This is an optimization exercise on Yosys and OpenROAD, whose aim is small area, a short achievable clock period and few clock cycles per item, not a production implementation.
RTL that was checked went through simulation tests only; none was proved equivalent to the original.
Some runs may be left out. An edit can pass the tests and still lose a function that they never use.
No functional check of the RTL was part of runs 2 to 7.

<file path="flow/design.v">
module fix_mpy #(
    parameter DW = 16,         
    parameter FRAC_BITS = 11   
) (
    input  [DW-1:0] md,   
    input  [DW-1:0] mr,   
    output [DW-1:0] out   
);
localparam NIN = DW-FRAC_BITS;   
wire [DW-1:0]d;     
wire [DW-2:0]r;     
assign r=mr[DW-1]? ((~mr[DW-2:0])+1) : mr[DW-2:0];
assign d=mr[DW-1]? ((~md)+1) : md;
wire s;   
assign s=d[DW-1];
/*verilator lint_off UNOPTFLAT*/
wire [DW+NIN:0]tsum[1:DW-2];  
generate
  genvar i;
  if (NIN>1)  
    assign tsum[1]= 3 +     
      (r[DW-2] ? {    d[DW-1:0],{{(NIN){1'b0}}}}: 'h0) +
      (r[DW-3] ? { s, d[DW-1:0],{{(NIN-1){1'b0}}}}: 'h0) ;
  else       
    assign tsum[1]= 3 +     
      (r[DW-2] ? { s, d[DW-1:0],1'b0}: 'h0) +
      (r[DW-3] ? { s, s, d[DW-1:0]}: 'h0) ;
  for (i=2; i<=NIN; i=i+1)     
    assign tsum[i] = tsum[i-1] + ( r[DW-2-i] ?  {{(i){s}}, d[DW-1:0],{(NIN-i){1'b0}}} : 'h0 );
  for (i=NIN+1; i<DW-1; i=i+1)  
     assign tsum[i] = tsum[i-1] + ( r[DW-2-i] ?  {{(i+(NIN<2)){s}}, d[DW-1:i-NIN] } : 'h0 );
endgenerate
assign out=tsum[DW-2][DW+1:2];  
/*verilator lint_on UNOPTFLAT*/
endmodule
module mandel_engine (
    input             clk,
    input             reset,      
    input             start,      
    input  [31:0]     x,          
    input  [31:0]     y,          
    input  [20:0]     delta,      
    output            busy,       
    output reg        wr_en,      
    output reg [8:0]  wr_addr,    
    output reg [15:0] wr_data     
);
parameter DW = 32;     
reg [DW-1:0] a;    
reg [DW-1:0] b;    
wire [DW-1:0] a2;
wire [DW-1:0] b2;
wire [DW-1:0] ab;
wire [DW:0] abs2;
fix_mpy #(.DW(DW), .FRAC_BITS(DW-5)) fmul0 (.md(a), .mr(a), .out(a2));
fix_mpy #(.DW(DW), .FRAC_BITS(DW-5)) fmul1 (.md(b), .mr(a), .out(ab));
fix_mpy #(.DW(DW), .FRAC_BITS(DW-5)) fmul2 (.md(b), .mr(b), .out(b2));
assign abs2 = a2 + b2;     
wire plus4;                
assign plus4 = abs2[DW] | abs2[DW-1] | abs2[DW-2] | abs2[DW-3];
reg [8:0] icount;          
wire init;                 
assign init = plus4 | (icount[8]);
reg running;               
reg [DW-1:0] c;            
reg [DW-1:0] d;            
reg [DW-1:0] xr;           
reg [DW-12:0] dr;          
reg [11:0] pix3;           
reg [10:0] pixcnt;         
wire [3:0] pix;            
assign pix = (icount[7:0] > 8'd133) ? 4'd15 : (
             (icount[7:0] > 8'd96) ? 4'd14 : (
             (icount[7:0] > 8'd69) ? 4'd13 : (
             (icount[7:0] > 8'd50) ? 4'd12 : (
             (icount[7:0] > 8'd36) ? 4'd11 : (
             (icount[7:0] > 8'd26) ? 4'd10 : (
             (icount[7:0] > 8'd19) ? 4'd9 : (
             (icount[7:0] > 8'd13) ? 4'd8 : (
             (icount[7:0] > 8'd10) ? 4'd7 : (
             (icount[7:0] >= 8'd7) ? 4'd6 : (
             (icount[7:0] >= 8'd5) ? 4'd5 : icount[3:0] ))))))))));
assign busy = running | wr_en;
always @(posedge clk) begin
    wr_en <= 0;
    if (reset) begin
        running <= 0;
    end else if (!running) begin
        if (start & ~wr_en) begin
            running <= 1;
            xr <= x;
            dr <= delta;
            c <= x - {delta, 5'h0};
            d <= y + {delta, 4'h0};
            a <= 0;
            b <= 0;
            icount <= 0;
            pixcnt <= 0;
        end
    end else begin
        a <= init ? 0 : a2 - b2 + c;
        b <= init ? 0 : {ab[DW-2:0], 1'b0} + d;
        icount <= init ? 0 : icount + 1;
        if (init) begin
            pixcnt <= pixcnt + 1;
            pix3 <= {pix3[7:0], pix};
            c <= (pixcnt[5:0] == 63) ? (xr - {dr, 5'h0}) : (c + dr);
            if (pixcnt[5:0] == 63)
                d <= d - dr;
            if (pixcnt[1:0] == 2'b11) begin
                wr_en <= 1;
                wr_data <= {pix3, pix};
                wr_addr <= pixcnt[10:2];
            end
            if (pixcnt == 11'd2047)
                running <= 0;
        end
    end
end
endmodule
</file>
<file path="flow/run.sh">
#!/bin/bash
# synth_recipe.tcl (not shown) runs the flow's synth.tcl, then flattens the netlist and writes it again
# the make line also repeats each setting of config.mk as NAME=value (left out here)
make -C /OpenROAD-flow-scripts/flow DESIGN_CONFIG=/design/flow/config.mk WORK_HOME=/design/flow/orfs CLKGATE_MAP_FILE= SYNTH_SCRIPT=/design/flow/synth_recipe.tcl finish
</file>
<file path="flow/config.mk">
export PLATFORM = sky130hd
export DESIGN_NAME = mandel_engine
export DESIGN_NICKNAME = mandel_engine
export VERILOG_FILES = /design/flow/design.v
export SDC_FILE = /design/flow/constraint.sdc
export NUM_CORES = 4
export LEC_CHECK = 0
export CAP_MARGIN = 20
export CORE_MARGIN = 2
export CORE_UTILIZATION = 40
export SLEW_MARGIN = 20
</file>
<file path="flow/constraint.sdc">
create_clock -name core_clock -period 20.0 [get_ports {clk}]
set_input_delay 4.0000 -clock core_clock [delete_from_list [all_inputs] [get_ports {clk}]]
set_output_delay 4.0000 -clock core_clock [all_outputs]
set_load 0.01 [all_outputs]
</file>
==> reports/results.md, run 1 <==
### Outcome
- **result of the run** timing/DRC/antenna clean

### Timing
- **final-report hold violation count** 0
- **Final Hold Slack** 0.432 ns
- **total setup violations reported at the end of the flow** 0
- **portion of the clock cycle consumed by the worst path in the final layout** 0.755
- **final max-slew violation count** 0
- **final setup skew** 0.0399 ns
- **setup repair after global routing missed its margin** no
- **shortest period the worst path allows** 15.11 ns
- **Setup Total Neg Slack** 0 ns
- **maximum achievable frequency** 66.2 MHz

### Clock network
- **insertion delay of the later-clocked pin in the worst-skew pair** 0.62 ns
- **buffer type at the clock tree root** clkbuf_16
- **Post-CTS Setup Inserts** 0
- **worst-case clock buffer depth** 3
- **H-tree levels** 1
- **quantity of gates resized following cts** 0
- **post-CTS clock slew at the launch and capture registers of the worst setup and hold paths** 0.07 ns
- **CTS Buf Count** 29
- **hold-fix buffer count after cts** 0
- **Clock Sink Count** 240
- **TritonCTS clock tree** yes

### Logic synthesis
- **compound-cell area share of the yosys netlist** 0.0640
- **synthesized area per cell** 9.42 um^2
- **area of the mapped netlist** 85300 um^2
- **cell taking the most area after synthesis** fa_1
- **adder-cell share of the synthesized area** 0.573
- **Area contributors post-synth** fa_1 52%, inv_1 11%, edfxtp_1 8.4%
- **dominant synthesized flop cell** edfxtp_1
- **leading post-synthesis cells by instance count** 2439 x inv_1, 2211 x fa_1, 1048 x nand2_1, 678 x nor2_1, 369 x ha_1
- **area share of xor/xnor cells in the synthesized design** 0.0488
- **asr flop ratio synth** 0
- **share of synthesized area spent on multiplexers** 0.00109
- **Post-synth EDFFs** 238
- **sequential area share after synthesis** 0.0843
- **count of cell types in the netlist** 85
- **flop and latch count out of synthesis** 240
- **largest family of logic cells by synthesized area** adder cells
- **leading cell type by number of instances after synthesis** inv_1
- **Mapped Cells** 9057
- **Post-Synth Simple-Gate Area** 0.109
- **Yosys warning count** 2
- **portion of synthesized cell area occupied by the leading cell type** 0.519

### Global route
- **GR Util met3** 0.0382
- **busiest grt layer** met2
- **maximum number of pins on one net before global-route repair** 81
- **total congestion overflow after global routing** 0
- **met2 Use GR** 0.433
- **initial antenna violation count** 8
- **global-route met1 utilization** 0.347
- **wire length of the first global-routing pass** 425 mm
- **vias in the first global route** 68600
- **total routing resource utilization after global routing** 0.261

### Detailed routing
- **drt via density** 5.23
- **Post-route DRC** 0
- **Detailed Route WL** 274 mm
- **Iteration-0 DRC Markers** 4714
- **post-detailed-route wirelength per cell** 22.9 um
- **number of routed nets with antenna violations** 0
- **via count** 62600
- **Detail Route met2 WL** 131 mm
- **Pre-Repair DR Iteration Count** 6
- **Routed met3 length** 21.0 mm

### Min path
- **Endpoint, Worst Hold** wr_data[13]
- **HP Start** pix3[9]
- **number of cells on the worst hold path** 0
- **kind of path behind the tightest hold check** reg -> reg

### Setup path
- **worst flop-to-flop path endpoint** a[4]
- **reg2reg path depth** 48
- **kind of capture point of the worst setup path** flip-flop
- **cell mode on critical path** fa_1
- **CP startpoint kind** flip-flop
- **worst flop-to-flop path startpoint** b[0]
- **biggest fanout along the worst timing path** 58
- **capture point of the worst path** a[4]
- **delay of the slowest cell on the worst path** 0.61 ns
- **CP arrival** 15.47 ns
- **cell at the slowest stage of the critical path** edfxtp_1
- **worst path required time** 20.37 ns

### Die
- **total die area** 217000 um^2
- **Core Box Area** 212000 um^2
- **Die X-Extent** 466 um
- **starting density of the core** 0.402
- **Top-Level Pins** 115
- **Site Rows** 169

### Finish
- **proportion of layout cells with a drive suffix above 1** 0.0376
- **Nets** 11800
- **most common library cell in the layout ignoring fill and taps** inv_1
- **commonest cells after routing, fill and taps aside** 2438 x inv_1, 2211 x fa_1, 1045 x nand2_1
- **Synth-to-Final Area Change** 7.83%

### Placed design
- **detailed placer's ending HPWL** 227 mm
- **# placed instances** 11900
- **count of input and output buffers** 114
- **placer's final routability congestion estimate** 0.958

### Run
- **number of maximum-capacitance violations** 0

Testbench counts for the RTL of run 1, summed over its fixed seeds: cycles 7,993,201, pixels 98,304.
run 1: layout make-up:
type / instances / area, um^2
flip-flops and latches: 240 / 7190
fillers: 20500 / 120000
clock inverters: 22 / 206
multi-input cells: 6122 / 68600
diodes: 4 / 10.0
inverters: 2454 / 9210
repair buffers: 282 / 2430
clock buffers: 32 / 747
well taps: 2821 / 3530
run 1: flip-flops by register name, indices dropped and copies added (netlist names):
name,cells
a,32
b,32
c,32
d,32
xr,32
dr,21
wr_data,16
pix3,12
pixcnt,11
icount,9
wr_addr,9
running,1
wr_en,1
run 1: critical path, delay by kind of cell, from the launching register on:
family          cells  cell delay [ns]
compound gates     13             2.19
mux                 1             0.34
flops               1             0.61
xor+xnor            1             0.14
simple gates       13             4.58
buf+inv             9             1.94
fa+ha+maj          11             4.94
run 1: through the flow:
stage          worst slack [ns]  cell area, um^2
4_1_cts                    5.04            91900
2_1_floorplan              5.34            85400
6_report                   4.89            92000
3_5_place_dp               5.12            91000
3_3_place_gp               4.37            90900
5_1_grt                    4.26            92000
==> run_1/logic_types.png <==
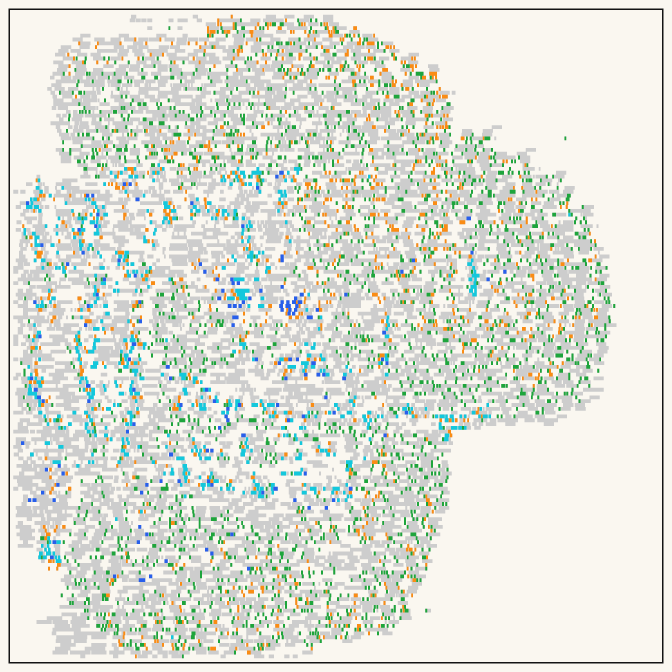
Key: green = inv cells [cells 2454, most used inv_1, where all over the die]; cyan = aoi and oai cells [cells 645, most used a21oi_1]; blue = and/or cells [cells 152, most used and2_1]; orange = nand cells [cells 1205, most used nand2_1]

==> run_1/routing.png <==
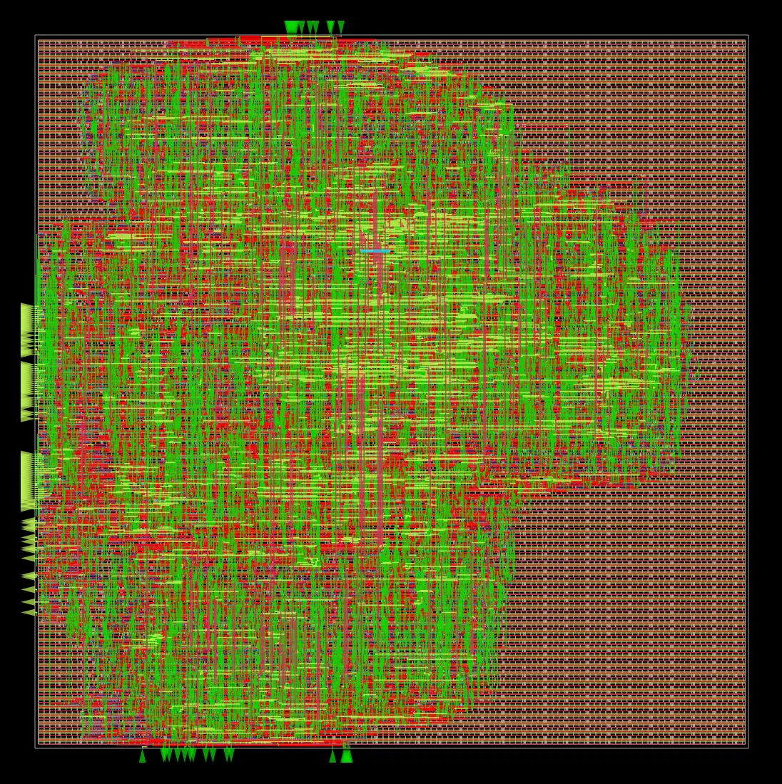
uppermost layer routed: met5
DRT met1 WL: 109 mm

==> run_1/wires.png <==
Only two layers are drawn.
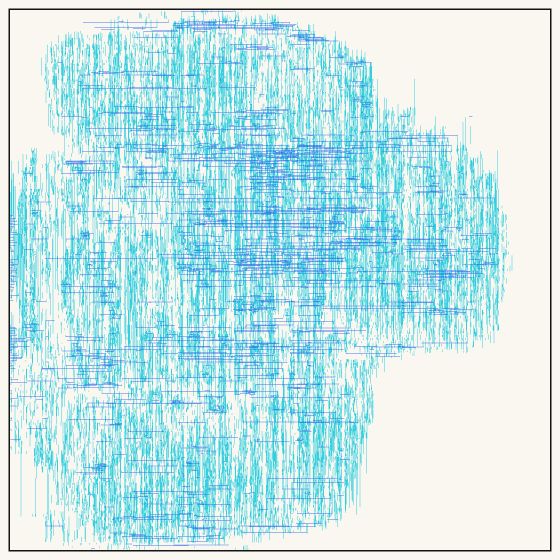
Key: cyan = metal 2 [wire length 131 mm]; blue = metal 3 [wire length 21.0 mm]

==> run_1/chip.png <==
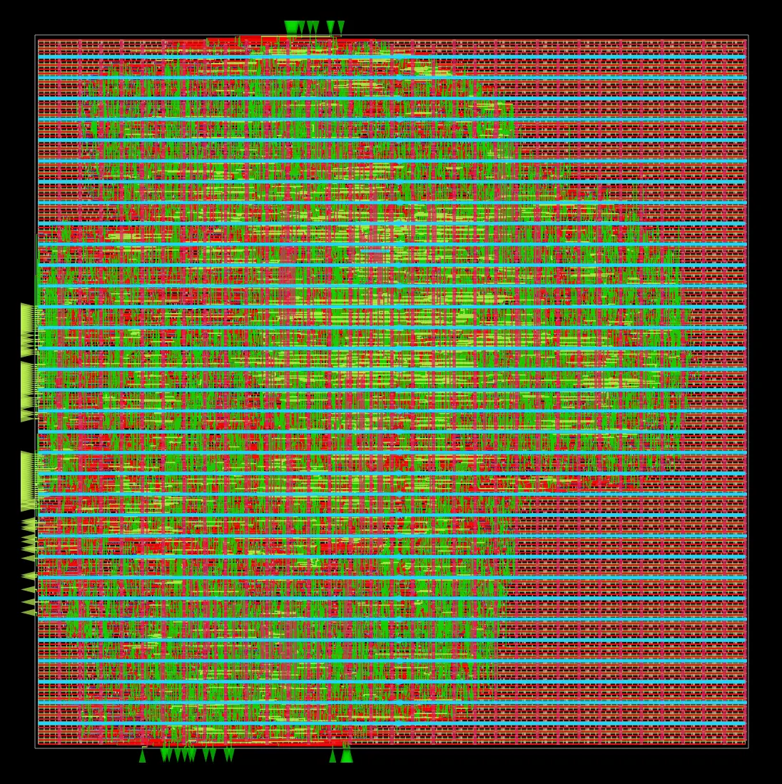
core utilization of the finished layout: 0.434
die height: 466 um

## Run 2: large edit since run 1, in outline
flow/design.v: 120 -> 5225 lines; modules unchanged: 0
  me_fa: new, 4 lines
  me_ha: new, 4 lines
  me_sq: new, 1425 lines
  me_mul: new, 3147 lines
  me_suma: new, 197 lines
  me_sumb: new, 191 lines
  me_por: new, 83 lines
  mandel_engine: edited, 85 -> 174 lines
  removed: fix_mpy
==> module me_fa as of run 2 <==
module me_fa (input a, input b, input c, output s, output co);
assign s = a ^ b ^ c;
assign co = (a & b) | (a & c) | (b & c);
endmodule
==> module me_por as of run 2 <==
module me_por (input [31:0] x, output [31:0] P);
wire o0_1 = x[1] | x[0];
wire o0_3 = x[3] | x[2];
wire o0_5 = x[5] | x[4];
wire o0_7 = x[7] | x[6];
wire o0_9 = x[9] | x[8];
wire o0_11 = x[11] | x[10];
wire o0_13 = x[13] | x[12];
wire o0_15 = x[15] | x[14];
wire o0_17 = x[17] | x[16];
wire o0_19 = x[19] | x[18];
wire o0_21 = x[21] | x[20];
wire o0_23 = x[23] | x[22];
wire o0_25 = x[25] | x[24];
wire o0_27 = x[27] | x[26];
wire o0_29 = x[29] | x[28];
wire o0_31 = x[31] | x[30];
wire o1_2 = x[2] | o0_1;
wire o1_3 = o0_3 | o0_1;
wire o1_6 = x[6] | o0_5;
wire o1_7 = o0_7 | o0_5;
wire o1_10 = x[10] | o0_9;
wire o1_11 = o0_11 | o0_9;
wire o1_14 = x[14] | o0_13;
wire o1_15 = o0_15 | o0_13;
wire o1_18 = x[18] | o0_17;
wire o1_19 = o0_19 | o0_17;
wire o1_22 = x[22] | o0_21;
wire o1_23 = o0_23 | o0_21;
wire o1_26 = x[26] | o0_25;
wire o1_27 = o0_27 | o0_25;
wire o1_30 = x[30] | o0_29;
wire o1_31 = o0_31 | o0_29;
wire o2_4 = x[4] | o1_3;
wire o2_5 = o0_5 | o1_3;
wire o2_6 = o1_6 | o1_3;
wire o2_7 = o1_7 | o1_3;
wire o2_12 = x[12] | o1_11;
wire o2_13 = o0_13 | o1_11;
wire o2_14 = o1_14 | o1_11;
wire o2_15 = o1_15 | o1_11;
wire o2_20 = x[20] | o1_19;
wire o2_21 = o0_21 | o1_19;
wire o2_22 = o1_22 | o1_19;
wire o2_23 = o1_23 | o1_19;
wire o2_28 = x[28] | o1_27;
wire o2_29 = o0_29 | o1_27;
wire o2_30 = o1_30 | o1_27;
wire o2_31 = o1_31 | o1_27;
wire o3_8 = x[8] | o2_7;
wire o3_9 = o0_9 | o2_7;
wire o3_10 = o1_10 | o2_7;
wire o3_11 = o1_11 | o2_7;
wire o3_12 = o2_12 | o2_7;
wire o3_13 = o2_13 | o2_7;
wire o3_14 = o2_14 | o2_7;
wire o3_15 = o2_15 | o2_7;
wire o3_24 = x[24] | o2_23;
wire o3_25 = o0_25 | o2_23;
wire o3_26 = o1_26 | o2_23;
wire o3_27 = o1_27 | o2_23;
wire o3_28 = o2_28 | o2_23;
wire o3_29 = o2_29 | o2_23;
wire o3_30 = o2_30 | o2_23;
wire o3_31 = o2_31 | o2_23;
wire o4_16 = x[16] | o3_15;
wire o4_17 = o0_17 | o3_15;
wire o4_18 = o1_18 | o3_15;
wire o4_19 = o1_19 | o3_15;
wire o4_20 = o2_20 | o3_15;
wire o4_21 = o2_21 | o3_15;
wire o4_22 = o2_22 | o3_15;
wire o4_23 = o2_23 | o3_15;
wire o4_24 = o3_24 | o3_15;
wire o4_25 = o3_25 | o3_15;
wire o4_26 = o3_26 | o3_15;
wire o4_27 = o3_27 | o3_15;
wire o4_28 = o3_28 | o3_15;
wire o4_29 = o3_29 | o3_15;
wire o4_30 = o3_30 | o3_15;
wire o4_31 = o3_31 | o3_15;
assign P = {o4_30, o4_29, o4_28, o4_27, o4_26, o4_25, o4_24, o4_23, o4_22, o4_21, o4_20, o4_19, o4_18, o4_17, o4_16, o3_15, o3_14, o3_13, o3_12, o3_11, o3_10, o3_9, o3_8, o2_7, o2_6, o2_5, o2_4, o1_3, o1_2, o0_1, x[0], 1'b0};
endmodule
==> module me_suma as of run 2 <==
module me_suma (input [31:0] a2, input [31:0] b2, input [31:0] c, output [31:0] S);
wire u_s0;
wire u_c1;
wire u_s2;
wire u_c3;
wire u_s4;
wire u_c5;
wire u_s6;
wire u_c7;
wire u_s8;
wire u_c9;
wire u_s10;
wire u_c11;
wire u_s12;
wire u_c13;
wire u_s14;
wire u_c15;
wire u_s16;
wire u_c17;
wire u_s18;
wire u_c19;
wire u_s20;
wire u_c21;
wire u_s22;
wire u_c23;
wire u_s24;
wire u_c25;
wire u_s26;
wire u_c27;
wire u_s28;
wire u_c29;
wire u_s30;
wire u_c31;
wire u_s32;
wire u_c33;
wire u_s34;
wire u_c35;
wire u_s36;
wire u_c37;
wire u_s38;
wire u_c39;
wire u_s40;
wire u_c41;
wire u_s42;
wire u_c43;
wire u_s44;
wire u_c45;
wire u_s46;
wire u_c47;
wire u_s48;
wire u_c49;
wire u_s50;
wire u_c51;
wire u_s52;
wire u_c53;
wire u_s54;
wire u_c55;
wire u_s56;
wire u_c57;
wire u_s58;
wire u_c59;
wire u_s60;
wire u_c61;
wire u_s62;
wire u_c63;
wire u_s64;
wire u_c65;
wire u_s66;
wire u_c67;
wire u_s68;
wire u_c69;
wire u_s70;
wire u_c71;
wire u_s72;
wire u_c73;
wire u_s74;
wire u_c75;
wire u_s76;
wire u_c77;
wire u_s78;
wire u_c79;
wire u_s80;
wire u_c81;
wire u_s82;
wire u_c83;
wire u_s84;
wire u_c85;
wire u_s86;
wire u_c87;
wire u_s88;
wire u_c89;
wire u_s90;
wire u_c91;
wire u_s92;
wire u_c93;
wire u_s94;
wire u_c95;
wire u_s96;
wire u_c97;
wire u_s98;
wire u_c99;
wire u_s100;
wire u_c101;
wire u_s102;
wire u_c103;
wire u_s104;
wire u_c105;
wire u_s106;
wire u_c107;
wire u_s108;
wire u_c109;
wire u_s110;
wire u_c111;
wire u_s112;
wire u_c113;
wire u_s114;
wire u_c115;
wire u_s116;
wire u_c117;
wire u_s118;
wire u_c119;
wire u_s120;
wire u_c121;
wire u_s122;
wire u_c123;
wire u_s124;
wire u_c125;
wire u_s126;
wire u_c127;
me_ha hu_s0 (.a(a2[0]), .b(~b2[0]), .s(u_s0), .co(u_c1));
me_ha hu_s2 (.a(a2[1]), .b(~b2[1]), .s(u_s2), .co(u_c3));
me_ha hu_s4 (.a(a2[2]), .b(~b2[2]), .s(u_s4), .co(u_c5));
me_ha hu_s6 (.a(a2[3]), .b(~b2[3]), .s(u_s6), .co(u_c7));
me_ha hu_s8 (.a(a2[4]), .b(~b2[4]), .s(u_s8), .co(u_c9));
me_ha hu_s10 (.a(a2[5]), .b(~b2[5]), .s(u_s10), .co(u_c11));
me_ha hu_s12 (.a(a2[6]), .b(~b2[6]), .s(u_s12), .co(u_c13));
me_ha hu_s14 (.a(a2[7]), .b(~b2[7]), .s(u_s14), .co(u_c15));
me_ha hu_s16 (.a(a2[8]), .b(~b2[8]), .s(u_s16), .co(u_c17));
me_ha hu_s18 (.a(a2[9]), .b(~b2[9]), .s(u_s18), .co(u_c19));
me_ha hu_s20 (.a(a2[10]), .b(~b2[10]), .s(u_s20), .co(u_c21));
me_ha hu_s22 (.a(a2[11]), .b(~b2[11]), .s(u_s22), .co(u_c23));
me_ha hu_s24 (.a(a2[12]), .b(~b2[12]), .s(u_s24), .co(u_c25));
me_ha hu_s26 (.a(a2[13]), .b(~b2[13]), .s(u_s26), .co(u_c27));
me_ha hu_s28 (.a(a2[14]), .b(~b2[14]), .s(u_s28), .co(u_c29));
me_ha hu_s30 (.a(a2[15]), .b(~b2[15]), .s(u_s30), .co(u_c31));
me_ha hu_s32 (.a(a2[16]), .b(~b2[16]), .s(u_s32), .co(u_c33));
me_ha hu_s34 (.a(a2[17]), .b(~b2[17]), .s(u_s34), .co(u_c35));
me_ha hu_s36 (.a(a2[18]), .b(~b2[18]), .s(u_s36), .co(u_c37));
me_ha hu_s38 (.a(a2[19]), .b(~b2[19]), .s(u_s38), .co(u_c39));
me_ha hu_s40 (.a(a2[20]), .b(~b2[20]), .s(u_s40), .co(u_c41));
me_ha hu_s42 (.a(a2[21]), .b(~b2[21]), .s(u_s42), .co(u_c43));
me_ha hu_s44 (.a(a2[22]), .b(~b2[22]), .s(u_s44), .co(u_c45));
me_ha hu_s46 (.a(a2[23]), .b(~b2[23]), .s(u_s46), .co(u_c47));
me_ha hu_s48 (.a(a2[24]), .b(~b2[24]), .s(u_s48), .co(u_c49));
me_ha hu_s50 (.a(a2[25]), .b(~b2[25]), .s(u_s50), .co(u_c51));
me_ha hu_s52 (.a(a2[26]), .b(~b2[26]), .s(u_s52), .co(u_c53));
me_ha hu_s54 (.a(a2[27]), .b(~b2[27]), .s(u_s54), .co(u_c55));
me_ha hu_s56 (.a(a2[28]), .b(~b2[28]), .s(u_s56), .co(u_c57));
me_ha hu_s58 (.a(a2[29]), .b(~b2[29]), .s(u_s58), .co(u_c59));
me_ha hu_s60 (.a(a2[30]), .b(~b2[30]), .s(u_s60), .co(u_c61));
me_ha hu_s62 (.a(a2[31]), .b(~b2[31]), .s(u_s62), .co(u_c63));
me_ha hu_s64 (.a(c[0]), .b(1'b1), .s(u_s64), .co(u_c65));
me_fa fu_s66 (.a(c[1]), .b(u_c1), .c(u_s2), .s(u_s66), .co(u_c67));
me_fa fu_s68 (.a(c[2]), .b(u_c3), .c(u_s4), .s(u_s68), .co(u_c69));
me_fa fu_s70 (.a(c[3]), .b(u_c5), .c(u_s6), .s(u_s70), .co(u_c71));
me_fa fu_s72 (.a(c[4]), .b(u_c7), .c(u_s8), .s(u_s72), .co(u_c73));
me_fa fu_s74 (.a(c[5]), .b(u_c9), .c(u_s10), .s(u_s74), .co(u_c75));
me_fa fu_s76 (.a(c[6]), .b(u_c11), .c(u_s12), .s(u_s76), .co(u_c77));
me_fa fu_s78 (.a(c[7]), .b(u_c13), .c(u_s14), .s(u_s78), .co(u_c79));
me_fa fu_s80 (.a(c[8]), .b(u_c15), .c(u_s16), .s(u_s80), .co(u_c81));
me_fa fu_s82 (.a(c[9]), .b(u_c17), .c(u_s18), .s(u_s82), .co(u_c83));
me_fa fu_s84 (.a(c[10]), .b(u_c19), .c(u_s20), .s(u_s84), .co(u_c85));
me_fa fu_s86 (.a(c[11]), .b(u_c21), .c(u_s22), .s(u_s86), .co(u_c87));
me_fa fu_s88 (.a(c[12]), .b(u_c23), .c(u_s24), .s(u_s88), .co(u_c89));
me_fa fu_s90 (.a(c[13]), .b(u_c25), .c(u_s26), .s(u_s90), .co(u_c91));
me_fa fu_s92 (.a(c[14]), .b(u_c27), .c(u_s28), .s(u_s92), .co(u_c93));
me_fa fu_s94 (.a(c[15]), .b(u_c29), .c(u_s30), .s(u_s94), .co(u_c95));
me_fa fu_s96 (.a(c[16]), .b(u_c31), .c(u_s32), .s(u_s96), .co(u_c97));
me_fa fu_s98 (.a(c[17]), .b(u_c33), .c(u_s34), .s(u_s98), .co(u_c99));
me_fa fu_s100 (.a(c[18]), .b(u_c35), .c(u_s36), .s(u_s100), .co(u_c101));
me_fa fu_s102 (.a(c[19]), .b(u_c37), .c(u_s38), .s(u_s102), .co(u_c103));
me_fa fu_s104 (.a(c[20]), .b(u_c39), .c(u_s40), .s(u_s104), .co(u_c105));
me_fa fu_s106 (.a(c[21]), .b(u_c41), .c(u_s42), .s(u_s106), .co(u_c107));
me_fa fu_s108 (.a(c[22]), .b(u_c43), .c(u_s44), .s(u_s108), .co(u_c109));
me_fa fu_s110 (.a(c[23]), .b(u_c45), .c(u_s46), .s(u_s110), .co(u_c111));
me_fa fu_s112 (.a(c[24]), .b(u_c47), .c(u_s48), .s(u_s112), .co(u_c113));
me_fa fu_s114 (.a(c[25]), .b(u_c49), .c(u_s50), .s(u_s114), .co(u_c115));
me_fa fu_s116 (.a(c[26]), .b(u_c51), .c(u_s52), .s(u_s116), .co(u_c117));
me_fa fu_s118 (.a(c[27]), .b(u_c53), .c(u_s54), .s(u_s118), .co(u_c119));
me_fa fu_s120 (.a(c[28]), .b(u_c55), .c(u_s56), .s(u_s120), .co(u_c121));
me_fa fu_s122 (.a(c[29]), .b(u_c57), .c(u_s58), .s(u_s122), .co(u_c123));
me_fa fu_s124 (.a(c[30]), .b(u_c59), .c(u_s60), .s(u_s124), .co(u_c125));
me_fa fu_s126 (.a(c[31]), .b(u_c61), .c(u_s62), .s(u_s126), .co(u_c127));
wire [31:0] X = {u_s126, u_s124, u_s122, u_s120, u_s118, u_s116, u_s114, u_s112, u_s110, u_s108, u_s106, u_s104, u_s102, u_s100, u_s98, u_s96, u_s94, u_s92, u_s90, u_s88, u_s86, u_s84, u_s82, u_s80, u_s78, u_s76, u_s74, u_s72, u_s70, u_s68, u_s66, u_s0};
wire [31:0] Y = {u_c125, u_c123, u_c121, u_c119, u_c117, u_c115, u_c113, u_c111, u_c109, u_c107, u_c105, u_c103, u_c101, u_c99, u_c97, u_c95, u_c93, u_c91, u_c89, u_c87, u_c85, u_c83, u_c81, u_c79, u_c77, u_c75, u_c73, u_c71, u_c69, u_c67, u_c65, u_s64};
assign S = X + Y;
endmodule
==> module me_ha as of run 2 <==
module me_ha (input a, input b, output s, output co);
assign s = a ^ b;
assign co = a & b;
endmodule
==> run_2/layer_met1.png <==
Supply wires on this layer in gray.
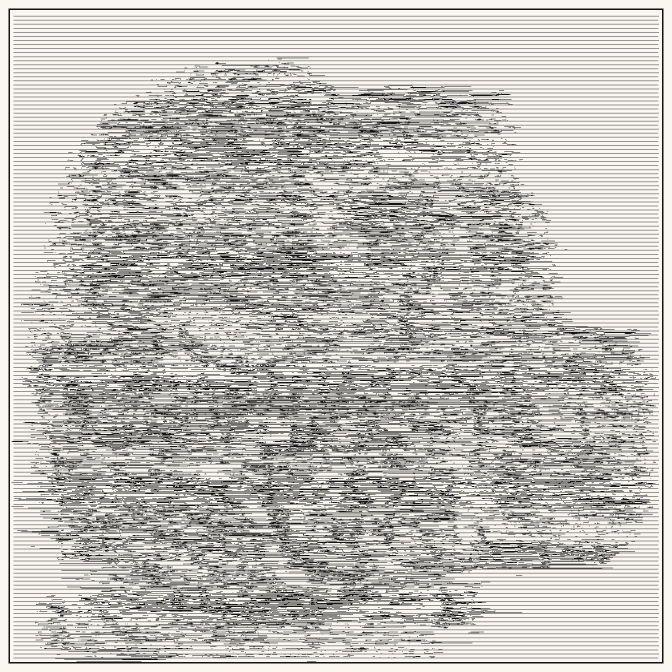
The wires run mostly horizontal. The longest straight run is 140 um. The layer carries 97.7 mm of wire. 9267 nets have wire on it.
global-route met1 utilization: 0.329
via count: 56800

==> reports/results.md, run 2 <==
### Placed design
- **placer's final routability congestion estimate** 0.932, -2.8%
- **count of input and output buffers** 114, unchanged
- **# placed instances** 10700, -10%
- **Placement Setup Slack** 12.24 ns, +7.11 ns
- **total placed instance area** 79500 um^2, -13%
- **detailed placer's ending HPWL** 176 mm, -23%

### Finish
- **multi-input combinational cell area** 53000 um^2, -23%
- **commonest cells after routing, fill and taps aside** 1564 x inv_1, 1161 x fa_1, 869 x and2_1
- **most common library cell in the layout ignoring fill and taps** inv_1
- **proportion of layout cells with a drive suffix above 1** 0.0523, +0.0147
- **number of fill cells in the layout** 18300, -11%
- **clock-cell share of area** 0.0346, +0.0242
- **Layout clock buffers** 114, +260%
- **post-route cell area** 82400 um^2, -10%
- **total inserted antenna cells** 16, +12
- **share of cell area taken by flip-flops and latches** 0.189, +0.110
- **Nets** 9898, -16%
- **flip-flop and latch count** 707, +190%
- **core utilization of the finished layout** 0.438, +0.00459
- **biggest cell category by area in the final layout** multi-input combinational cells
- **Non-clock buffers** 223, -21%
- **Logic inverters** 1568, -36%
- **area taken by flip-flops and latches** 15500 um^2, +120%
- **Synth-to-Final Area Change** 8.63%
- **registers with the most flip-flops** sv0 x64, sv1 x64
- **Signal buf overhead** 0.0238, -0.00260
- **share of cell area taken by multi-input logic gates** 0.643, -0.103
- **multi-input combinational cell count** 5684, -7.2%

### Logic synthesis
- **largest family of logic cells by synthesized area** adder cells
- **Area contributors post-synth** fa_1 31%, dfxtp_1 15%, inv_1 7.7%
- **count of cell types in the netlist** 100, +18%
- **Post-Synth Simple-Gate Area** 0.165, +0.0560
- **compound-cell area share of the yosys netlist** 0.0903, +0.0264
- **flop and latch count out of synthesis** 707, +190%
- **cell taking the most area after synthesis** fa_1
- **synthesized area per cell** 9.09 um^2, -3.5%
- **Post-synth EDFFs** 136, -43%
- **dominant synthesized flop cell** dfxtp_1
- **share of synthesized area spent on multiplexers** 0.0212, +0.0201
- **area of the mapped netlist** 75800 um^2, -11%
- **Mapped Cells** 8344, -7.9%
- **area share of xor/xnor cells in the synthesized design** 0.0525, +0.00378
- **leading cell type by number of instances after synthesis** inv_1
- **asr flop ratio synth** 0, unchanged
- **leading post-synthesis cells by instance count** 1564 x inv_1, 1161 x fa_1, 869 x and2_1, 760 x nand2_1, 571 x dfxtp_1
- **sequential area share after synthesis** 0.205, +0.120
- **portion of synthesized cell area occupied by the leading cell type** 0.306, -0.212
- **adder-cell share of the synthesized area** 0.369, -0.204
- **Yosys warning count** 1, -1

### Timing
- **total setup violations reported at the end of the flow** 0, unchanged
- **shortest period the worst path allows** 7.81 ns, -7.30 ns
- **Final Hold Slack** 0.311 ns, -0.121 ns
- **maximum achievable frequency** 128 MHz, +93%
- **final setup skew** 0.0731 ns, +0.0332 ns
- **setup repair after global routing missed its margin** no
- **final max-slew violation count** 0, unchanged
- **min setup slack post-route** 12.19 ns, +7.30 ns
- **final-report hold violation count** 0, unchanged
- **portion of the clock cycle consumed by the worst path in the final layout** 0.390, -0.365
- **Setup Total Neg Slack** 0 ns, unchanged

### Min path
- **number of cells on the worst hold path** 0, unchanged
- **Endpoint, Worst Hold** c1[22]
- **kind of path behind the tightest hold check** reg -> reg
- **HP Start** c0[22]

### Die
- **Tapcell Cnt** 2495, -12%
- **Core Box Area** 188000 um^2, -11%
- **total die area** 193000 um^2, -11%
- **starting density of the core** 0.403, +0.00126
- **Top-Level Pins** 115, unchanged
- **Die X-Extent** 439 um, -5.7%
- **Site Rows** 159, -5.9%
- **die height** 439 um, -5.7%

### Global route
- **initial antenna violation count** 14, +6
- **maximum number of pins on one net before global-route repair** 85, +4.9%
- **total congestion overflow after global routing** 0, unchanged
- **vias in the first global route** 59200, -14%
- **wire length of the first global-routing pass** 362 mm, -15%

### Clock network
- **CTS Buf Count** 85, +190%
- **quantity of gates resized following cts** 0, unchanged
- **post-CTS clock slew at the launch and capture registers of the worst setup and hold paths** 0.06 ns, about the same
- **Clock Sink Count** 707, +190%
- **TritonCTS clock tree** yes
- **hold-fix buffer count after cts** 0, unchanged
- **Post-CTS Setup Inserts** 0, unchanged
- **H-tree levels** 3, +2
- **insertion delay of the later-clocked pin in the worst-skew pair** 0.72 ns, +0.10 ns
- **buffer type at the clock tree root** clkbuf_16
- **worst-case clock buffer depth** 3, unchanged

### Detailed routing
- **number of routed nets with antenna violations** 0, unchanged
- **Pre-Repair DR Iteration Count** 5, -1
- **Post-route DRC** 0, unchanged
- **drt via density** 5.23, about the same
- **Iteration-0 DRC Markers** 4362, -7.5%

### Setup path
- **biggest fanout along the worst timing path** 43, -26%
- **capture point of the worst path** a2[31]
- **worst path required time** 20.59 ns, +0.22 ns
- **worst flop-to-flop path endpoint** a2[31]
- **CP arrival** 8.39 ns, -7.08 ns
- **worst flop-to-flop path startpoint** ra[28]
- **reg2reg path depth** 23, -52%
- **CP startpoint kind** flip-flop
- **origin of the worst setup path** ra[28]
- **kind of capture point of the worst setup path** flip-flop
- **critical path type** reg -> reg

### Outcome
- **result of the run** timing/DRC/antenna clean

### Run
- **number of maximum-capacitance violations** 0, unchanged

==> run_2/routing.png <==
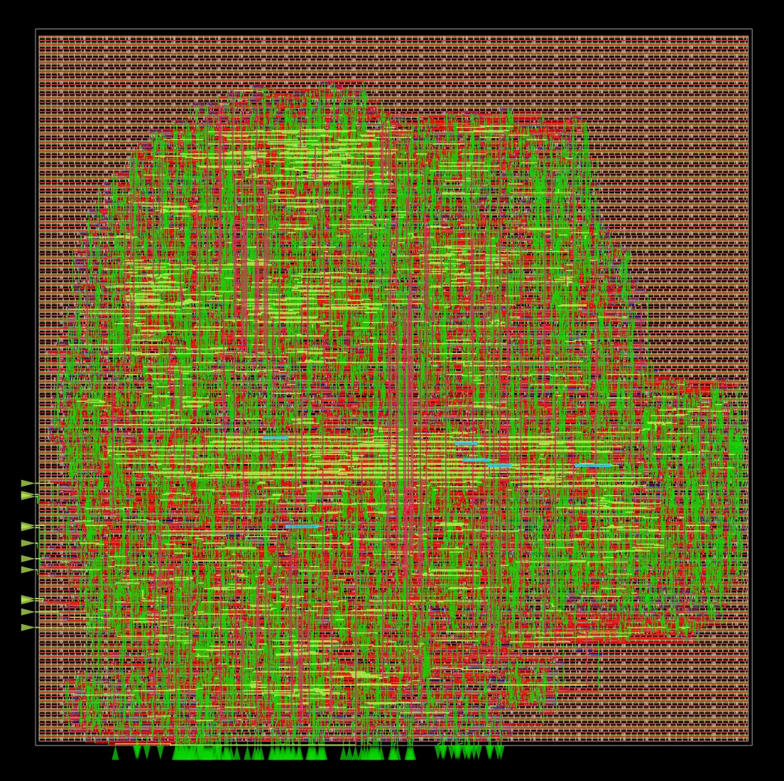
Routed met3 length: 17.6 mm
total routing resource utilization after global routing: 0.248
Detail Route met2 WL: 108 mm
Detailed Route WL: 236 mm
post-detailed-route wirelength per cell: 21.7 um

[run 2: worst max-delay path: stages (launching register included)]
cell and delay [ns]:
dfxtp_2 0.54, buf_4 0.60, and2_1 0.26, fa_1 0.46, fa_1 0.52, fa_1 0.53
fa_1 0.46, fa_1 0.55, inv_1 0.06, fa_1 0.54, inv_1 0.04, ha_1 0.33
o21a_1 0.12, o21a_1 0.13, and2_1 0.16, a21boi_0 0.12, o31ai_1 0.65, a31oi_1 0.23
o31ai_1 0.56, nand4_1 0.20, a41oi_1 0.22, o21ai_0 0.13, a21oi_1 0.16, a31oi_1 0.05
[run 2: metal layers]
layer / up-vias / routed length [um] / track usage
met4: 12 / 12100 / 0.112
met5: - / 92 / 0
met2: 1991 / 108000 / 0.394
met3: 480 / 17600 / 0.0438
li1: 25700 / - / -
met1: 28600 / 97700 / 0.329
[run 2: logic make-up after synthesis]
kind of cell	count (synthesis)
AO/OA/AOI/OAI	1080
XOR/XNOR	455
multiplexers	147
adder cells (fa/ha/maj)	1541
flip-flops	707
AND/OR/NAND/NOR	2461
buffers and inverters	1953
==> run 2 -> run 3 <==
--- a/flow/config.mk
+++ b/flow/config.mk
@@ -5,6 +5,7 @@
 export SDC_FILE = /design/flow/constraint.sdc
 export NUM_CORES = 4
 export LEC_CHECK = 0
+export ABC_CLOCK_PERIOD_IN_PS = 4000
 export CAP_MARGIN = 20
 export CORE_MARGIN = 2
 export CORE_UTILIZATION = 40
==> run_3/wires.png <==
Only two layers are drawn.
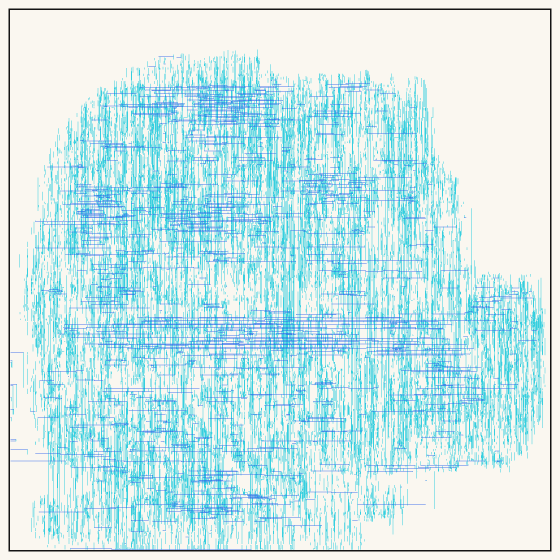
Key: blue = metal 3 [wire length 17600 um]; cyan = metal 2 [wire length 108 mm]

==> reports/results.md, run 3 <==
### Finish
- **share of cell area taken by multi-input logic gates** 0.643, unchanged
- **multi-input combinational cell area** 53000 um^2, unchanged
- **number of fill cells in the layout** 18300, unchanged
- **Layout clock buffers** 114, unchanged
- **total inserted antenna cells** 16, unchanged
- **proportion of layout cells with a drive suffix above 1** 0.0523, unchanged
- **flip-flop and latch count** 707, unchanged
- **biggest cell category by area in the final layout** multi-input combinational cells
- **commonest cells after routing, fill and taps aside** 1564 x inv_1, 1161 x fa_1, 869 x and2_1
- **registers with the most flip-flops** sv0 x64, sv1 x64
- **Synth-to-Final Area Change** 8.63%, unchanged
- **post-route cell area** 82400 um^2, unchanged
- **multi-input combinational cell count** 5684, unchanged
- **area taken by flip-flops and latches** 15500 um^2, unchanged
- **core utilization of the finished layout** 0.438, unchanged
- **clock-cell share of area** 0.0346, unchanged
- **Non-clock buffers** 223, unchanged
- **Signal buf overhead** 0.0238, unchanged
- **Logic inverters** 1568, unchanged

### Detailed routing
- **Detailed Route WL** 236 mm, unchanged
- **via count** 56800, unchanged
- **Post-route DRC** 0, unchanged
- **number of routed nets with antenna violations** 0, unchanged
- **Pre-Repair DR Iteration Count** 5, unchanged
- **Iteration-0 DRC Markers** 4362, unchanged
- **drt via density** 5.23, unchanged

### Clock network
- **worst-case clock buffer depth** 3, unchanged
- **quantity of gates resized following cts** 0, unchanged
- **post-CTS clock slew at the launch and capture registers of the worst setup and hold paths** 0.06 ns, about the same
- **TritonCTS clock tree** yes
- **insertion delay of the later-clocked pin in the worst-skew pair** 0.72 ns, about the same
- **hold-fix buffer count after cts** 0, unchanged
- **Clock Sink Count** 707, unchanged
- **H-tree levels** 3, unchanged

### Logic synthesis
- **sequential area share after synthesis** 0.205, unchanged
- **flop and latch count out of synthesis** 707, unchanged
- **synthesized area per cell** 9.09 um^2, unchanged
- **cell taking the most area after synthesis** fa_1
- **portion of synthesized cell area occupied by the leading cell type** 0.306, unchanged
- **Yosys warning count** 1, unchanged
- **leading post-synthesis cells by instance count** 1564 x inv_1, 1161 x fa_1, 869 x and2_1, 760 x nand2_1, 571 x dfxtp_1
- **largest family of logic cells by synthesized area** adder cells
- **Post-synth EDFFs** 136, unchanged
- **dominant synthesized flop cell** dfxtp_1
- **Mapped Cells** 8344, unchanged
- **area share of xor/xnor cells in the synthesized design** 0.0525, unchanged
- **compound-cell area share of the yosys netlist** 0.0903, unchanged
- **share of synthesized area spent on multiplexers** 0.0212, unchanged
- **Post-Synth Simple-Gate Area** 0.165, unchanged
- **Area contributors post-synth** fa_1 31%, dfxtp_1 15%, inv_1 7.7%
- **area of the mapped netlist** 75800 um^2, unchanged
- **leading cell type by number of instances after synthesis** inv_1
- **asr flop ratio synth** 0, unchanged
- **count of cell types in the netlist** 100, unchanged
- **adder-cell share of the synthesized area** 0.369, unchanged

### Setup path
- **capture point of the worst path** a2[31]
- **worst path required time** 20.59 ns, about the same
- **worst flop-to-flop path startpoint** ra[28]
- **cell class contributing the biggest share of worst-path delay** adder cells
- **critical path type** reg -> reg
- **origin of the worst setup path** ra[28]
- **number of buffers and inverters on the critical path** 3, unchanged
- **CP startpoint kind** flip-flop
- **cell mode on critical path** fa_1
- **cell at the slowest stage of the critical path** o31ai_1
- **delay of the slowest cell on the worst path** 0.65 ns, about the same
- **reg2reg path depth** 23, unchanged
- **cell chain of the critical path** buf_4, and2_1, fa_1, fa_1, fa_1, fa_1, fa_1, inv_1, fa_1, inv_1, ha_1, o21a_1, o21a_1, and2_1, a21boi_0, o31ai_1, a31oi_1, o31ai_1, nand4_1, a41oi_1, o21ai_0, a21oi_1, a31oi_1
- **instance count on the critical path** 23, unchanged
- **worst flop-to-flop path endpoint** a2[31]
- **CP arrival** 8.39 ns, about the same

### Min path
- **kind of path behind the tightest hold check** reg -> reg
- **Endpoint, Worst Hold** c1[22]
- **HP Start** c0[22]
- **number of cells on the worst hold path** 0, unchanged

### Global route
- **vias in the first global route** 59200, unchanged
- **maximum number of pins on one net before global-route repair** 85, unchanged
- **wire length of the first global-routing pass** 362 mm, unchanged
- **initial antenna violation count** 14, unchanged
- **total congestion overflow after global routing** 0, unchanged
- **total routing resource utilization after global routing** 0.248, unchanged

### Die
- **Core Box Area** 188000 um^2, unchanged
- **Site Rows** 159, unchanged
- **Top-Level Pins** 115, unchanged
- **Die X-Extent** 439 um, unchanged
- **starting density of the core** 0.403, unchanged
- **Tapcell Cnt** 2495, unchanged
- **total die area** 193000 um^2, unchanged
- **die height** 439 um, unchanged

### Timing
- **Setup Total Neg Slack** 0 ns, unchanged
- **min setup slack post-route** 12.19 ns, unchanged
- **final-report hold violation count** 0, unchanged
- **maximum achievable frequency** 128 MHz, unchanged
- **final max-slew violation count** 0, unchanged
- **setup repair after global routing missed its margin** no
- **Final Hold Slack** 0.311 ns, unchanged
- **shortest period the worst path allows** 7.81 ns, unchanged

### Outcome
- **result of the run** timing/DRC/antenna clean

### Placed design
- **placer's final routability congestion estimate** 0.932, unchanged
- **# placed instances** 10700, unchanged
- **detailed placer's ending HPWL** 176 mm, unchanged
- **total placed instance area** 79500 um^2, unchanged
- **count of input and output buffers** 114, unchanged
- **Placement Setup Slack** 12.24 ns, unchanged

### Run
- **number of maximum-capacitance violations** 0, unchanged

==> run_3/layer_met4.png <==
Supply wires on this layer in gray.
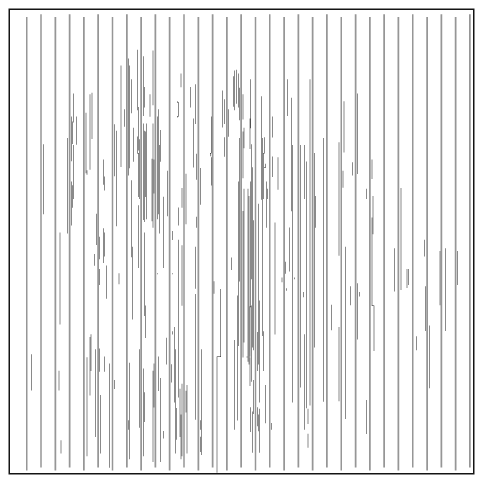
145 nets have wire on it. The layer carries 12100 um of wire. The longest straight run is 309 um.

## run 3: cell counts after synthesis
Identical to the previous run, type by type.
## run 3: worst register-to-register path, cell delays in order, from the launching register on
cell	delay [ns]
dfxtp_2	0.54
buf_4	0.61
and2_1	0.31
fa_1	0.46
fa_1	0.52
fa_1	0.53
fa_1	0.46
fa_1	0.55
inv_1	0.06
fa_1	0.54
inv_1	0.04
ha_1	0.33
o21a_1	0.12
o21a_1	0.13
and2_1	0.16
a21boi_0	0.12
o31ai_1	0.65
a31oi_1	0.23
o31ai_1	0.56
nand4_1	0.20
a41oi_1	0.22
o21ai_0	0.13
a21oi_1	0.16
a31oi_1	0.05
## run 3: per-layer routing
metal | share of wire | vias up | track usage
li1 | - | 25700 | -
met2 | 0.46 | 1991 | 0.394
met1 | 0.41 | 28600 | 0.329
met3 | 0.075 | 480 | 0.0438
met5 | 0.00039 | - | 0
met4 | 0.051 | 12 | 0.112
==> run 3 -> run 4 <==
==> flow/flow/run.sh (new file) <==
#!/bin/bash
# Standard ORFS layout, with timing repair aimed below the design's period:
# the SDC is unchanged (20 ns); repair_timing is asked to leave MARGIN ns of
# setup slack, so it optimises the paths as if the clock were faster.
set -euo pipefail
MARGIN=${MARGIN:-14}
bash standard.sh synth > synth.log 2>&1
bash standard.sh SETUP_SLACK_MARGIN=$MARGIN finish > layout.log 2>&1
==> flow/standard.sh (new file) <==
#!/bin/bash
# synth_recipe.tcl (not shown) runs the flow's synth.tcl, then flattens the netlist and writes it again
# the make line also repeats each setting of config.mk as NAME=value (left out here)
make -C /OpenROAD-flow-scripts/flow DESIGN_CONFIG=/design/flow/config.mk WORK_HOME=/design/flow/orfs CLKGATE_MAP_FILE= SYNTH_SCRIPT=/design/flow/synth_recipe.tcl "${@:-finish}"
--- a/flow/config.mk
+++ b/flow/config.mk
@@ -5,7 +5,6 @@
 export SDC_FILE = /design/flow/constraint.sdc
 export NUM_CORES = 4
 export LEC_CHECK = 0
-export ABC_CLOCK_PERIOD_IN_PS = 4000
 export CAP_MARGIN = 20
 export CORE_MARGIN = 2
 export CORE_UTILIZATION = 40
removed: flow/run.sh
==> reports/results.md, run 4 <==
### Logic synthesis
- **asr flop ratio synth** 0, unchanged
- **compound-cell area share of the yosys netlist** 0.0903, unchanged
- **count of cell types in the netlist** 100, unchanged
- **synthesized area per cell** 9.09 um^2, unchanged
- **portion of synthesized cell area occupied by the leading cell type** 0.306, unchanged
- **largest family of logic cells by synthesized area** adder cells
- **Mapped Cells** 8344, unchanged
- **flop and latch count out of synthesis** 707, unchanged
- **Area contributors post-synth** fa_1 31%, dfxtp_1 15%, inv_1 7.7%
- **leading cell type by number of instances after synthesis** inv_1
- **area share of xor/xnor cells in the synthesized design** 0.0525, unchanged
- **dominant synthesized flop cell** dfxtp_1
- **leading post-synthesis cells by instance count** 1564 x inv_1, 1161 x fa_1, 869 x and2_1, 760 x nand2_1, 571 x dfxtp_1
- **share of synthesized area spent on multiplexers** 0.0212, unchanged
- **cell taking the most area after synthesis** fa_1
- **sequential area share after synthesis** 0.205, unchanged
- **Post-synth EDFFs** 136, unchanged
- **area of the mapped netlist** 75800 um^2, unchanged
- **Post-Synth Simple-Gate Area** 0.165, unchanged

### Finish
- **flip-flop and latch count** 707, unchanged
- **commonest cells after routing, fill and taps aside** 1548 x inv_1, 1139 x fa_1, 865 x and2_1
- **Signal buf overhead** 0.0453, +0.0216
- **registers with the most flip-flops** sv0 x64, sv1 x64
- **Non-clock buffers** 335, +50%
- **multi-input combinational cell area** 53600 um^2, +1.1%
- **multi-input combinational cell count** 5684, unchanged
- **share of cell area taken by multi-input logic gates** 0.631, -0.0123
- **biggest cell category by area in the final layout** multi-input combinational cells
- **core utilization of the finished layout** 0.452, +0.0137
- **Logic inverters** 1568, unchanged
- **area taken by flip-flops and latches** 15700 um^2, +0.70%
- **Synth-to-Final Area Change** 12.0%
- **Layout clock buffers** 108, -5.3%
- **number of fill cells in the layout** 18000, -1.7%

### Setup path
- **worst path required time** 20.62 ns, +0.03 ns
- **cell class contributing the biggest share of worst-path delay** adder cells
- **number of buffers and inverters on the critical path** 6, +3
- **worst flop-to-flop path startpoint** ra[24]
- **delay of the slowest cell on the worst path** 0.55 ns, -0.10 ns
- **CP arrival** 6.73 ns, -1.66 ns
- **CP startpoint kind** flip-flop

### Timing
- **setup repair after global routing missed its margin** yes
- **min setup slack post-route** 13.88 ns, +1.69 ns
- **final max-slew violation count** 0, unchanged
- **maximum achievable frequency** 163 MHz, +28%
- **Setup Total Neg Slack** 0 ns, unchanged
- **final-report hold violation count** 0, unchanged
- **shortest period the worst path allows** 6.12 ns, -1.69 ns

### Detailed routing
- **Post-route DRC** 0, unchanged
- **number of routed nets with antenna violations** 0, unchanged
- **post-detailed-route wirelength per cell** 22.4 um
- **Pre-Repair DR Iteration Count** 6, +1
- **Iteration-0 DRC Markers** 4389, +0.62%

### Placed design
- **count of input and output buffers** 114, unchanged
- **detailed placer's ending HPWL** 176 mm, about the same
- **placer's final routability congestion estimate** 0.929, -0.30%
- **Placement Setup Slack** 12.96 ns, +0.721 ns

### Die
- **Die X-Extent** 439 um, unchanged
- **die height** 439 um, unchanged
- **Top-Level Pins** 115, unchanged
- **Site Rows** 159, unchanged
- **starting density of the core** 0.403, unchanged
- **Tapcell Cnt** 2495, unchanged
- **Core Box Area** 188000 um^2, unchanged

### Clock network
- **Clock Sink Count** 707, unchanged
- **worst-case clock buffer depth** 3, unchanged
- **TritonCTS clock tree** yes
- **H-tree levels** 3, unchanged
- **post-CTS clock slew at the launch and capture registers of the worst setup and hold paths** 0.06 ns, about the same

### Min path
- **number of cells on the worst hold path** 0, unchanged
- **HP Start** sv1[11]
- **kind of path behind the tightest hold check** reg -> reg

### Global route
- **maximum number of pins on one net before global-route repair** 74, -13%
- **wire length of the first global-routing pass** 371 mm, +2.5%
- **total routing resource utilization after global routing** 0.254, +0.00639
- **vias in the first global route** 60100, +1.6%

### Outcome
- **result of the run** timing/DRC/antenna clean

run 4: cell counts after synthesis:
Identical to the previous run, type by type.
run 4: stage by stage:
stage | cell area, um^2 | hold WS [ns] | cells
floorplan | 76000 | 0.310 | 8344
global route | 84900 | 0.314 | 10900
finish | 85000 | 0.314 | 10900
global placement | 79600 | 0.310 | 10700
detailed placement | 79600 | 0.312 | 10700
CTS | 84300 | 0.308 | 10900
run 4: how the worst max path moves through the flow:
stage,slack [ns],depth (start not counted),to,startpoint
detailed placement,12.96,24,a2[31],ra[20]
global route,13.66,26,a2[31],ra[24]
global placement,12.98,24,a2[31],ra[20]
CTS,13.86,23,a2[31],ra[6]
finish,13.88,26,a2[31],ra[24]
floorplan,13.98,26,a2[31],ra[30]
run 4: metal layers:
| layer | global-route usage | wire (um) |
|---|---|---|
| met2 | 0.410 | 113000 |
| met3 | 0.0390 | 17700 |
| met1 | 0.342 | 103000 |
| met5 | 0 | 61 |
| met4 | 0.0999 | 11300 |
run 4: repair_timing:
action                     CTS  global route
buffers inserted            66            22
setup endpoints to repair   42            31
pin swaps                   45            60
gates resized for setup    219           103
gates cloned                14             5
hold buffers                 0             0
==> run_4/logic_types.png <==
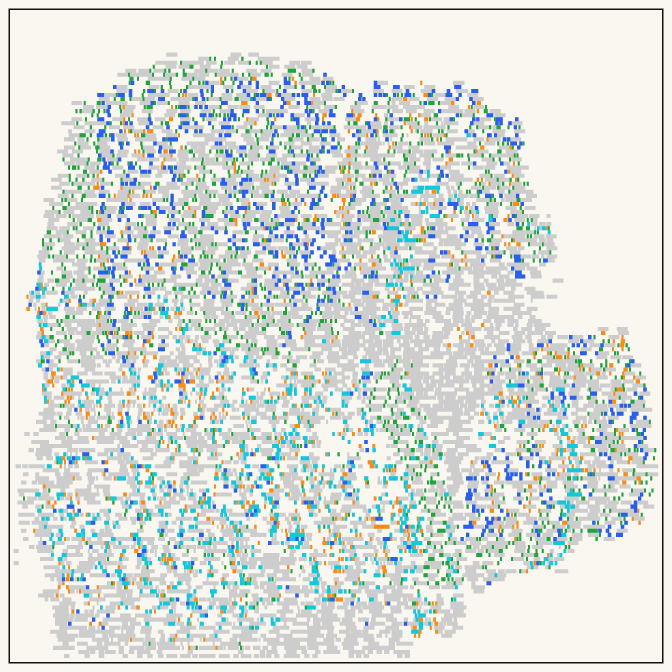
Key: blue = and/or cells [cells 977, most used and2_1, where all over the die]; orange = nand cells [cells 892, most used nand2_1, where all over the die]; green = inv cells [cells 1568, most used inv_1, where all over the die]; cyan = aoi and oai cells [cells 859, most used a21oi_1]

==> run_4/routing.png <==
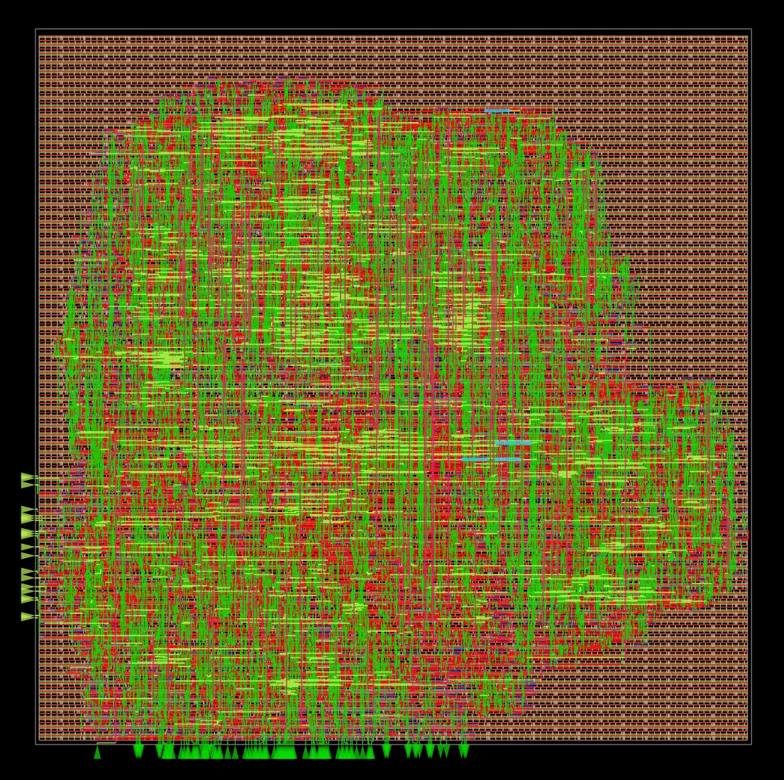
Detailed Route WL: 245 mm
Routed met3 length: 17.7 mm
Detail Route met2 WL: 113 mm

==> run_4/layer_met1.png <==
Supply wires on this layer in gray.
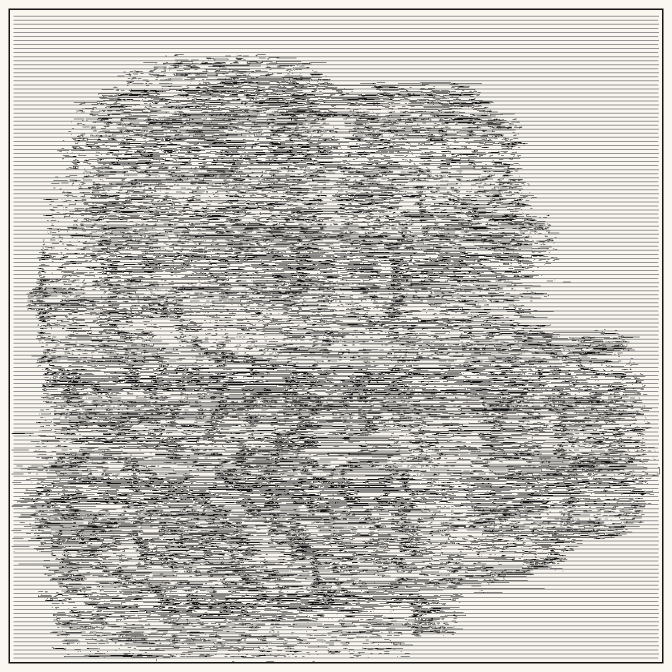

==> run 4 -> run 5 <==
==> flow/flow/run.sh (replaced) <==
#!/bin/bash
# Standard ORFS layout, with timing repair aimed below the design's period:
# the SDC is unchanged (20 ns); repair_timing is asked to leave MARGIN ns of
# setup slack, so it optimises the paths as if the clock were faster.
set -euo pipefail
MARGIN=${MARGIN:-12}
bash standard.sh synth > synth.log 2>&1
bash standard.sh SETUP_SLACK_MARGIN=$MARGIN finish > layout.log 2>&1
==> run_5/layer_met1.png <==
Supply wires on this layer in gray.
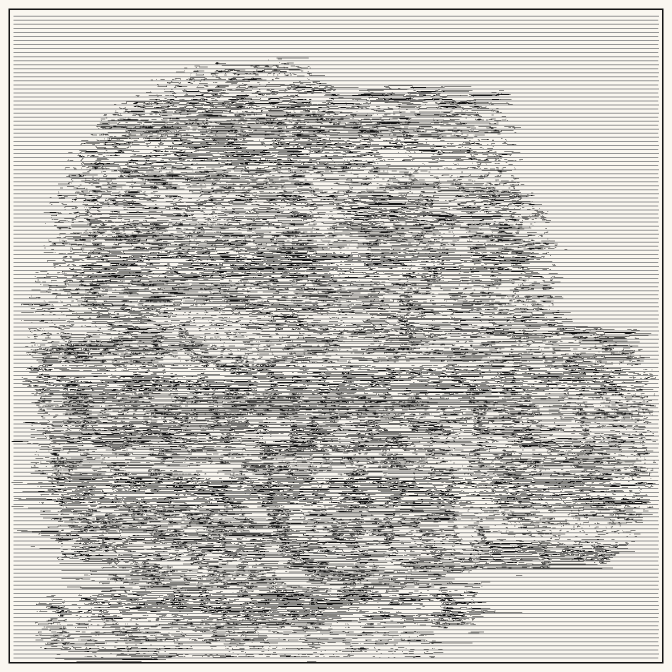
The wires run mostly horizontal. The layer carries 97.6 mm of wire. 9267 nets have wire on it. The longest straight run is 140 um. The layer holds 41% of the routed length.

==> run_5/routing.png <==
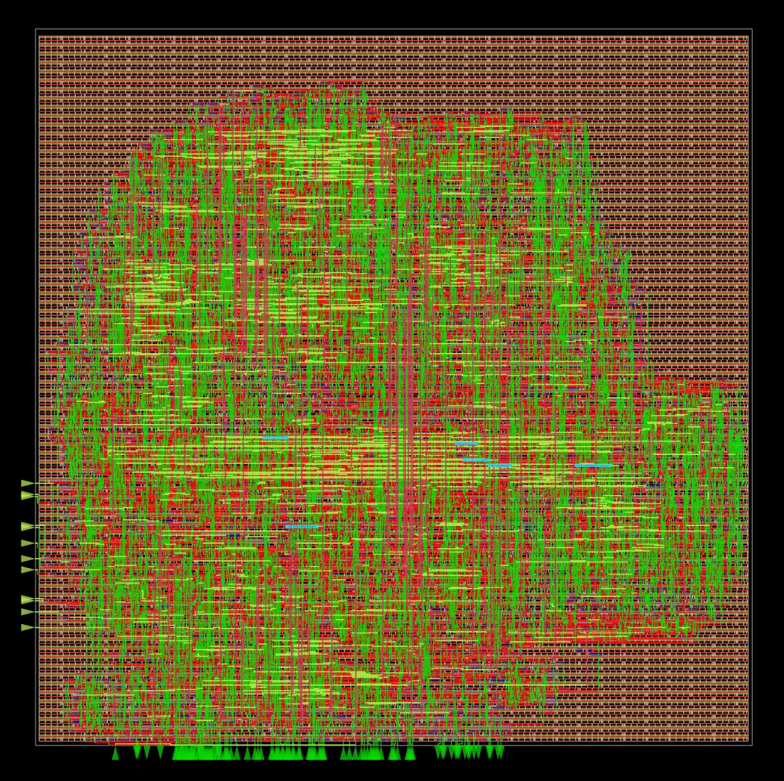
Detail Route met2 WL: 108 mm
Routed met3 length: 17.7 mm
Detailed Route WL: 236 mm
post-detailed-route wirelength per cell: 21.7 um

==> reports/results.md, run 5 <==
### Finish
- **Signal buf overhead** 0.0238, -0.0215
- **Non-clock buffers** 223, -33%
- **biggest cell category by area in the final layout** multi-input combinational cells
- **registers with the most flip-flops** sv0 x64, sv1 x64
- **number of fill cells in the layout** 18300, +1.7%
- **flip-flop and latch count** 707, unchanged
- **share of cell area taken by multi-input logic gates** 0.643, +0.0123
- **Logic inverters** 1568, unchanged
- **core utilization of the finished layout** 0.438, -0.0136
- **commonest cells after routing, fill and taps aside** 1564 x inv_1, 1161 x fa_1, 869 x and2_1
- **final instance count without filler cells** 10900, -0.84%
- **Layout clock buffers** 114, +5.6%
- **post-route cell area** 82400 um^2, -3.0%
- **Synth-to-Final Area Change** 8.63%
- **multi-input combinational cell count** 5684, unchanged
- **clock-cell share of area** 0.0346
- **area taken by flip-flops and latches** 15500 um^2, -0.70%
- **multi-input combinational cell area** 53000 um^2, -1.1%

### Timing
- **Final Hold Slack** 0.311 ns, -0.00379 ns
- **final-report hold violation count** 0, unchanged
- **maximum achievable frequency** 131 MHz, -20%
- **min setup slack post-route** 12.36 ns, -1.52 ns
- **setup repair after global routing missed its margin** no
- **Setup Total Neg Slack** 0 ns, unchanged
- **final max-slew violation count** 0, unchanged
- **shortest period the worst path allows** 7.64 ns, +1.52 ns

### Logic synthesis
- **area share of xor/xnor cells in the synthesized design** 0.0525, unchanged
- **flop and latch count out of synthesis** 707, unchanged
- **Post-synth EDFFs** 136, unchanged
- **dominant synthesized flop cell** dfxtp_1
- **Post-Synth Simple-Gate Area** 0.165, unchanged
- **largest family of logic cells by synthesized area** adder cells
- **Area contributors post-synth** fa_1 31%, dfxtp_1 15%, inv_1 7.7%
- **Mapped Cells** 8344, unchanged
- **synthesized area per cell** 9.09 um^2, unchanged
- **sequential area share after synthesis** 0.205, unchanged
- **count of cell types in the netlist** 100, unchanged
- **asr flop ratio synth** 0, unchanged
- **leading post-synthesis cells by instance count** 1564 x inv_1, 1161 x fa_1, 869 x and2_1, 760 x nand2_1, 571 x dfxtp_1
- **area of the mapped netlist** 75800 um^2, unchanged
- **portion of synthesized cell area occupied by the leading cell type** 0.306, unchanged
- **share of synthesized area spent on multiplexers** 0.0212, unchanged
- **leading cell type by number of instances after synthesis** inv_1
- **cell taking the most area after synthesis** fa_1
- **compound-cell area share of the yosys netlist** 0.0903, unchanged

### Global route
- **maximum number of pins on one net before global-route repair** 85, +15%
- **vias in the first global route** 59200, -1.6%
- **total congestion overflow after global routing** 0
- **total routing resource utilization after global routing** 0.248, -0.00639
- **wire length of the first global-routing pass** 362 mm, -2.4%

### Setup path
- **worst path required time** 20.59 ns, -0.03 ns
- **worst flop-to-flop path startpoint** ra[28]
- **capture point of the worst path** a2[31]
- **origin of the worst setup path** ra[28]
- **cell class contributing the biggest share of worst-path delay** adder cells
- **number of buffers and inverters on the critical path** 3, -3
- **CP startpoint kind** flip-flop
- **delay of the slowest cell on the worst path** 0.65 ns, +0.10 ns
- **CP arrival** 8.22 ns, +1.49 ns
- **instance count on the critical path** 23, -12%

### Placed design
- **placer's final routability congestion estimate** 0.932, +0.30%
- **detailed placer's ending HPWL** 176 mm, about the same
- **Placement Setup Slack** 12.24 ns, -0.721 ns
- **# placed instances** 10700, -0.047%
- **count of input and output buffers** 114, unchanged
- **total placed instance area** 79500 um^2, -0.15%

### Detailed routing
- **number of routed nets with antenna violations** 0, unchanged
- **Iteration-0 DRC Markers** 4363, -0.59%
- **drt via density** 5.23
- **Post-route DRC** 0, unchanged
- **Pre-Repair DR Iteration Count** 5, -1

### Clock network
- **Clock Sink Count** 707, unchanged
- **CTS Buf Count** 85
- **Post-CTS Setup Inserts** 0, -100%
- **H-tree levels** 3, unchanged
- **TritonCTS clock tree** yes
- **worst-case clock buffer depth** 3, unchanged
- **hold-fix buffer count after cts** 0, unchanged

### Die
- **Site Rows** 159, unchanged
- **die height** 439 um, unchanged
- **starting density of the core** 0.403, unchanged
- **Die X-Extent** 439 um, unchanged
- **Tapcell Cnt** 2495, unchanged
- **Top-Level Pins** 115, unchanged
- **Core Box Area** 188000 um^2, unchanged

### Min path
- **kind of path behind the tightest hold check** reg -> reg
- **HP Start** c0[22]
- **number of cells on the worst hold path** 0, unchanged

### Outcome
- **result of the run** timing/DRC/antenna clean

## run 5: cell families (layout without fill, tap and decap cells)
family | Yosys count | in the layout
xor gates and xnor gates | 455 | 455
buffers and inverters | 1953 | 1949
DFF | 707 | 707
other | 0 | 16
muxes | 147 | 147
adders and majority gates | 1541 | 1541
and+or+nand+nor | 2461 | 2461
AOI/OAI and AO/OA | 1080 | 1080
## run 5: timing repair
item | in CTS | in global routing
gates resized for setup | 0 | 1
hold endpoints to repair | 0 | 0
setup endpoints to repair | 0 | 1
## run 5: per-layer routing
layer / vias to the layer above / wire length (um) / track usage
li1: 25700 / - / -
met1: 28500 / 97600 / 0.329
met2: 1996 / 108000 / 0.394
met3: 480 / 17700 / 0.0438
met4: 12 / 12100 / 0.112
met5: - / 92 / 0
--- run 6: outline of the changes from run 5 ---
flow/design.v: 5225 -> 5714 lines; modules unchanged: 6
  me_suma: edited, 197 -> 389 lines
  me_esct: new, 295 lines
  mandel_engine: edited, 174 -> 176 lines
==> module me_esct as of run 6 <==
module me_esct (input [31:0] xa, input [31:0] ya, input [31:0] xb, input [31:0] yb, input ca, input cb, output [33:0] U, output [33:0] V);
wire e_s0;
wire e_c1;
wire e_s2;
wire e_c3;
wire e_s4;
wire e_c5;
wire e_s6;
wire e_c7;
wire e_s8;
wire e_c9;
wire e_s10;
wire e_c11;
wire e_s12;
wire e_c13;
wire e_s14;
wire e_c15;
wire e_s16;
wire e_c17;
wire e_s18;
wire e_c19;
wire e_s20;
wire e_c21;
wire e_s22;
wire e_c23;
wire e_s24;
wire e_c25;
wire e_s26;
wire e_c27;
wire e_s28;
wire e_c29;
wire e_s30;
wire e_c31;
wire e_s32;
wire e_c33;
wire e_s34;
wire e_c35;
wire e_s36;
wire e_c37;
wire e_s38;
wire e_c39;
wire e_s40;
wire e_c41;
wire e_s42;
wire e_c43;
wire e_s44;
wire e_c45;
wire e_s46;
wire e_c47;
wire e_s48;
wire e_c49;
wire e_s50;
wire e_c51;
wire e_s52;
wire e_c53;
wire e_s54;
wire e_c55;
wire e_s56;
wire e_c57;
wire e_s58;
wire e_c59;
wire e_s60;
wire e_c61;
wire e_s62;
wire e_c63;
wire e_s64;
wire e_c65;
wire e_s66;
wire e_c67;
wire e_s68;
wire e_c69;
wire e_s70;
wire e_c71;
wire e_s72;
wire e_c73;
wire e_s74;
wire e_c75;
wire e_s76;
wire e_c77;
wire e_s78;
wire e_c79;
wire e_s80;
wire e_c81;
wire e_s82;
wire e_c83;
wire e_s84;
wire e_c85;
wire e_s86;
wire e_c87;
wire e_s88;
wire e_c89;
wire e_s90;
wire e_c91;
wire e_s92;
wire e_c93;
wire e_s94;
wire e_c95;
wire e_s96;
wire e_c97;
wire e_s98;
wire e_c99;
wire e_s100;
wire e_c101;
wire e_s102;
wire e_c103;
wire e_s104;
wire e_c105;
wire e_s106;
wire e_c107;
wire e_s108;
wire e_c109;
wire e_s110;
wire e_c111;
wire e_s112;
wire e_c113;
wire e_s114;
wire e_c115;
wire e_s116;
wire e_c117;
wire e_s118;
wire e_c119;
wire e_s120;
wire e_c121;
wire e_s122;
wire e_c123;
wire e_s124;
wire e_c125;
wire e_s126;
wire e_c127;
wire e_s128;
wire e_c129;
wire e_s130;
wire e_c131;
wire e_s132;
wire e_c133;
wire e_s134;
wire e_c135;
wire e_s136;
wire e_c137;
wire e_s138;
wire e_c139;
wire e_s140;
wire e_c141;
wire e_s142;
wire e_c143;
wire e_s144;
wire e_c145;
wire e_s146;
wire e_c147;
wire e_s148;
wire e_c149;
wire e_s150;
wire e_c151;
wire e_s152;
wire e_c153;
wire e_s154;
wire e_c155;
wire e_s156;
wire e_c157;
wire e_s158;
wire e_c159;
wire e_s160;
wire e_c161;
wire e_s162;
wire e_c163;
wire e_s164;
wire e_c165;
wire e_s166;
wire e_c167;
wire e_s168;
wire e_c169;
wire e_s170;
wire e_c171;
wire e_s172;
wire e_c173;
wire e_s174;
wire e_c175;
wire e_s176;
wire e_c177;
wire e_s178;
wire e_c179;
wire e_s180;
wire e_c181;
wire e_s182;
wire e_c183;
wire e_s184;
wire e_c185;
wire e_s186;
wire e_c187;
wire e_s188;
wire e_c189;
wire e_s190;
wire e_c191;
wire e_s192;
wire e_c193;
me_fa fe_s0 (.a(xa[0]), .b(ya[0]), .c(xb[0]), .s(e_s0), .co(e_c1));
me_ha he_s2 (.a(xa[1]), .b(ya[1]), .s(e_s2), .co(e_c3));
me_ha he_s4 (.a(xa[2]), .b(ya[2]), .s(e_s4), .co(e_c5));
me_ha he_s6 (.a(xa[3]), .b(ya[3]), .s(e_s6), .co(e_c7));
me_ha he_s8 (.a(xa[4]), .b(ya[4]), .s(e_s8), .co(e_c9));
me_ha he_s10 (.a(xa[5]), .b(ya[5]), .s(e_s10), .co(e_c11));
me_ha he_s12 (.a(xa[6]), .b(ya[6]), .s(e_s12), .co(e_c13));
me_ha he_s14 (.a(xa[7]), .b(ya[7]), .s(e_s14), .co(e_c15));
me_ha he_s16 (.a(xa[8]), .b(ya[8]), .s(e_s16), .co(e_c17));
me_ha he_s18 (.a(xa[9]), .b(ya[9]), .s(e_s18), .co(e_c19));
me_ha he_s20 (.a(xa[10]), .b(ya[10]), .s(e_s20), .co(e_c21));
me_ha he_s22 (.a(xa[11]), .b(ya[11]), .s(e_s22), .co(e_c23));
me_ha he_s24 (.a(xa[12]), .b(ya[12]), .s(e_s24), .co(e_c25));
me_ha he_s26 (.a(xa[13]), .b(ya[13]), .s(e_s26), .co(e_c27));
me_ha he_s28 (.a(xa[14]), .b(ya[14]), .s(e_s28), .co(e_c29));
me_ha he_s30 (.a(xa[15]), .b(ya[15]), .s(e_s30), .co(e_c31));
me_ha he_s32 (.a(xa[16]), .b(ya[16]), .s(e_s32), .co(e_c33));
me_ha he_s34 (.a(xa[17]), .b(ya[17]), .s(e_s34), .co(e_c35));
me_ha he_s36 (.a(xa[18]), .b(ya[18]), .s(e_s36), .co(e_c37));
me_ha he_s38 (.a(xa[19]), .b(ya[19]), .s(e_s38), .co(e_c39));
me_ha he_s40 (.a(xa[20]), .b(ya[20]), .s(e_s40), .co(e_c41));
me_ha he_s42 (.a(xa[21]), .b(ya[21]), .s(e_s42), .co(e_c43));
me_ha he_s44 (.a(xa[22]), .b(ya[22]), .s(e_s44), .co(e_c45));
me_ha he_s46 (.a(xa[23]), .b(ya[23]), .s(e_s46), .co(e_c47));
me_ha he_s48 (.a(xa[24]), .b(ya[24]), .s(e_s48), .co(e_c49));
me_ha he_s50 (.a(xa[25]), .b(ya[25]), .s(e_s50), .co(e_c51));
me_ha he_s52 (.a(xa[26]), .b(ya[26]), .s(e_s52), .co(e_c53));
me_ha he_s54 (.a(xa[27]), .b(ya[27]), .s(e_s54), .co(e_c55));
me_ha he_s56 (.a(xa[28]), .b(ya[28]), .s(e_s56), .co(e_c57));
me_ha he_s58 (.a(xa[29]), .b(ya[29]), .s(e_s58), .co(e_c59));
me_ha he_s60 (.a(xa[30]), .b(ya[30]), .s(e_s60), .co(e_c61));
me_ha he_s62 (.a(xa[31]), .b(ya[31]), .s(e_s62), .co(e_c63));
me_ha he_s64 (.a(yb[0]), .b(ca), .s(e_s64), .co(e_c65));
me_fa fe_s66 (.a(xb[1]), .b(yb[1]), .c(e_s2), .s(e_s66), .co(e_c67));
me_fa fe_s68 (.a(xb[2]), .b(yb[2]), .c(e_c3), .s(e_s68), .co(e_c69));
me_fa fe_s70 (.a(xb[3]), .b(yb[3]), .c(e_c5), .s(e_s70), .co(e_c71));
me_fa fe_s72 (.a(xb[4]), .b(yb[4]), .c(e_c7), .s(e_s72), .co(e_c73));
me_fa fe_s74 (.a(xb[5]), .b(yb[5]), .c(e_c9), .s(e_s74), .co(e_c75));
me_fa fe_s76 (.a(xb[6]), .b(yb[6]), .c(e_c11), .s(e_s76), .co(e_c77));
me_fa fe_s78 (.a(xb[7]), .b(yb[7]), .c(e_c13), .s(e_s78), .co(e_c79));
me_fa fe_s80 (.a(xb[8]), .b(yb[8]), .c(e_c15), .s(e_s80), .co(e_c81));
me_fa fe_s82 (.a(xb[9]), .b(yb[9]), .c(e_c17), .s(e_s82), .co(e_c83));
me_fa fe_s84 (.a(xb[10]), .b(yb[10]), .c(e_c19), .s(e_s84), .co(e_c85));
me_fa fe_s86 (.a(xb[11]), .b(yb[11]), .c(e_c21), .s(e_s86), .co(e_c87));
me_fa fe_s88 (.a(xb[12]), .b(yb[12]), .c(e_c23), .s(e_s88), .co(e_c89));
me_fa fe_s90 (.a(xb[13]), .b(yb[13]), .c(e_c25), .s(e_s90), .co(e_c91));
me_fa fe_s92 (.a(xb[14]), .b(yb[14]), .c(e_c27), .s(e_s92), .co(e_c93));
me_fa fe_s94 (.a(xb[15]), .b(yb[15]), .c(e_c29), .s(e_s94), .co(e_c95));
me_fa fe_s96 (.a(xb[16]), .b(yb[16]), .c(e_c31), .s(e_s96), .co(e_c97));
me_fa fe_s98 (.a(xb[17]), .b(yb[17]), .c(e_c33), .s(e_s98), .co(e_c99));
me_fa fe_s100 (.a(xb[18]), .b(yb[18]), .c(e_c35), .s(e_s100), .co(e_c101));
me_fa fe_s102 (.a(xb[19]), .b(yb[19]), .c(e_c37), .s(e_s102), .co(e_c103));
me_fa fe_s104 (.a(xb[20]), .b(yb[20]), .c(e_c39), .s(e_s104), .co(e_c105));
me_fa fe_s106 (.a(xb[21]), .b(yb[21]), .c(e_c41), .s(e_s106), .co(e_c107));
me_fa fe_s108 (.a(xb[22]), .b(yb[22]), .c(e_c43), .s(e_s108), .co(e_c109));
me_fa fe_s110 (.a(xb[23]), .b(yb[23]), .c(e_c45), .s(e_s110), .co(e_c111));
me_fa fe_s112 (.a(xb[24]), .b(yb[24]), .c(e_c47), .s(e_s112), .co(e_c113));
me_fa fe_s114 (.a(xb[25]), .b(yb[25]), .c(e_c49), .s(e_s114), .co(e_c115));
me_fa fe_s116 (.a(xb[26]), .b(yb[26]), .c(e_c51), .s(e_s116), .co(e_c117));
me_fa fe_s118 (.a(xb[27]), .b(yb[27]), .c(e_c53), .s(e_s118), .co(e_c119));
me_fa fe_s120 (.a(xb[28]), .b(yb[28]), .c(e_c55), .s(e_s120), .co(e_c121));
me_fa fe_s122 (.a(xb[29]), .b(yb[29]), .c(e_c57), .s(e_s122), .co(e_c123));
me_fa fe_s124 (.a(xb[30]), .b(yb[30]), .c(e_c59), .s(e_s124), .co(e_c125));
me_fa fe_s126 (.a(xb[31]), .b(yb[31]), .c(e_c61), .s(e_s126), .co(e_c127));
me_ha he_s128 (.a(cb), .b(e_s64), .s(e_s128), .co(e_c129));
me_fa fe_s130 (.a(e_c65), .b(e_c1), .c(e_s66), .s(e_s130), .co(e_c131));
me_fa fe_s132 (.a(e_s4), .b(e_s68), .c(e_c67), .s(e_s132), .co(e_c133));
me_fa fe_s134 (.a(e_s6), .b(e_c69), .c(e_s70), .s(e_s134), .co(e_c135));
me_fa fe_s136 (.a(e_s8), .b(e_c71), .c(e_s72), .s(e_s136), .co(e_c137));
me_fa fe_s138 (.a(e_s10), .b(e_c73), .c(e_s74), .s(e_s138), .co(e_c139));
me_fa fe_s140 (.a(e_s12), .b(e_c75), .c(e_s76), .s(e_s140), .co(e_c141));
me_fa fe_s142 (.a(e_s14), .b(e_c77), .c(e_s78), .s(e_s142), .co(e_c143));
me_fa fe_s144 (.a(e_s16), .b(e_c79), .c(e_s80), .s(e_s144), .co(e_c145));
me_fa fe_s146 (.a(e_s18), .b(e_c81), .c(e_s82), .s(e_s146), .co(e_c147));
me_fa fe_s148 (.a(e_s20), .b(e_c83), .c(e_s84), .s(e_s148), .co(e_c149));
me_fa fe_s150 (.a(e_s22), .b(e_c85), .c(e_s86), .s(e_s150), .co(e_c151));
me_fa fe_s152 (.a(e_s24), .b(e_c87), .c(e_s88), .s(e_s152), .co(e_c153));
me_fa fe_s154 (.a(e_s26), .b(e_c89), .c(e_s90), .s(e_s154), .co(e_c155));
me_fa fe_s156 (.a(e_s28), .b(e_c91), .c(e_s92), .s(e_s156), .co(e_c157));
me_fa fe_s158 (.a(e_s30), .b(e_c93), .c(e_s94), .s(e_s158), .co(e_c159));
me_fa fe_s160 (.a(e_s32), .b(e_c95), .c(e_s96), .s(e_s160), .co(e_c161));
me_fa fe_s162 (.a(e_s34), .b(e_c97), .c(e_s98), .s(e_s162), .co(e_c163));
me_fa fe_s164 (.a(e_s36), .b(e_c99), .c(e_s100), .s(e_s164), .co(e_c165));
me_fa fe_s166 (.a(e_s38), .b(e_c101), .c(e_s102), .s(e_s166), .co(e_c167));
me_fa fe_s168 (.a(e_s40), .b(e_c103), .c(e_s104), .s(e_s168), .co(e_c169));
me_fa fe_s170 (.a(e_s42), .b(e_c105), .c(e_s106), .s(e_s170), .co(e_c171));
me_fa fe_s172 (.a(e_s44), .b(e_c107), .c(e_s108), .s(e_s172), .co(e_c173));
me_fa fe_s174 (.a(e_s46), .b(e_c109), .c(e_s110), .s(e_s174), .co(e_c175));
me_fa fe_s176 (.a(e_s48), .b(e_c111), .c(e_s112), .s(e_s176), .co(e_c177));
me_fa fe_s178 (.a(e_s50), .b(e_c113), .c(e_s114), .s(e_s178), .co(e_c179));
me_fa fe_s180 (.a(e_s52), .b(e_c115), .c(e_s116), .s(e_s180), .co(e_c181));
me_fa fe_s182 (.a(e_s54), .b(e_c117), .c(e_s118), .s(e_s182), .co(e_c183));
me_fa fe_s184 (.a(e_s56), .b(e_c119), .c(e_s120), .s(e_s184), .co(e_c185));
me_fa fe_s186 (.a(e_s58), .b(e_c121), .c(e_s122), .s(e_s186), .co(e_c187));
me_fa fe_s188 (.a(e_s60), .b(e_c123), .c(e_s124), .s(e_s188), .co(e_c189));
me_fa fe_s190 (.a(e_s62), .b(e_c125), .c(e_s126), .s(e_s190), .co(e_c191));
me_ha he_s192 (.a(e_c63), .b(e_c127), .s(e_s192), .co(e_c193));
assign U = {e_c193, e_s192, e_s190, e_s188, e_s186, e_s184, e_s182, e_s180, e_s178, e_s176, e_s174, e_s172, e_s170, e_s168, e_s166, e_s164, e_s162, e_s160, e_s158, e_s156, e_s154, e_s152, e_s150, e_s148, e_s146, e_s144, e_s142, e_s140, e_s138, e_s136, e_s134, e_s132, e_s130, e_s0};
assign V = {1'b0, e_c191, e_c189, e_c187, e_c185, e_c183, e_c181, e_c179, e_c177, e_c175, e_c173, e_c171, e_c169, e_c167, e_c165, e_c163, e_c161, e_c159, e_c157, e_c155, e_c153, e_c151, e_c149, e_c147, e_c145, e_c143, e_c141, e_c139, e_c137, e_c135, e_c133, e_c131, e_c129, e_s128};
endmodule
--- a/flow/flow/run.sh
+++ b/flow/flow/run.sh
@@ -4,5 +4,5 @@
 # setup slack, so it optimises the paths as if the clock were faster.
 set -euo pipefail
-MARGIN=${MARGIN:-12}
+MARGIN=${MARGIN:-15}
 bash standard.sh synth > synth.log 2>&1
 bash standard.sh SETUP_SLACK_MARGIN=$MARGIN finish > layout.log 2>&1
==> run_6/chip.png <==
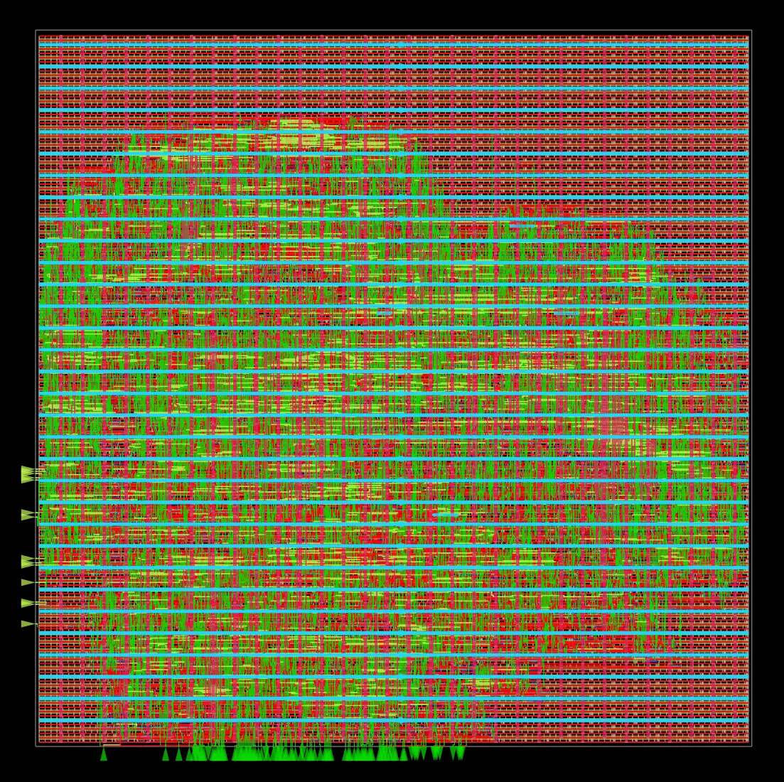
post-route cell area: 87800 um^2
total die area: 200000 um^2
final instance count without filler cells: 11200

==> reports/results.md, run 6 <==
### Outcome
- **result of the run** timing/DRC/antenna clean

### Logic synthesis
- **sequential area share after synthesis** 0.211, +0.00605
- **share of synthesized area spent on multiplexers** 0.0170, -0.00421
- **Post-synth EDFFs** 126, -7.4%
- **area share of xor/xnor cells in the synthesized design** 0.0432, -0.00937
- **dominant synthesized flop cell** dfxtp_1
- **area of the mapped netlist** 78500 um^2, +3.5%
- **synthesized area per cell** 9.29 um^2, +2.2%
- **compound-cell area share of the yosys netlist** 0.0753, -0.0150
- **largest family of logic cells by synthesized area** adder cells
- **cell taking the most area after synthesis** fa_1
- **flop and latch count out of synthesis** 763, +7.9%
- **count of cell types in the netlist** 96, -4.0%
- **asr flop ratio synth** 0, unchanged

### Finish
- **Synth-to-Final Area Change** 11.9%
- **registers with the most flip-flops** sv0 x64, sv1 x64
- **number of fill cells in the layout** 18800, +2.6%

### Min path
- **HP Start** c0[7]
- **kind of path behind the tightest hold check** reg -> reg
- **number of cells on the worst hold path** 0, unchanged

### Timing
- **shortest period the worst path allows** 6.18 ns, -1.46 ns
- **final-report hold violation count** 0, unchanged
- **final max-slew violation count** 0, unchanged

### Die
- **die height** 447 um, +1.7%
- **starting density of the core** 0.403, -0.000782
- **Top-Level Pins** 115, unchanged
- **Site Rows** 162, +1.9%
- **Die X-Extent** 447 um, +1.7%
- **Core Box Area** 195000 um^2, +3.7%

### Global route
- **vias in the first global route** 61200, +3.4%
- **total congestion overflow after global routing** 0, unchanged
- **wire length of the first global-routing pass** 387 mm, +6.9%
- **GR Util met3** 0.0384, -0.00536
- **global-route met1 utilization** 0.353, +0.0243
- **total routing resource utilization after global routing** 0.259, +0.0114

### Detailed routing
- **Iteration-0 DRC Markers** 4811, +10%
- **number of routed nets with antenna violations** 0, unchanged
- **Detail Route met2 WL** 117 mm, +8.1%
- **DRT met1 WL** 106 mm, +8.5%
- **post-detailed-route wirelength per cell** 22.9 um, +5.5%
- **Detailed Route WL** 256 mm, +8.5%
- **Routed met3 length** 20.5 mm, +16%
- **drt via density** 5.29, +1.2%
- **Post-route DRC** 0, unchanged

### Clock network
- **H-tree levels** 3, unchanged
- **CTS Buf Count** 83, -2.4%
- **hold-fix buffer count after cts** 0, unchanged
- **quantity of gates resized following cts** 310, +310
- **Clock Sink Count** 763, +7.9%
- **Post-CTS Setup Inserts** 51, +51

### Placed design
- **detailed placer's ending HPWL** 181 mm, +2.9%
- **# placed instances** 10900, +2.2%

### Setup path
- **instance count on the critical path** 33, +43%
- **CP startpoint kind** flip-flop
- **CP arrival** 6.61 ns, -1.61 ns
- **number of buffers and inverters on the critical path** 6, +3
- **capture point of the worst path** gw[8]
- **worst path required time** 20.44 ns, -0.15 ns
- **worst flop-to-flop path startpoint** xa[1]

==> run_6/logic_types.png <==
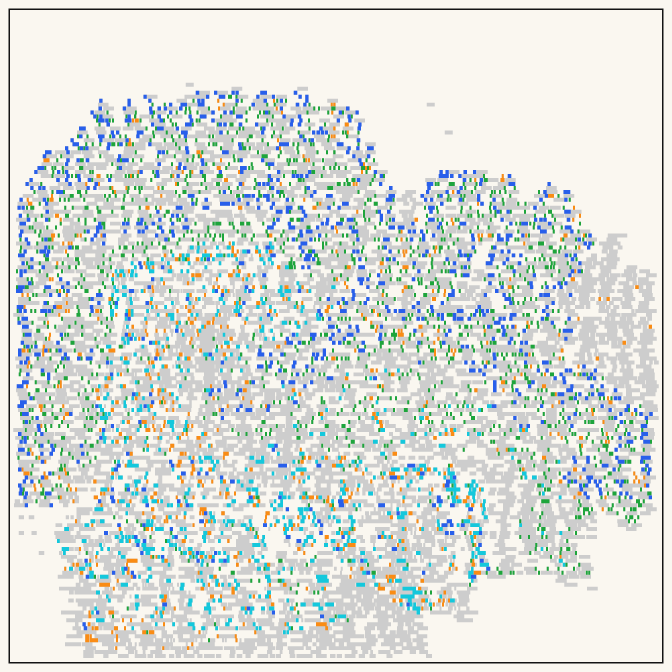
Key: orange = nand cells [cells 838, most used nand2_1]; green = inv cells [cells 1680, most used inv_1]; blue = and/or cells [cells 1096, most used and2_1]; cyan = aoi and oai cells [cells 786, most used a21oi_1]

run 6: cell count changes after synthesis, moves of 33 or more:
cell	delta
and2_1	+107
o21ai_1	-50
nand2_1	-91
o21ai_0	+57
nor2_1	-43
a21oi_1	-54
inv_1	+115
xor2_1	-35
xnor2_1	-33
dfxtp_1	+66
fa_1	+127
run 6: layout make-up:
type                    instances  area, um^2  share of cell area
diodes                          8        20.0            0.000228
clock buffers                 103        2320              0.0264
clock inverters                45         558             0.00635
inverters                    1680        6310              0.0718
multi-input cells            5609       54800               0.624
flip-flops and latches        763       16600               0.189
well taps                    2624        3280              0.0374
repair buffers                334        3880              0.0442
run 6: per-stage QoR:
| step | setup WS (ns) | hold slack, ns | util | area (um^2) |
|---|---|---|---|---|
| 2_1_floorplan | 14.12 | 0.310 | - | 78800 |
| 3_3_place_gp | 12.82 | 0.310 | 0.424 | 82600 |
| 3_5_place_dp | 12.82 | 0.312 | 0.424 | 82600 |
| 4_1_cts | 13.83 | 0.306 | 0.449 | 87500 |
| 5_1_grt | 13.62 | 0.322 | 0.450 | 87800 |
| 6_report | 13.82 | 0.301 | 0.450 | 87800 |
==> run_6/layer_met4.png <==
Supply wires on this layer in gray.
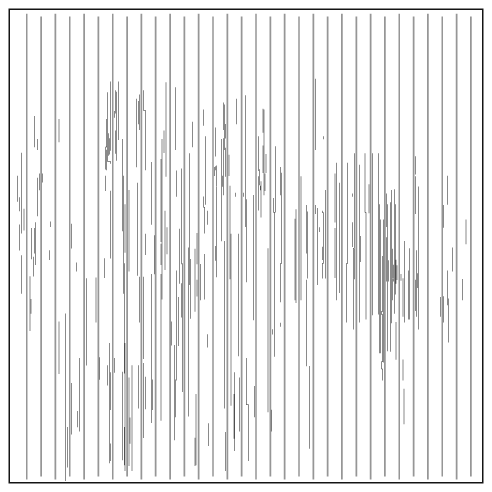

==> run 6 -> run 7 <==
--- a/flow/config.mk
+++ b/flow/config.mk
@@ -9,3 +9,5 @@
 export CORE_MARGIN = 2
 export CORE_UTILIZATION = 40
 export SLEW_MARGIN = 20
+export SYNTH_HIERARCHICAL = 1
+export SYNTH_MINIMUM_KEEP_SIZE = 0
==> run_7/layer_met4.png <==
Supply wires on this layer in gray.
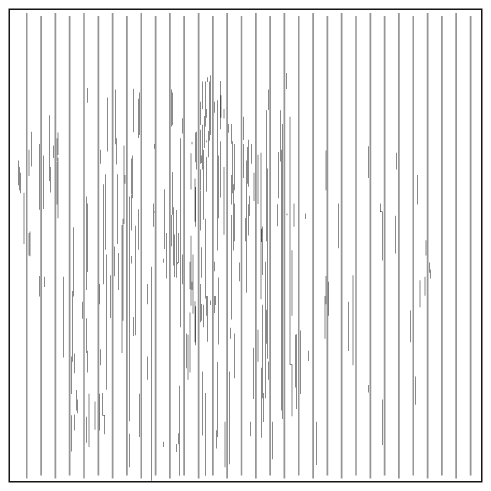
The layer holds 3.9% of the routed length. The layer carries 9880 um of wire. The wires run mostly vertical. The longest straight run is 280 um. 134 nets have wire on it.

==> run_7/chip.png <==
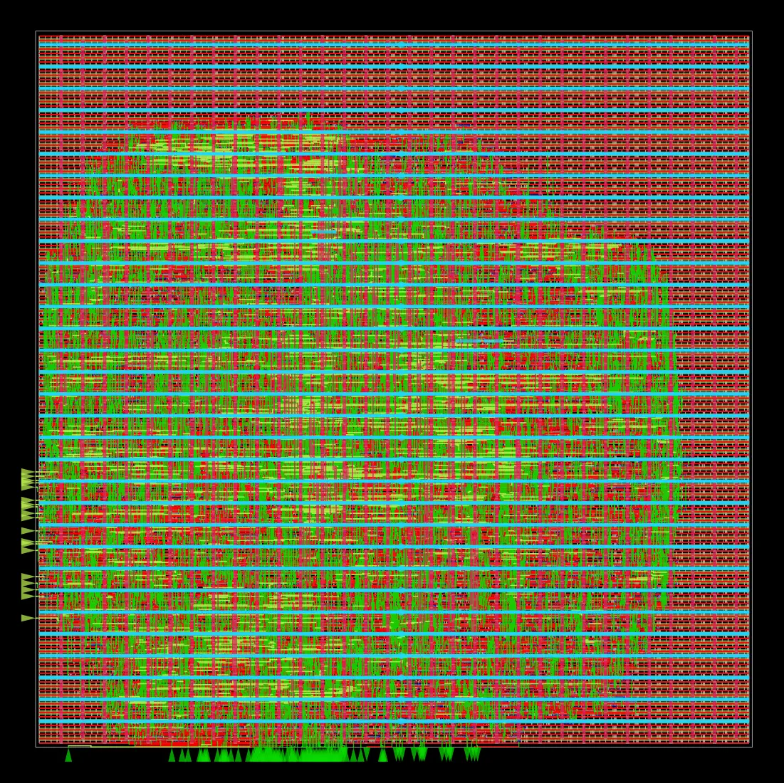
Die X-Extent: 446 um
Detailed Route WL: 251 mm

==> reports/results.md, run 7 <==
### Outcome
- **result of the run** timing/DRC/antenna clean

### Finish
- **multi-input combinational cell area** 57600 um^2, +5.1%
- **total inserted antenna cells** 7, -1
- **number of fill cells in the layout** 18100, -3.5%
- **Logic inverters** 200, -88%
- **Synth-to-Final Area Change** 8.15%
- **final instance count without filler cells** 9773, -12%
- **flip-flop and latch count** 765, +0.26%
- **most common library cell in the layout ignoring fill and taps** fa_1
- **proportion of layout cells with a drive suffix above 1** 0.121
- **multi-input combinational cell count** 5739, +2.3%
- **share of cell area taken by flip-flops and latches** 0.197, +0.00739
- **Layout clock buffers** 112, +8.7%
- **Signal buf overhead** 0.0387, -0.00553
- **registers with the most flip-flops** sv0 x64, sv1 x64
- **area taken by flip-flops and latches** 16700 um^2, +0.19%
- **biggest cell category by area in the final layout** multi-input combinational cells
- **Nets** 8868
- **Non-clock buffers** 278, -17%
- **clock-cell share of area** 0.0367, +0.00386
- **share of cell area taken by multi-input logic gates** 0.680, +0.0559
- **commonest cells after routing, fill and taps aside** 1301 x fa_1, 1175 x and2_1, 575 x dfxtp_1
- **core utilization of the finished layout** 0.435, -0.0156

### Timing
- **min setup slack post-route** 13.86 ns, +0.0359 ns
- **final max-slew violation count** 0, unchanged
- **final setup skew** 0.0467 ns
- **slew at the pin closest to its max-slew limit** 1.28 ns
- **setup repair after global routing missed its margin** yes
- **total setup violations reported at the end of the flow** 0
- **shortest period the worst path allows** 6.14 ns, -0.0359 ns
- **portion of the clock cycle consumed by the worst path in the final layout** 0.307
- **maximum achievable frequency** 163 MHz
- **final-report hold violation count** 0, unchanged
- **Relative slew margins** 0.144
- **Setup Total Neg Slack** 0 ns

### Die
- **total die area** 199000 um^2, -0.26%
- **Tapcell Cnt** 2624, unchanged
- **Top-Level Pins** 115, unchanged
- **Site Rows** 162, unchanged
- **Core Box Area** 195000 um^2, -0.10%
- **starting density of the core** 0.402, -0.000634

### Logic synthesis
- **area of the mapped netlist** 78300 um^2, -0.26%
- **synthesized area per cell** 10.5 um^2, +13%
- **Yosys warning count** 7

### Setup path
- **cell mode on critical path** a21o_1
- **biggest fanout along the worst timing path** 6
- **kind of capture point of the worst setup path** flip-flop
- **cell class contributing the biggest share of worst-path delay** compound AO/OA/AOI/OAI gates
- **cell chain of the critical path** ha_4, fa_1, fa_1, ha_4, a31o_4, a21o_1, a21o_1, a21o_1, a211oi_2, o21bai_1, a21oi_2, o311ai_4, a221o_1, fa_2, inv_2, fa_2, nand3b_1, a211oi_4, a21bo_2, buf_12, o21ai_4, and2_4, nand2_8, o21ai_4
- **CP startpoint kind** flip-flop
- **capture point of the worst path** gd[3]
- **reg2reg path depth** 24
- **origin of the worst setup path** xa[1]
- **instance count on the critical path** 24, -27%
- **worst path required time** 20.41 ns, -0.03 ns
- **cell at the slowest stage of the critical path** fa_1
- **number of buffers and inverters on the critical path** 2, -4
- **CP arrival** 6.55 ns, -0.06 ns
- **delay of the slowest cell on the worst path** 0.54 ns
- **critical path type** reg -> reg
- **worst flop-to-flop path startpoint** xa[1]

### Clock network
- **buffer type at the clock tree root** clkbuf_16
- **hold-fix buffer count after cts** 0, unchanged
- **TritonCTS clock tree** yes
- **worst-case clock buffer depth** 3
- **insertion delay of the later-clocked pin in the worst-skew pair** 0.72 ns
- **H-tree levels** 3, unchanged
- **Clock Sink Count** 765, +0.26%
- **post-CTS clock slew at the launch and capture registers of the worst setup and hold paths** 0.06 ns
- **CTS Buf Count** 89, +7.2%

### Global route
- **total routing resource utilization after global routing** 0.254, -0.00525
- **total congestion overflow after global routing** 0, unchanged
- **initial antenna violation count** 32
- **global-route met1 utilization** 0.340, -0.0128
- **GR Util met3** 0.0452, +0.00678
- **met2 Use GR** 0.410
- **wire length of the first global-routing pass** 378 mm, -2.4%
- **maximum number of pins on one net before global-route repair** 72
- **vias in the first global route** 58300, -4.7%
- **busiest grt layer** met2

### Detailed routing
- **uppermost layer routed** met5
- **Pre-Repair DR Iteration Count** 7
- **number of routed nets with antenna violations** 0, unchanged
- **via count** 54400
- **Iteration-0 DRC Markers** 4513, -6.2%
- **drt via density** 5.57, +5.3%
- **post-detailed-route wirelength per cell** 25.7 um, +12%
- **Post-route DRC** 0, unchanged
- **Detail Route met2 WL** 117 mm, about the same
- **Routed met3 length** 20.2 mm, -1.6%
- **DRT met1 WL** 104 mm, -1.6%

### Run
- **number of maximum-capacitance violations** 0

### Min path
- **kind of path behind the tightest hold check** reg -> reg

### Placed design
- **count of input and output buffers** 114
- **Placement Setup Slack** 12.30 ns, -0.514 ns
- **# placed instances** 9536, -13%
- **detailed placer's ending HPWL** 178 mm, -1.9%
- **placer's final routability congestion estimate** 0.931

==> run 7: what timing repair did <==
item / CTS / global route
endpoints found under the setup margin: 318 / 307
pin swaps: 32 / 52
gates resized for setup: 256 / 239
cloned: 29 / 8
hold endpoints to repair: 0 / 0
setup buffers: 28 / 5
==> run 7: how the worst min path moves through the flow <==
stage                  from  slack [ns]  cells after the start       to
floorplan             c0[0]        0.31                      0    c1[0]
global placement     c0[11]        0.31                      0   c1[11]
detailed placement   c0[15]        0.31                      0   c1[15]
CTS                 sv1[41]        0.32                      0  sv0[41]
global route        sv1[50]        0.33                      0  sv0[50]
finish               d0[10]        0.32                      0   d1[10]
==> run 7: through the flow <==
stage          hold slack [ns]  cell area (um^2)
2_1_floorplan            0.310             78600
3_3_place_gp             0.310             79000
3_5_place_dp             0.312             79100
4_1_cts                  0.320             83500
5_1_grt                  0.328             84700
6_report                 0.318             84700
==> run 7 -> run 8 <==
--- a/flow/design.v
+++ b/flow/design.v
@@ -5560,7 +5560,8 @@
 reg        sa, sb;        
 reg [31:0] dab;           
 reg [31:0] c0, d0;
-reg [7:0]  k0;
+reg [7:0]  k0;            
+reg        e0;            
 reg [63:0] sv0;           
 reg [1:0]  pi0;           
 reg [8:0]  wa0;           
@@ -5573,6 +5574,7 @@
 reg        cyc1;
 reg [31:0] c1, d1;
 reg [7:0]  k1;
+reg        e1;
 reg [63:0] sv1;
 reg [1:0]  pi1;
 reg [8:0]  wa1;
@@ -5583,8 +5585,8 @@
 me_sq  sqb (.r(rb), .X(txb), .Y(tyb));
 me_mul mab (.r(ra), .D(dab), .X(txab), .Y(tyab));
 wire [63:0] st = {sa, ra, sb, rb};
-wire cmp_en = (k0 > 8'd8);
-wire save   = (k0[2:0] == 3'd0);
+wire cmp_en = (k0[7:3] != 5'd0);
+wire save   = (k0[2:0] == 3'd7);
 wire tca  = (txa[1] & tya[1])   | ((txa[1] | tya[1])   & txa[0] & tya[0]);
 wire tcb  = (txb[1] & tyb[1])   | ((txb[1] | tyb[1])   & txb[0] & tyb[0]);
 wire tcab = (txab[1] & tyab[1]) | ((txab[1] | tyab[1]) & txab[0] & tyab[0]);
@@ -5596,6 +5598,7 @@
     sv1  <= save ? st : sv0;
     c1   <= c0;   d1  <= d0;
     k1   <= k0;   pi1 <= pi0;
+    e1   <= e0;
     wa1  <= wa0;  p31 <= p30;
     act1 <= reset ? 1'b0 : act0;
 end
@@ -5618,7 +5621,7 @@
 wire [30:0] an_abs = an[30:0] ^ ({31{an[31]}} & pan[30:0]);
 wire [30:0] bn_abs = bn[31] ? nbn[30:0] : bn[30:0];
 wire [31:0] dab_n  = an[31] ? nbn : bn;
-wire done = act1 & (esc | cyc1 | (k1 == 8'd255));
+wire done = act1 & (e1 | cyc1 | (k1 == 8'd255));
 wire last = (pi1 == 2'd3);
 wire take = (~act1 | (done & last)) & gv;
 wire inword = act1 & ~last;
@@ -5643,7 +5646,7 @@
                 (kk > 8'd10)  ? 4'd7  : (
                 (kk >= 8'd7)  ? 4'd6  : (
                 (kk >= 8'd5)  ? 4'd5  : kk[3:0] ))))))))));
-wire [3:0] pix = esc ? pm : 4'd0;
+wire [3:0] pix = e1 ? pm : 4'd0;
 wire ld = done | take;
 always @(posedge clk) begin
     if (ld) begin
@@ -5651,13 +5654,15 @@
         rb  <= nd_abs;  sb <= nd[31];
         dab <= dab_i;
         c0  <= nc;      d0 <= nd;
-        k0  <= 8'd1;
+        k0  <= 8'd0;
+        e0  <= 1'b0;
     end else begin
         ra  <= an_abs;  sa <= an[31];
         rb  <= bn_abs;  sb <= bn[31];
         dab <= dab_n;
         c0  <= c1;      d0 <= d1;
         k0  <= k1 + 8'd1;
+        e0  <= esc;
     end
     sv0 <= sv1;
     pi0 <= take ? 2'd0 : (done ? pi1 + 2'd1 : pi1);
--- a/flow/config.mk
+++ b/flow/config.mk
@@ -9,5 +9,3 @@
 export CORE_MARGIN = 2
 export CORE_UTILIZATION = 40
 export SLEW_MARGIN = 20
-export SYNTH_HIERARCHICAL = 1
-export SYNTH_MINIMUM_KEEP_SIZE = 0
==> reports/results.md, run 8 <==
### Finish
- **Nets** 10300, +16%
- **area taken by flip-flops and latches** 16700 um^2, about the same
- **Synth-to-Final Area Change** 10.5%
- **registers with the most flip-flops** sv0 x64, sv1 x64
- **core utilization of the finished layout** 0.445, +0.0104
- **multi-input combinational cell area** 56100 um^2, -2.6%
- **most common library cell in the layout ignoring fill and taps** inv_1
- **number of fill cells in the layout** 19200, +5.8%

### Global route
- **vias in the first global route** 62200, +6.6%
- **GR Util met3** 0.0419, -0.00330
- **met2 Use GR** 0.413, +0.00283
- **total congestion overflow after global routing** 0, unchanged
- **busiest grt layer** met2
- **initial antenna violation count** 31, -3.1%
- **wire length of the first global-routing pass** 386 mm, +2.2%

### Placed design
- **placer's final routability congestion estimate** 0.961, +3.2%
- **count of input and output buffers** 114, unchanged
- **Placement Setup Slack** 14.22 ns, +1.92 ns
- **detailed placer's ending HPWL** 188 mm, +5.5%

### Logic synthesis
- **cell taking the most area after synthesis** fa_1
- **asr flop ratio synth** 0
- **synthesized area per cell** 9.24 um^2, -12%
- **count of cell types in the netlist** 96
- **Yosys warning count** 1, -6
- **area of the mapped netlist** 79500 um^2, +1.6%

### Setup path
- **cell at the slowest stage of the critical path** fa_1
- **critical path type** reg -> reg
- **number of buffers and inverters on the critical path** 4, +2
- **CP arrival** 5.80 ns, -0.75 ns
- **delay of the slowest cell on the worst path** 0.54 ns, about the same
- **kind of capture point of the worst setup path** flip-flop
- **cell class contributing the biggest share of worst-path delay** adder cells
- **worst path required time** 20.56 ns, +0.15 ns
- **cell chain of the critical path** inv_2, fa_2, inv_2, fa_1, fa_1, ha_4, buf_4, o21ai_1, or2_2, a21o_1, a2111oi_4, o2111ai_2, or4_4, and4bb_4, nand3_4, buf_4, o31ai_4, xor2_1, mux2i_1
- **CP startpoint kind** flip-flop

### Die
- **Core Box Area** 197000 um^2, +1.4%
- **Top-Level Pins** 115, unchanged
- **Die X-Extent** 450 um, +0.78%
- **total die area** 202000 um^2, +1.6%

### Detailed routing
- **Detail Route met2 WL** 120 mm, +2.7%
- **Iteration-0 DRC Markers** 4736, +4.9%
- **post-detailed-route wirelength per cell** 22.5 um, -12%
- **number of routed nets with antenna violations** 0, unchanged
- **drt via density** 5.28, -5.3%
- **Pre-Repair DR Iteration Count** 6, -1
- **Post-route DRC** 0, unchanged
- **uppermost layer routed** met5

### Timing
- **total setup violations reported at the end of the flow** 0, unchanged
- **final max-slew violation count** 0, unchanged
- **min setup slack post-route** 14.76 ns, +0.904 ns
- **final-report hold violation count** 0, unchanged
- **final setup skew** 0.0737 ns, +0.0269 ns
- **setup repair after global routing missed its margin** yes
- **Setup Total Neg Slack** 0 ns, unchanged
- **maximum achievable frequency** 191 MHz, +17%
- **slew at the pin closest to its max-slew limit** 1.21 ns, -0.0702 ns
- **Relative slew margins** 0.189, +0.0450
- **Final Hold Slack** 0.301 ns, -0.0174 ns
- **shortest period the worst path allows** 5.24 ns, -0.904 ns
- **portion of the clock cycle consumed by the worst path in the final layout** 0.262, -0.0452

### Clock network
- **worst-case clock buffer depth** 3, unchanged
- **insertion delay of the later-clocked pin in the worst-skew pair** 0.71 ns, about the same
- **Clock Sink Count** 765, unchanged
- **post-CTS clock slew at the launch and capture registers of the worst setup and hold paths** 0.07 ns, about the same
- **buffer type at the clock tree root** clkbuf_16
- **hold-fix buffer count after cts** 0, unchanged
- **H-tree levels** 3, unchanged

### Min path
- **kind of path behind the tightest hold check** reg -> reg

### Outcome
- **result of the run** timing/DRC/antenna clean

Testbench counts for the RTL of run 8, summed over its fixed seeds: cycles 4,239,862, pixels 98,304.
==> run 8: worst paths after layout <==
kind,from,endpoint,cells past startpoint
worst max-delay path,ya[1],ra[29],19
worst min-delay path,c0[5],c1[5],0
worst max register to register,ya[1],ra[29],19
worst min register to register,c0[5],c1[5],0
==> run 8: stage by stage <==
step / area (um^2) / instances
6_report: 87900 / 11300
5_1_grt: 87900 / 11300
4_1_cts: 86900 / 11200
3_5_place_dp: 83500 / 11100
3_3_place_gp: 83500 / 11100
2_1_floorplan: 79600 / 8605
==> run 8: final cells by class <==
class / instances / area share
Antenna cell: 6 / 0.000171
Clock buffer: 113 / 0.0274
Clock inverter: 40 / 0.00494
Inverter: 1693 / 0.0723
Multi-Input combinational cell: 5739 / 0.638
Sequential cell: 765 / 0.190
Tap cell: 2640 / 0.0376
Timing Repair Buffer: 285 / 0.0297
==> run 8: repair_timing <==
item	in CTS	in global routing
gates resized for setup	249	150
endpoints found under the setup margin	146	139
gates cloned	0	1
pin swaps	34	59
setup buffers	29	25
==> run_8/routing.png <==
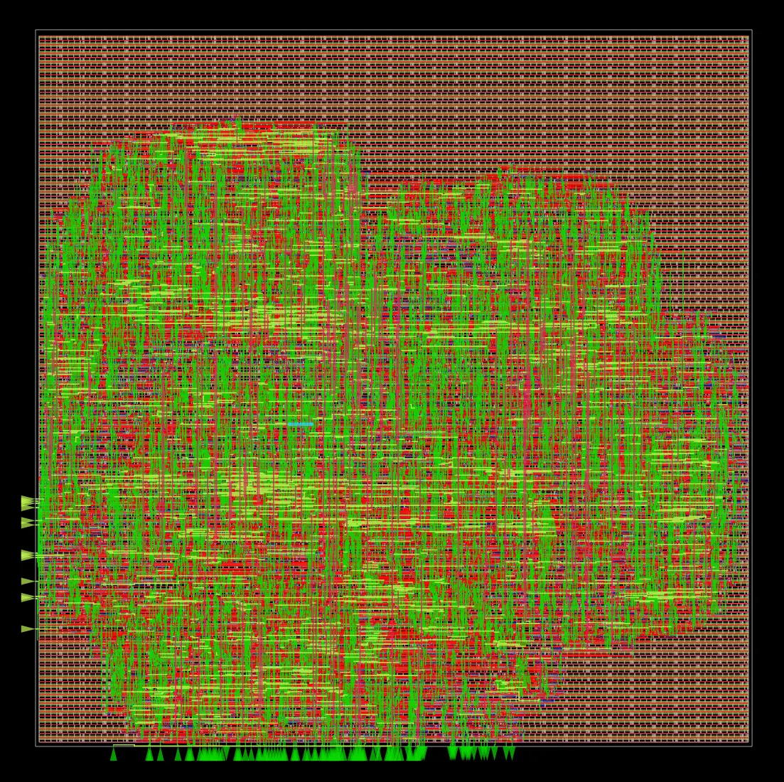
total routing resource utilization after global routing: 0.252
DRT met1 WL: 103 mm

==> run_8/layer_met1.png <==
Supply wires on this layer in gray.
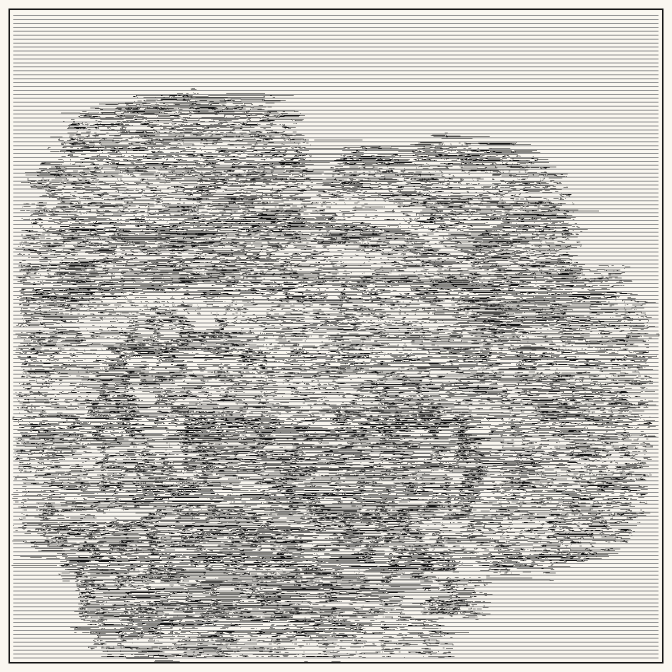
9639 nets have wire on it. The wires run mostly horizontal. The layer holds 41% of the routed length. The layer carries 103 mm of wire.
global-route met1 utilization: 0.329
via count: 59500
Detailed Route WL: 254 mm

==> run 8 -> run 9 <==
--- a/flow/config.mk
+++ b/flow/config.mk
@@ -5,7 +5,10 @@
 export SDC_FILE = /design/flow/constraint.sdc
 export NUM_CORES = 4
 export LEC_CHECK = 0
+export ABC_AREA = 1
 export CAP_MARGIN = 20
 export CORE_MARGIN = 2
 export CORE_UTILIZATION = 40
 export SLEW_MARGIN = 20
+export SYNTH_HIERARCHICAL = 1
+export SYNTH_MINIMUM_KEEP_SIZE = 0
==> run_9/layer_met4.png <==
Supply wires on this layer in gray.
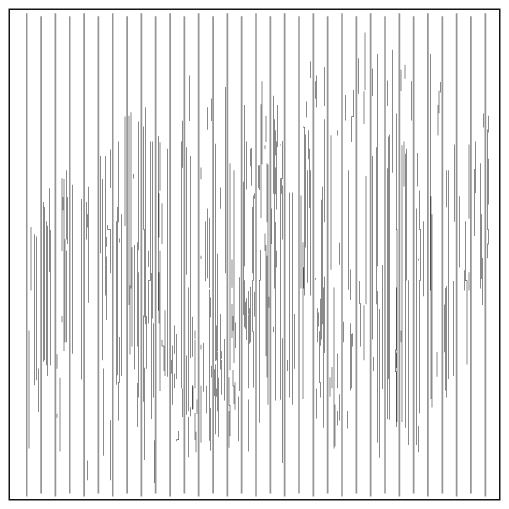
The longest straight run is 270 um. The layer carries 22.5 mm of wire. 213 nets have wire on it. The layer holds 7.3% of the routed length.

==> reports/results.md, run 9 <==
### Setup path
- **cell class contributing the biggest share of worst-path delay** flip-flops
- **CP startpoint kind** flip-flop
- **critical path type** reg -> out
- **cell at the slowest stage of the critical path** dfxtp_1
- **worst path required time** 16.00 ns, -4.56 ns
- **delay of the slowest cell on the worst path** 0.31 ns, -0.23 ns
- **number of buffers and inverters on the critical path** 1, -3
- **cell chain of the critical path** buf_2
- **kind of capture point of the worst setup path** output pin
- **biggest fanout along the worst timing path** 1
- **CP arrival** 1.18 ns, -4.62 ns

### Detailed routing
- **Pre-Repair DR Iteration Count** 6, unchanged
- **via count** 66400, +12%
- **DRT met1 WL** 123 mm, +19%
- **uppermost layer routed** met5
- **Detailed Route WL** 310 mm, +22%
- **Detail Route met2 WL** 141 mm, +17%
- **Iteration-0 DRC Markers** 6605, +39%
- **Post-route DRC** 0, unchanged
- **drt via density** 5.12, -3.0%
- **post-detailed-route wirelength per cell** 23.9 um, +5.9%
- **Routed met3 length** 23.1 mm
- **number of routed nets with antenna violations** 0, unchanged

### Die
- **Top-Level Pins** 115, unchanged
- **starting density of the core** 0.402
- **total die area** 214000 um^2, +5.9%
- **Core Box Area** 210000 um^2, +6.2%

### Placed design
- **count of input and output buffers** 114, unchanged
- **placer's final routability congestion estimate** 1.02, +6.4%
- **# placed instances** 12800, +15%
- **detailed placer's ending HPWL** 238 mm, +27%
- **total placed instance area** 84400 um^2, +1.1%
- **Placement Setup Slack** 14.96 ns, +0.742 ns

### Global route
- **vias in the first global route** 68000, +9.3%
- **total congestion overflow after global routing** 0, unchanged
- **total routing resource utilization after global routing** 0.288, +0.0368
- **maximum number of pins on one net before global-route repair** 116
- **wire length of the first global-routing pass** 454 mm, +18%
- **global-route met1 utilization** 0.371, +0.0422
- **met2 Use GR** 0.458, +0.0457
- **busiest grt layer** met2
- **GR Util met3** 0.0421, +0.000183
- **initial antenna violation count** 28, -9.7%

### Outcome
- **result of the run** timing/DRC/antenna clean

### Finish
- **Synth-to-Final Area Change** 4.04%
- **post-route cell area** 87700 um^2, -0.20%
- **registers with the most flip-flops** sv0 x64, sv1 x64
- **core utilization of the finished layout** 0.419, -0.0267
- **most common library cell in the layout ignoring fill and taps** nand2_1
- **Nets** 11900, +15%

### Clock network
- **insertion delay of the later-clocked pin in the worst-skew pair** 0.75 ns, +0.04 ns
- **worst-case clock buffer depth** 3, unchanged
- **buffer type at the clock tree root** clkbuf_16
- **CTS Buf Count** 94
- **H-tree levels** 3, unchanged
- **Clock Sink Count** 767, +0.26%
- **post-CTS clock slew at the launch and capture registers of the worst setup and hold paths** 0.06 ns, about the same

### Timing
- **min setup slack post-route** 14.82 ns, +0.0529 ns
- **Final Hold Slack** 0.307 ns, +0.00574 ns
- **final setup skew** 0.0362 ns, -0.0374 ns
- **final max-slew violation count** 0, unchanged
- **Relative slew margins** 0.209, +0.0194
- **setup repair after global routing missed its margin** yes
- **portion of the clock cycle consumed by the worst path in the final layout** 0.259, -0.00265
- **total setup violations reported at the end of the flow** 0, unchanged
- **slew at the pin closest to its max-slew limit** 1.19 ns, -0.0220 ns
- **shortest period the worst path allows** 5.18 ns, -0.0529 ns
- **maximum achievable frequency** 193 MHz, +1.0%
- **final-report hold violation count** 0, unchanged
- **Setup Total Neg Slack** 0 ns, unchanged

### Logic synthesis
- **Mapped Cells** 10500
- **area of the mapped netlist** 84300 um^2, +6.0%
- **synthesized area per cell** 8.01 um^2, -13%
- **Yosys warning count** 7, +6

### Min path
- **kind of path behind the tightest hold check** reg -> reg

### Run
- **number of maximum-capacitance violations** 0

==> run_9/chip.png <==
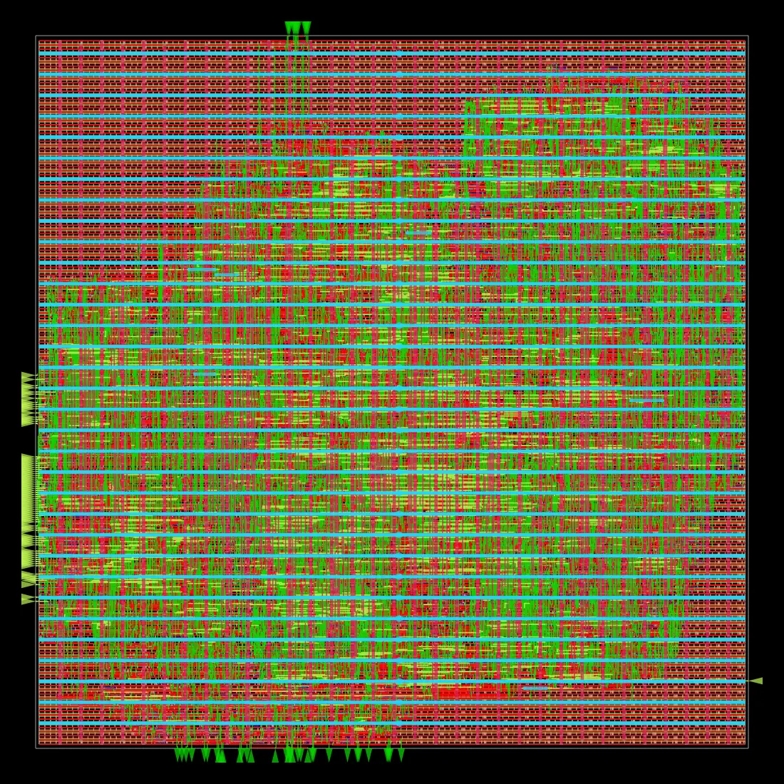
final instance count without filler cells: 13000
Die X-Extent: 463 um

run 9: worst paths after layout:
check,startpoint,end,cells after the start
setup / recovery,wr_data[0],wr_data[0],1
hold reg to reg,sv1[12],sv0[12],0
hold / removal,sv1[12],sv0[12],0
setup reg to reg,dab[29],xab[8],11
run 9: cell type report:
| class | instances | area, um^2 |
|---|---|---|
| multi-input combinational | 6906 | 54600 |
| fill | 21000 | 122000 |
| inverter | 2070 | 7780 |
| clock buffer | 122 | 2640 |
| antenna | 25 | 62.6 |
| tap | 2805 | 3510 |
| sequential | 767 | 16700 |
| timing repair buffer | 228 | 2000 |
| clock inverter | 50 | 465 |
run 9: timing repair:
action	4_1_cts	5_1_grt
cloned	0	0
pin swaps	0	1
resized for setup	131	47
hold buffers	0	0
setup endpoints to repair	28	90
setup buffers	0	6
==> run 9 -> run 10 <==
--- a/flow/config.mk
+++ b/flow/config.mk
@@ -5,7 +5,6 @@
 export SDC_FILE = /design/flow/constraint.sdc
 export NUM_CORES = 4
 export LEC_CHECK = 0
-export ABC_AREA = 1
 export CAP_MARGIN = 20
 export CORE_MARGIN = 2
 export CORE_UTILIZATION = 40
==> reports/results.md, run 10 <==
### Outcome
- **result of the run** timing/DRC/antenna clean

### Timing
- **maximum achievable frequency** 191 MHz, -0.99%
- **Relative slew margins** 0.250, +0.0414
- **shortest period the worst path allows** 5.23 ns, +0.0520 ns
- **final setup skew** 0.0400 ns, +0.00380 ns
- **setup repair after global routing missed its margin** yes
- **Setup Total Neg Slack** 0 ns, unchanged
- **final-report hold violation count** 0, unchanged
- **slew at the pin closest to its max-slew limit** 1.12 ns, -0.0619 ns
- **total setup violations reported at the end of the flow** 0, unchanged
- **portion of the clock cycle consumed by the worst path in the final layout** 0.262, +0.00260
- **final max-slew violation count** 0, unchanged

### Clock network
- **worst-case clock buffer depth** 3, unchanged
- **CTS Buf Count** 90, -4.3%
- **Clock Sink Count** 767, unchanged
- **hold-fix buffer count after cts** 0, unchanged
- **buffer type at the clock tree root** clkbuf_16
- **H-tree levels** 3, unchanged
- **post-CTS clock slew at the launch and capture registers of the worst setup and hold paths** 0.06 ns, about the same
- **TritonCTS clock tree** yes
- **Post-CTS Setup Inserts** 11, +11
- **quantity of gates resized following cts** 209, +60%
- **insertion delay of the later-clocked pin in the worst-skew pair** 0.71 ns, -0.04 ns

### Global route
- **initial antenna violation count** 25, -11%
- **wire length of the first global-routing pass** 363 mm, -20%
- **total routing resource utilization after global routing** 0.242, -0.0461
- **total congestion overflow after global routing** 0, unchanged
- **vias in the first global route** 57000, -16%
- **maximum number of pins on one net before global-route repair** 100, -14%

### Detailed routing
- **number of routed nets with antenna violations** 0, unchanged
- **Iteration-0 DRC Markers** 4568, -31%
- **Detailed Route WL** 241 mm, -22%
- **drt via density** 5.51, +7.6%
- **Pre-Repair DR Iteration Count** 6, unchanged
- **Post-route DRC** 0, unchanged
- **post-detailed-route wirelength per cell** 24.7 um, +3.3%

### Logic synthesis
- **Mapped Cells** 7467, -29%
- **Yosys warning count** 7, unchanged
- **synthesized area per cell** 10.5 um^2, +31%
- **area of the mapped netlist** 78700 um^2, -6.7%

### Finish
- **final instance count without filler cells** 9751, -25%
- **share of cell area taken by flip-flops and latches** 0.201, +0.0109
- **multi-input combinational cell count** 5738, -17%
- **area taken by flip-flops and latches** 16700 um^2, +0.19%
- **multi-input combinational cell area** 57100 um^2, +4.7%
- **registers with the most flip-flops** sv0 x64, sv1 x64
- **flip-flop and latch count** 767, unchanged
- **number of fill cells in the layout** 18400, -12%
- **proportion of layout cells with a drive suffix above 1** 0.102
- **clock-cell share of area** 0.0375, +0.00203
- **Non-clock buffers** 234, +2.6%
- **Logic inverters** 205, -90%
- **Signal buf overhead** 0.0250, +0.00224
- **total inserted antenna cells** 17, -32%
- **share of cell area taken by multi-input logic gates** 0.687, +0.0650
- **Layout clock buffers** 117, -4.1%
- **Nets** 8831, -26%
- **Synth-to-Final Area Change** 5.63%
- **biggest cell category by area in the final layout** multi-input combinational cells
- **commonest cells after routing, fill and taps aside** 1298 x fa_1, 1180 x and2_1, 562 x dfxtp_1
- **most common library cell in the layout ignoring fill and taps** fa_1

### Setup path
- **cell at the slowest stage of the critical path** fa_1
- **CP arrival** 5.84 ns, +4.66 ns
- **number of buffers and inverters on the critical path** 1, unchanged
- **cell class contributing the biggest share of worst-path delay** adder cells
- **worst path required time** 20.61 ns, +4.61 ns
- **critical path type** reg -> reg
- **CP startpoint kind** flip-flop
- **biggest fanout along the worst timing path** 3, +2
- **cell chain of the critical path** inv_2, fa_2, fa_1, fa_1, fa_2, a21o_1, a221oi_4, o211ai_4, a31o_4, a31oi_4, o21ai_1, xor2_1, or4_4, nor4_4, nand2_1, nand2_2, xnor2_2, nor2_1, a31oi_1
- **delay of the slowest cell on the worst path** 0.57 ns, +0.26 ns
- **kind of capture point of the worst setup path** flip-flop

### Die
- **starting density of the core** 0.403, +0.000874
- **Top-Level Pins** 115, unchanged
- **Site Rows** 162
- **Core Box Area** 195000 um^2, -6.9%
- **Tapcell Cnt** 2624, -6.5%

### Placed design
- **detailed placer's ending HPWL** 175 mm, -26%
- **placer's final routability congestion estimate** 0.896, -12%
- **count of input and output buffers** 114, unchanged
- **# placed instances** 9542, -25%

### Run
- **number of maximum-capacitance violations** 0, unchanged

### Min path
- **kind of path behind the tightest hold check** reg -> reg

==> run 10: stage by stage <==
stage | setup slack, ns | cell area [um^2] | utilization | hold slack (ns)
after global placement | 13.98 | 79200 | 0.406 | 0.310
after global routing | 14.58 | 83100 | 0.426 | 0.322
after CTS | 14.80 | 82700 | 0.424 | 0.308
after floorplan | 14.98 | 78700 | - | 0.310
final | 14.77 | 83100 | 0.426 | 0.317
after detailed placement | 14.20 | 79200 | 0.406 | 0.312
==> run 10: final timing paths <==
path                start  endpoint  depth (start not counted)
setup / recovery    xb[0]    ra[28]                         19
hold / removal    sv1[35]   sv0[35]                          0
setup reg to reg    xb[0]    ra[28]                         19
hold reg to reg   sv1[35]   sv0[35]                          0
==> run 10: per-layer routing <==
layer / vias up / wire, um / share of wire / track usage
met5: - / 59 / 0.00025 / 0.00147
met4: 6 / 10600 / 0.044 / 0.0989
met3: 496 / 17800 / 0.074 / 0.0507
met2: 2049 / 110000 / 0.46 / 0.384
met1: 27800 / 102000 / 0.42 / 0.322
li1: 23400 / - / - / -
==> run_10/layer_met1.png <==
Supply wires on this layer in gray.
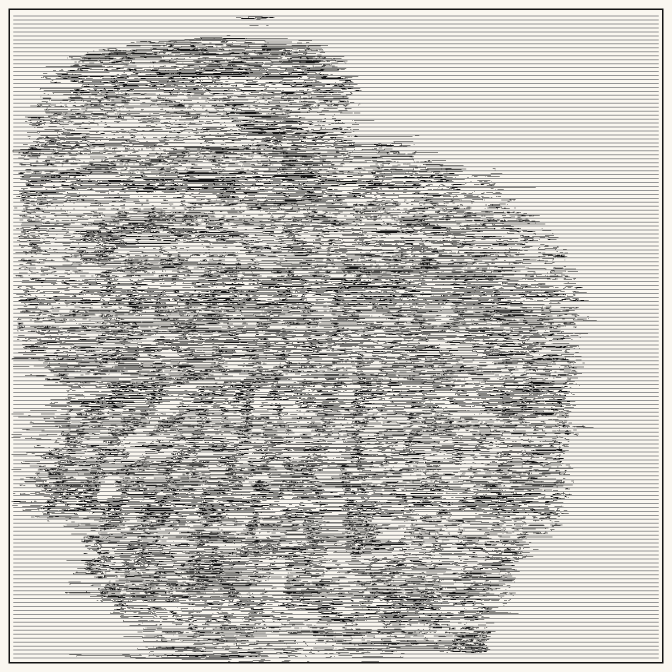
The wires run mostly horizontal. The longest straight run is 159 um.
via count: 53700
global-route met1 utilization: 0.322

==> run_10/chip.png <==
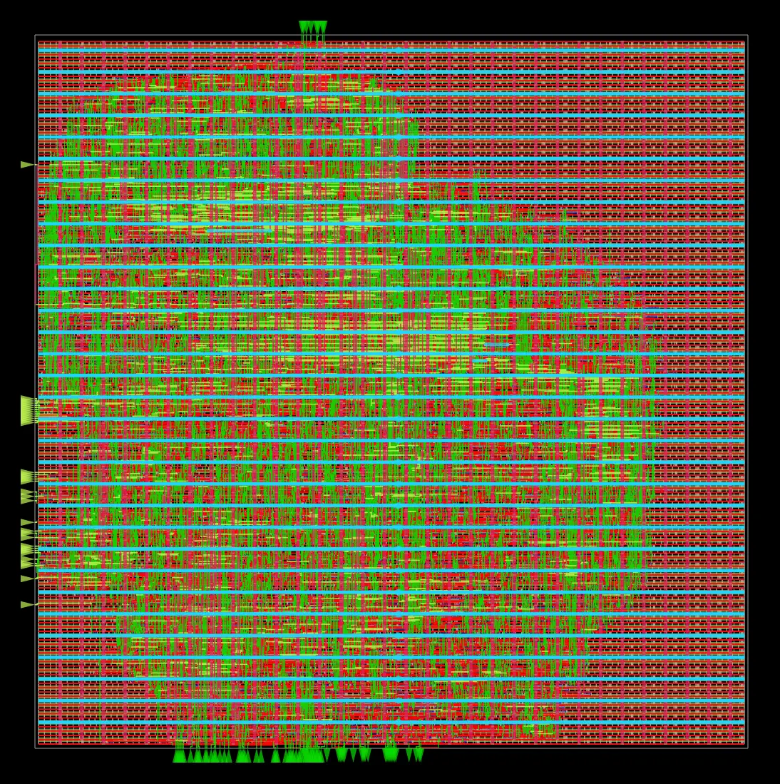
total die area: 200000 um^2
Die X-Extent: 448 um

## what the ideal ports hide
The results above use ideal ports. As a check the final layouts listed here were re-extracted and re-timed, cells and wires unchanged. Step 1 sets driving cells, clkbuf_16 on the clock port and buf_2 on the other inputs (assumed; they add their load-dependent delay and slew). Step 2 moves the port delays by t, midway between the first and last clock arrival at a register: inputs arrive t later, outputs are due t later. That takes back most of the time a late clock gives input paths. Slacks: ideal ports / drivers / drivers and shift; pairs: ideal ports / drivers.
run | shift t [ns] | setup WS [ns] | latest minus earliest clock arrival (ns) | worst data-port slew with drivers (ns)
run 1 | 0.668 | 4.893 / 4.893 / 4.893 | 0.040 / 0.040 | 0.13
run 2 | 0.756 | 12.191 / 12.191 / 12.191 | 0.073 / 0.073 | 0.09
run 3 | 0.756 | 12.191 / 12.191 / 12.191 | 0.073 / 0.073 | 0.09
run 4 | 0.776 | 13.883 / 13.883 / 13.883 | 0.058 / 0.057 | 0.07
run 5 | 0.756 | 12.361 / 12.361 / 12.361 | 0.073 / 0.073 | 0.09
run 6 | 0.782 | 13.825 / 13.825 / 13.825 | 0.059 / 0.059 | 0.08
run 7 | 0.783 | 13.861 / 13.861 / 13.861 | 0.053 / 0.054 | 0.10
run 8 | 0.754 | 14.765 / 14.747 / 14.765 | 0.074 / 0.074 | 0.07
run 9 | 0.828 | 14.818 / 14.721 / 14.961 | 0.038 / 0.039 | 0.08
run 10 | 0.773 | 14.766 / 14.759 / 14.608 | 0.042 / 0.042 | 0.14
After both steps setup and hold are still met in every run listed. The setup slack of run 10, which loses most, moves by -0.007 ns with the drivers and by -0.158 ns with both steps.
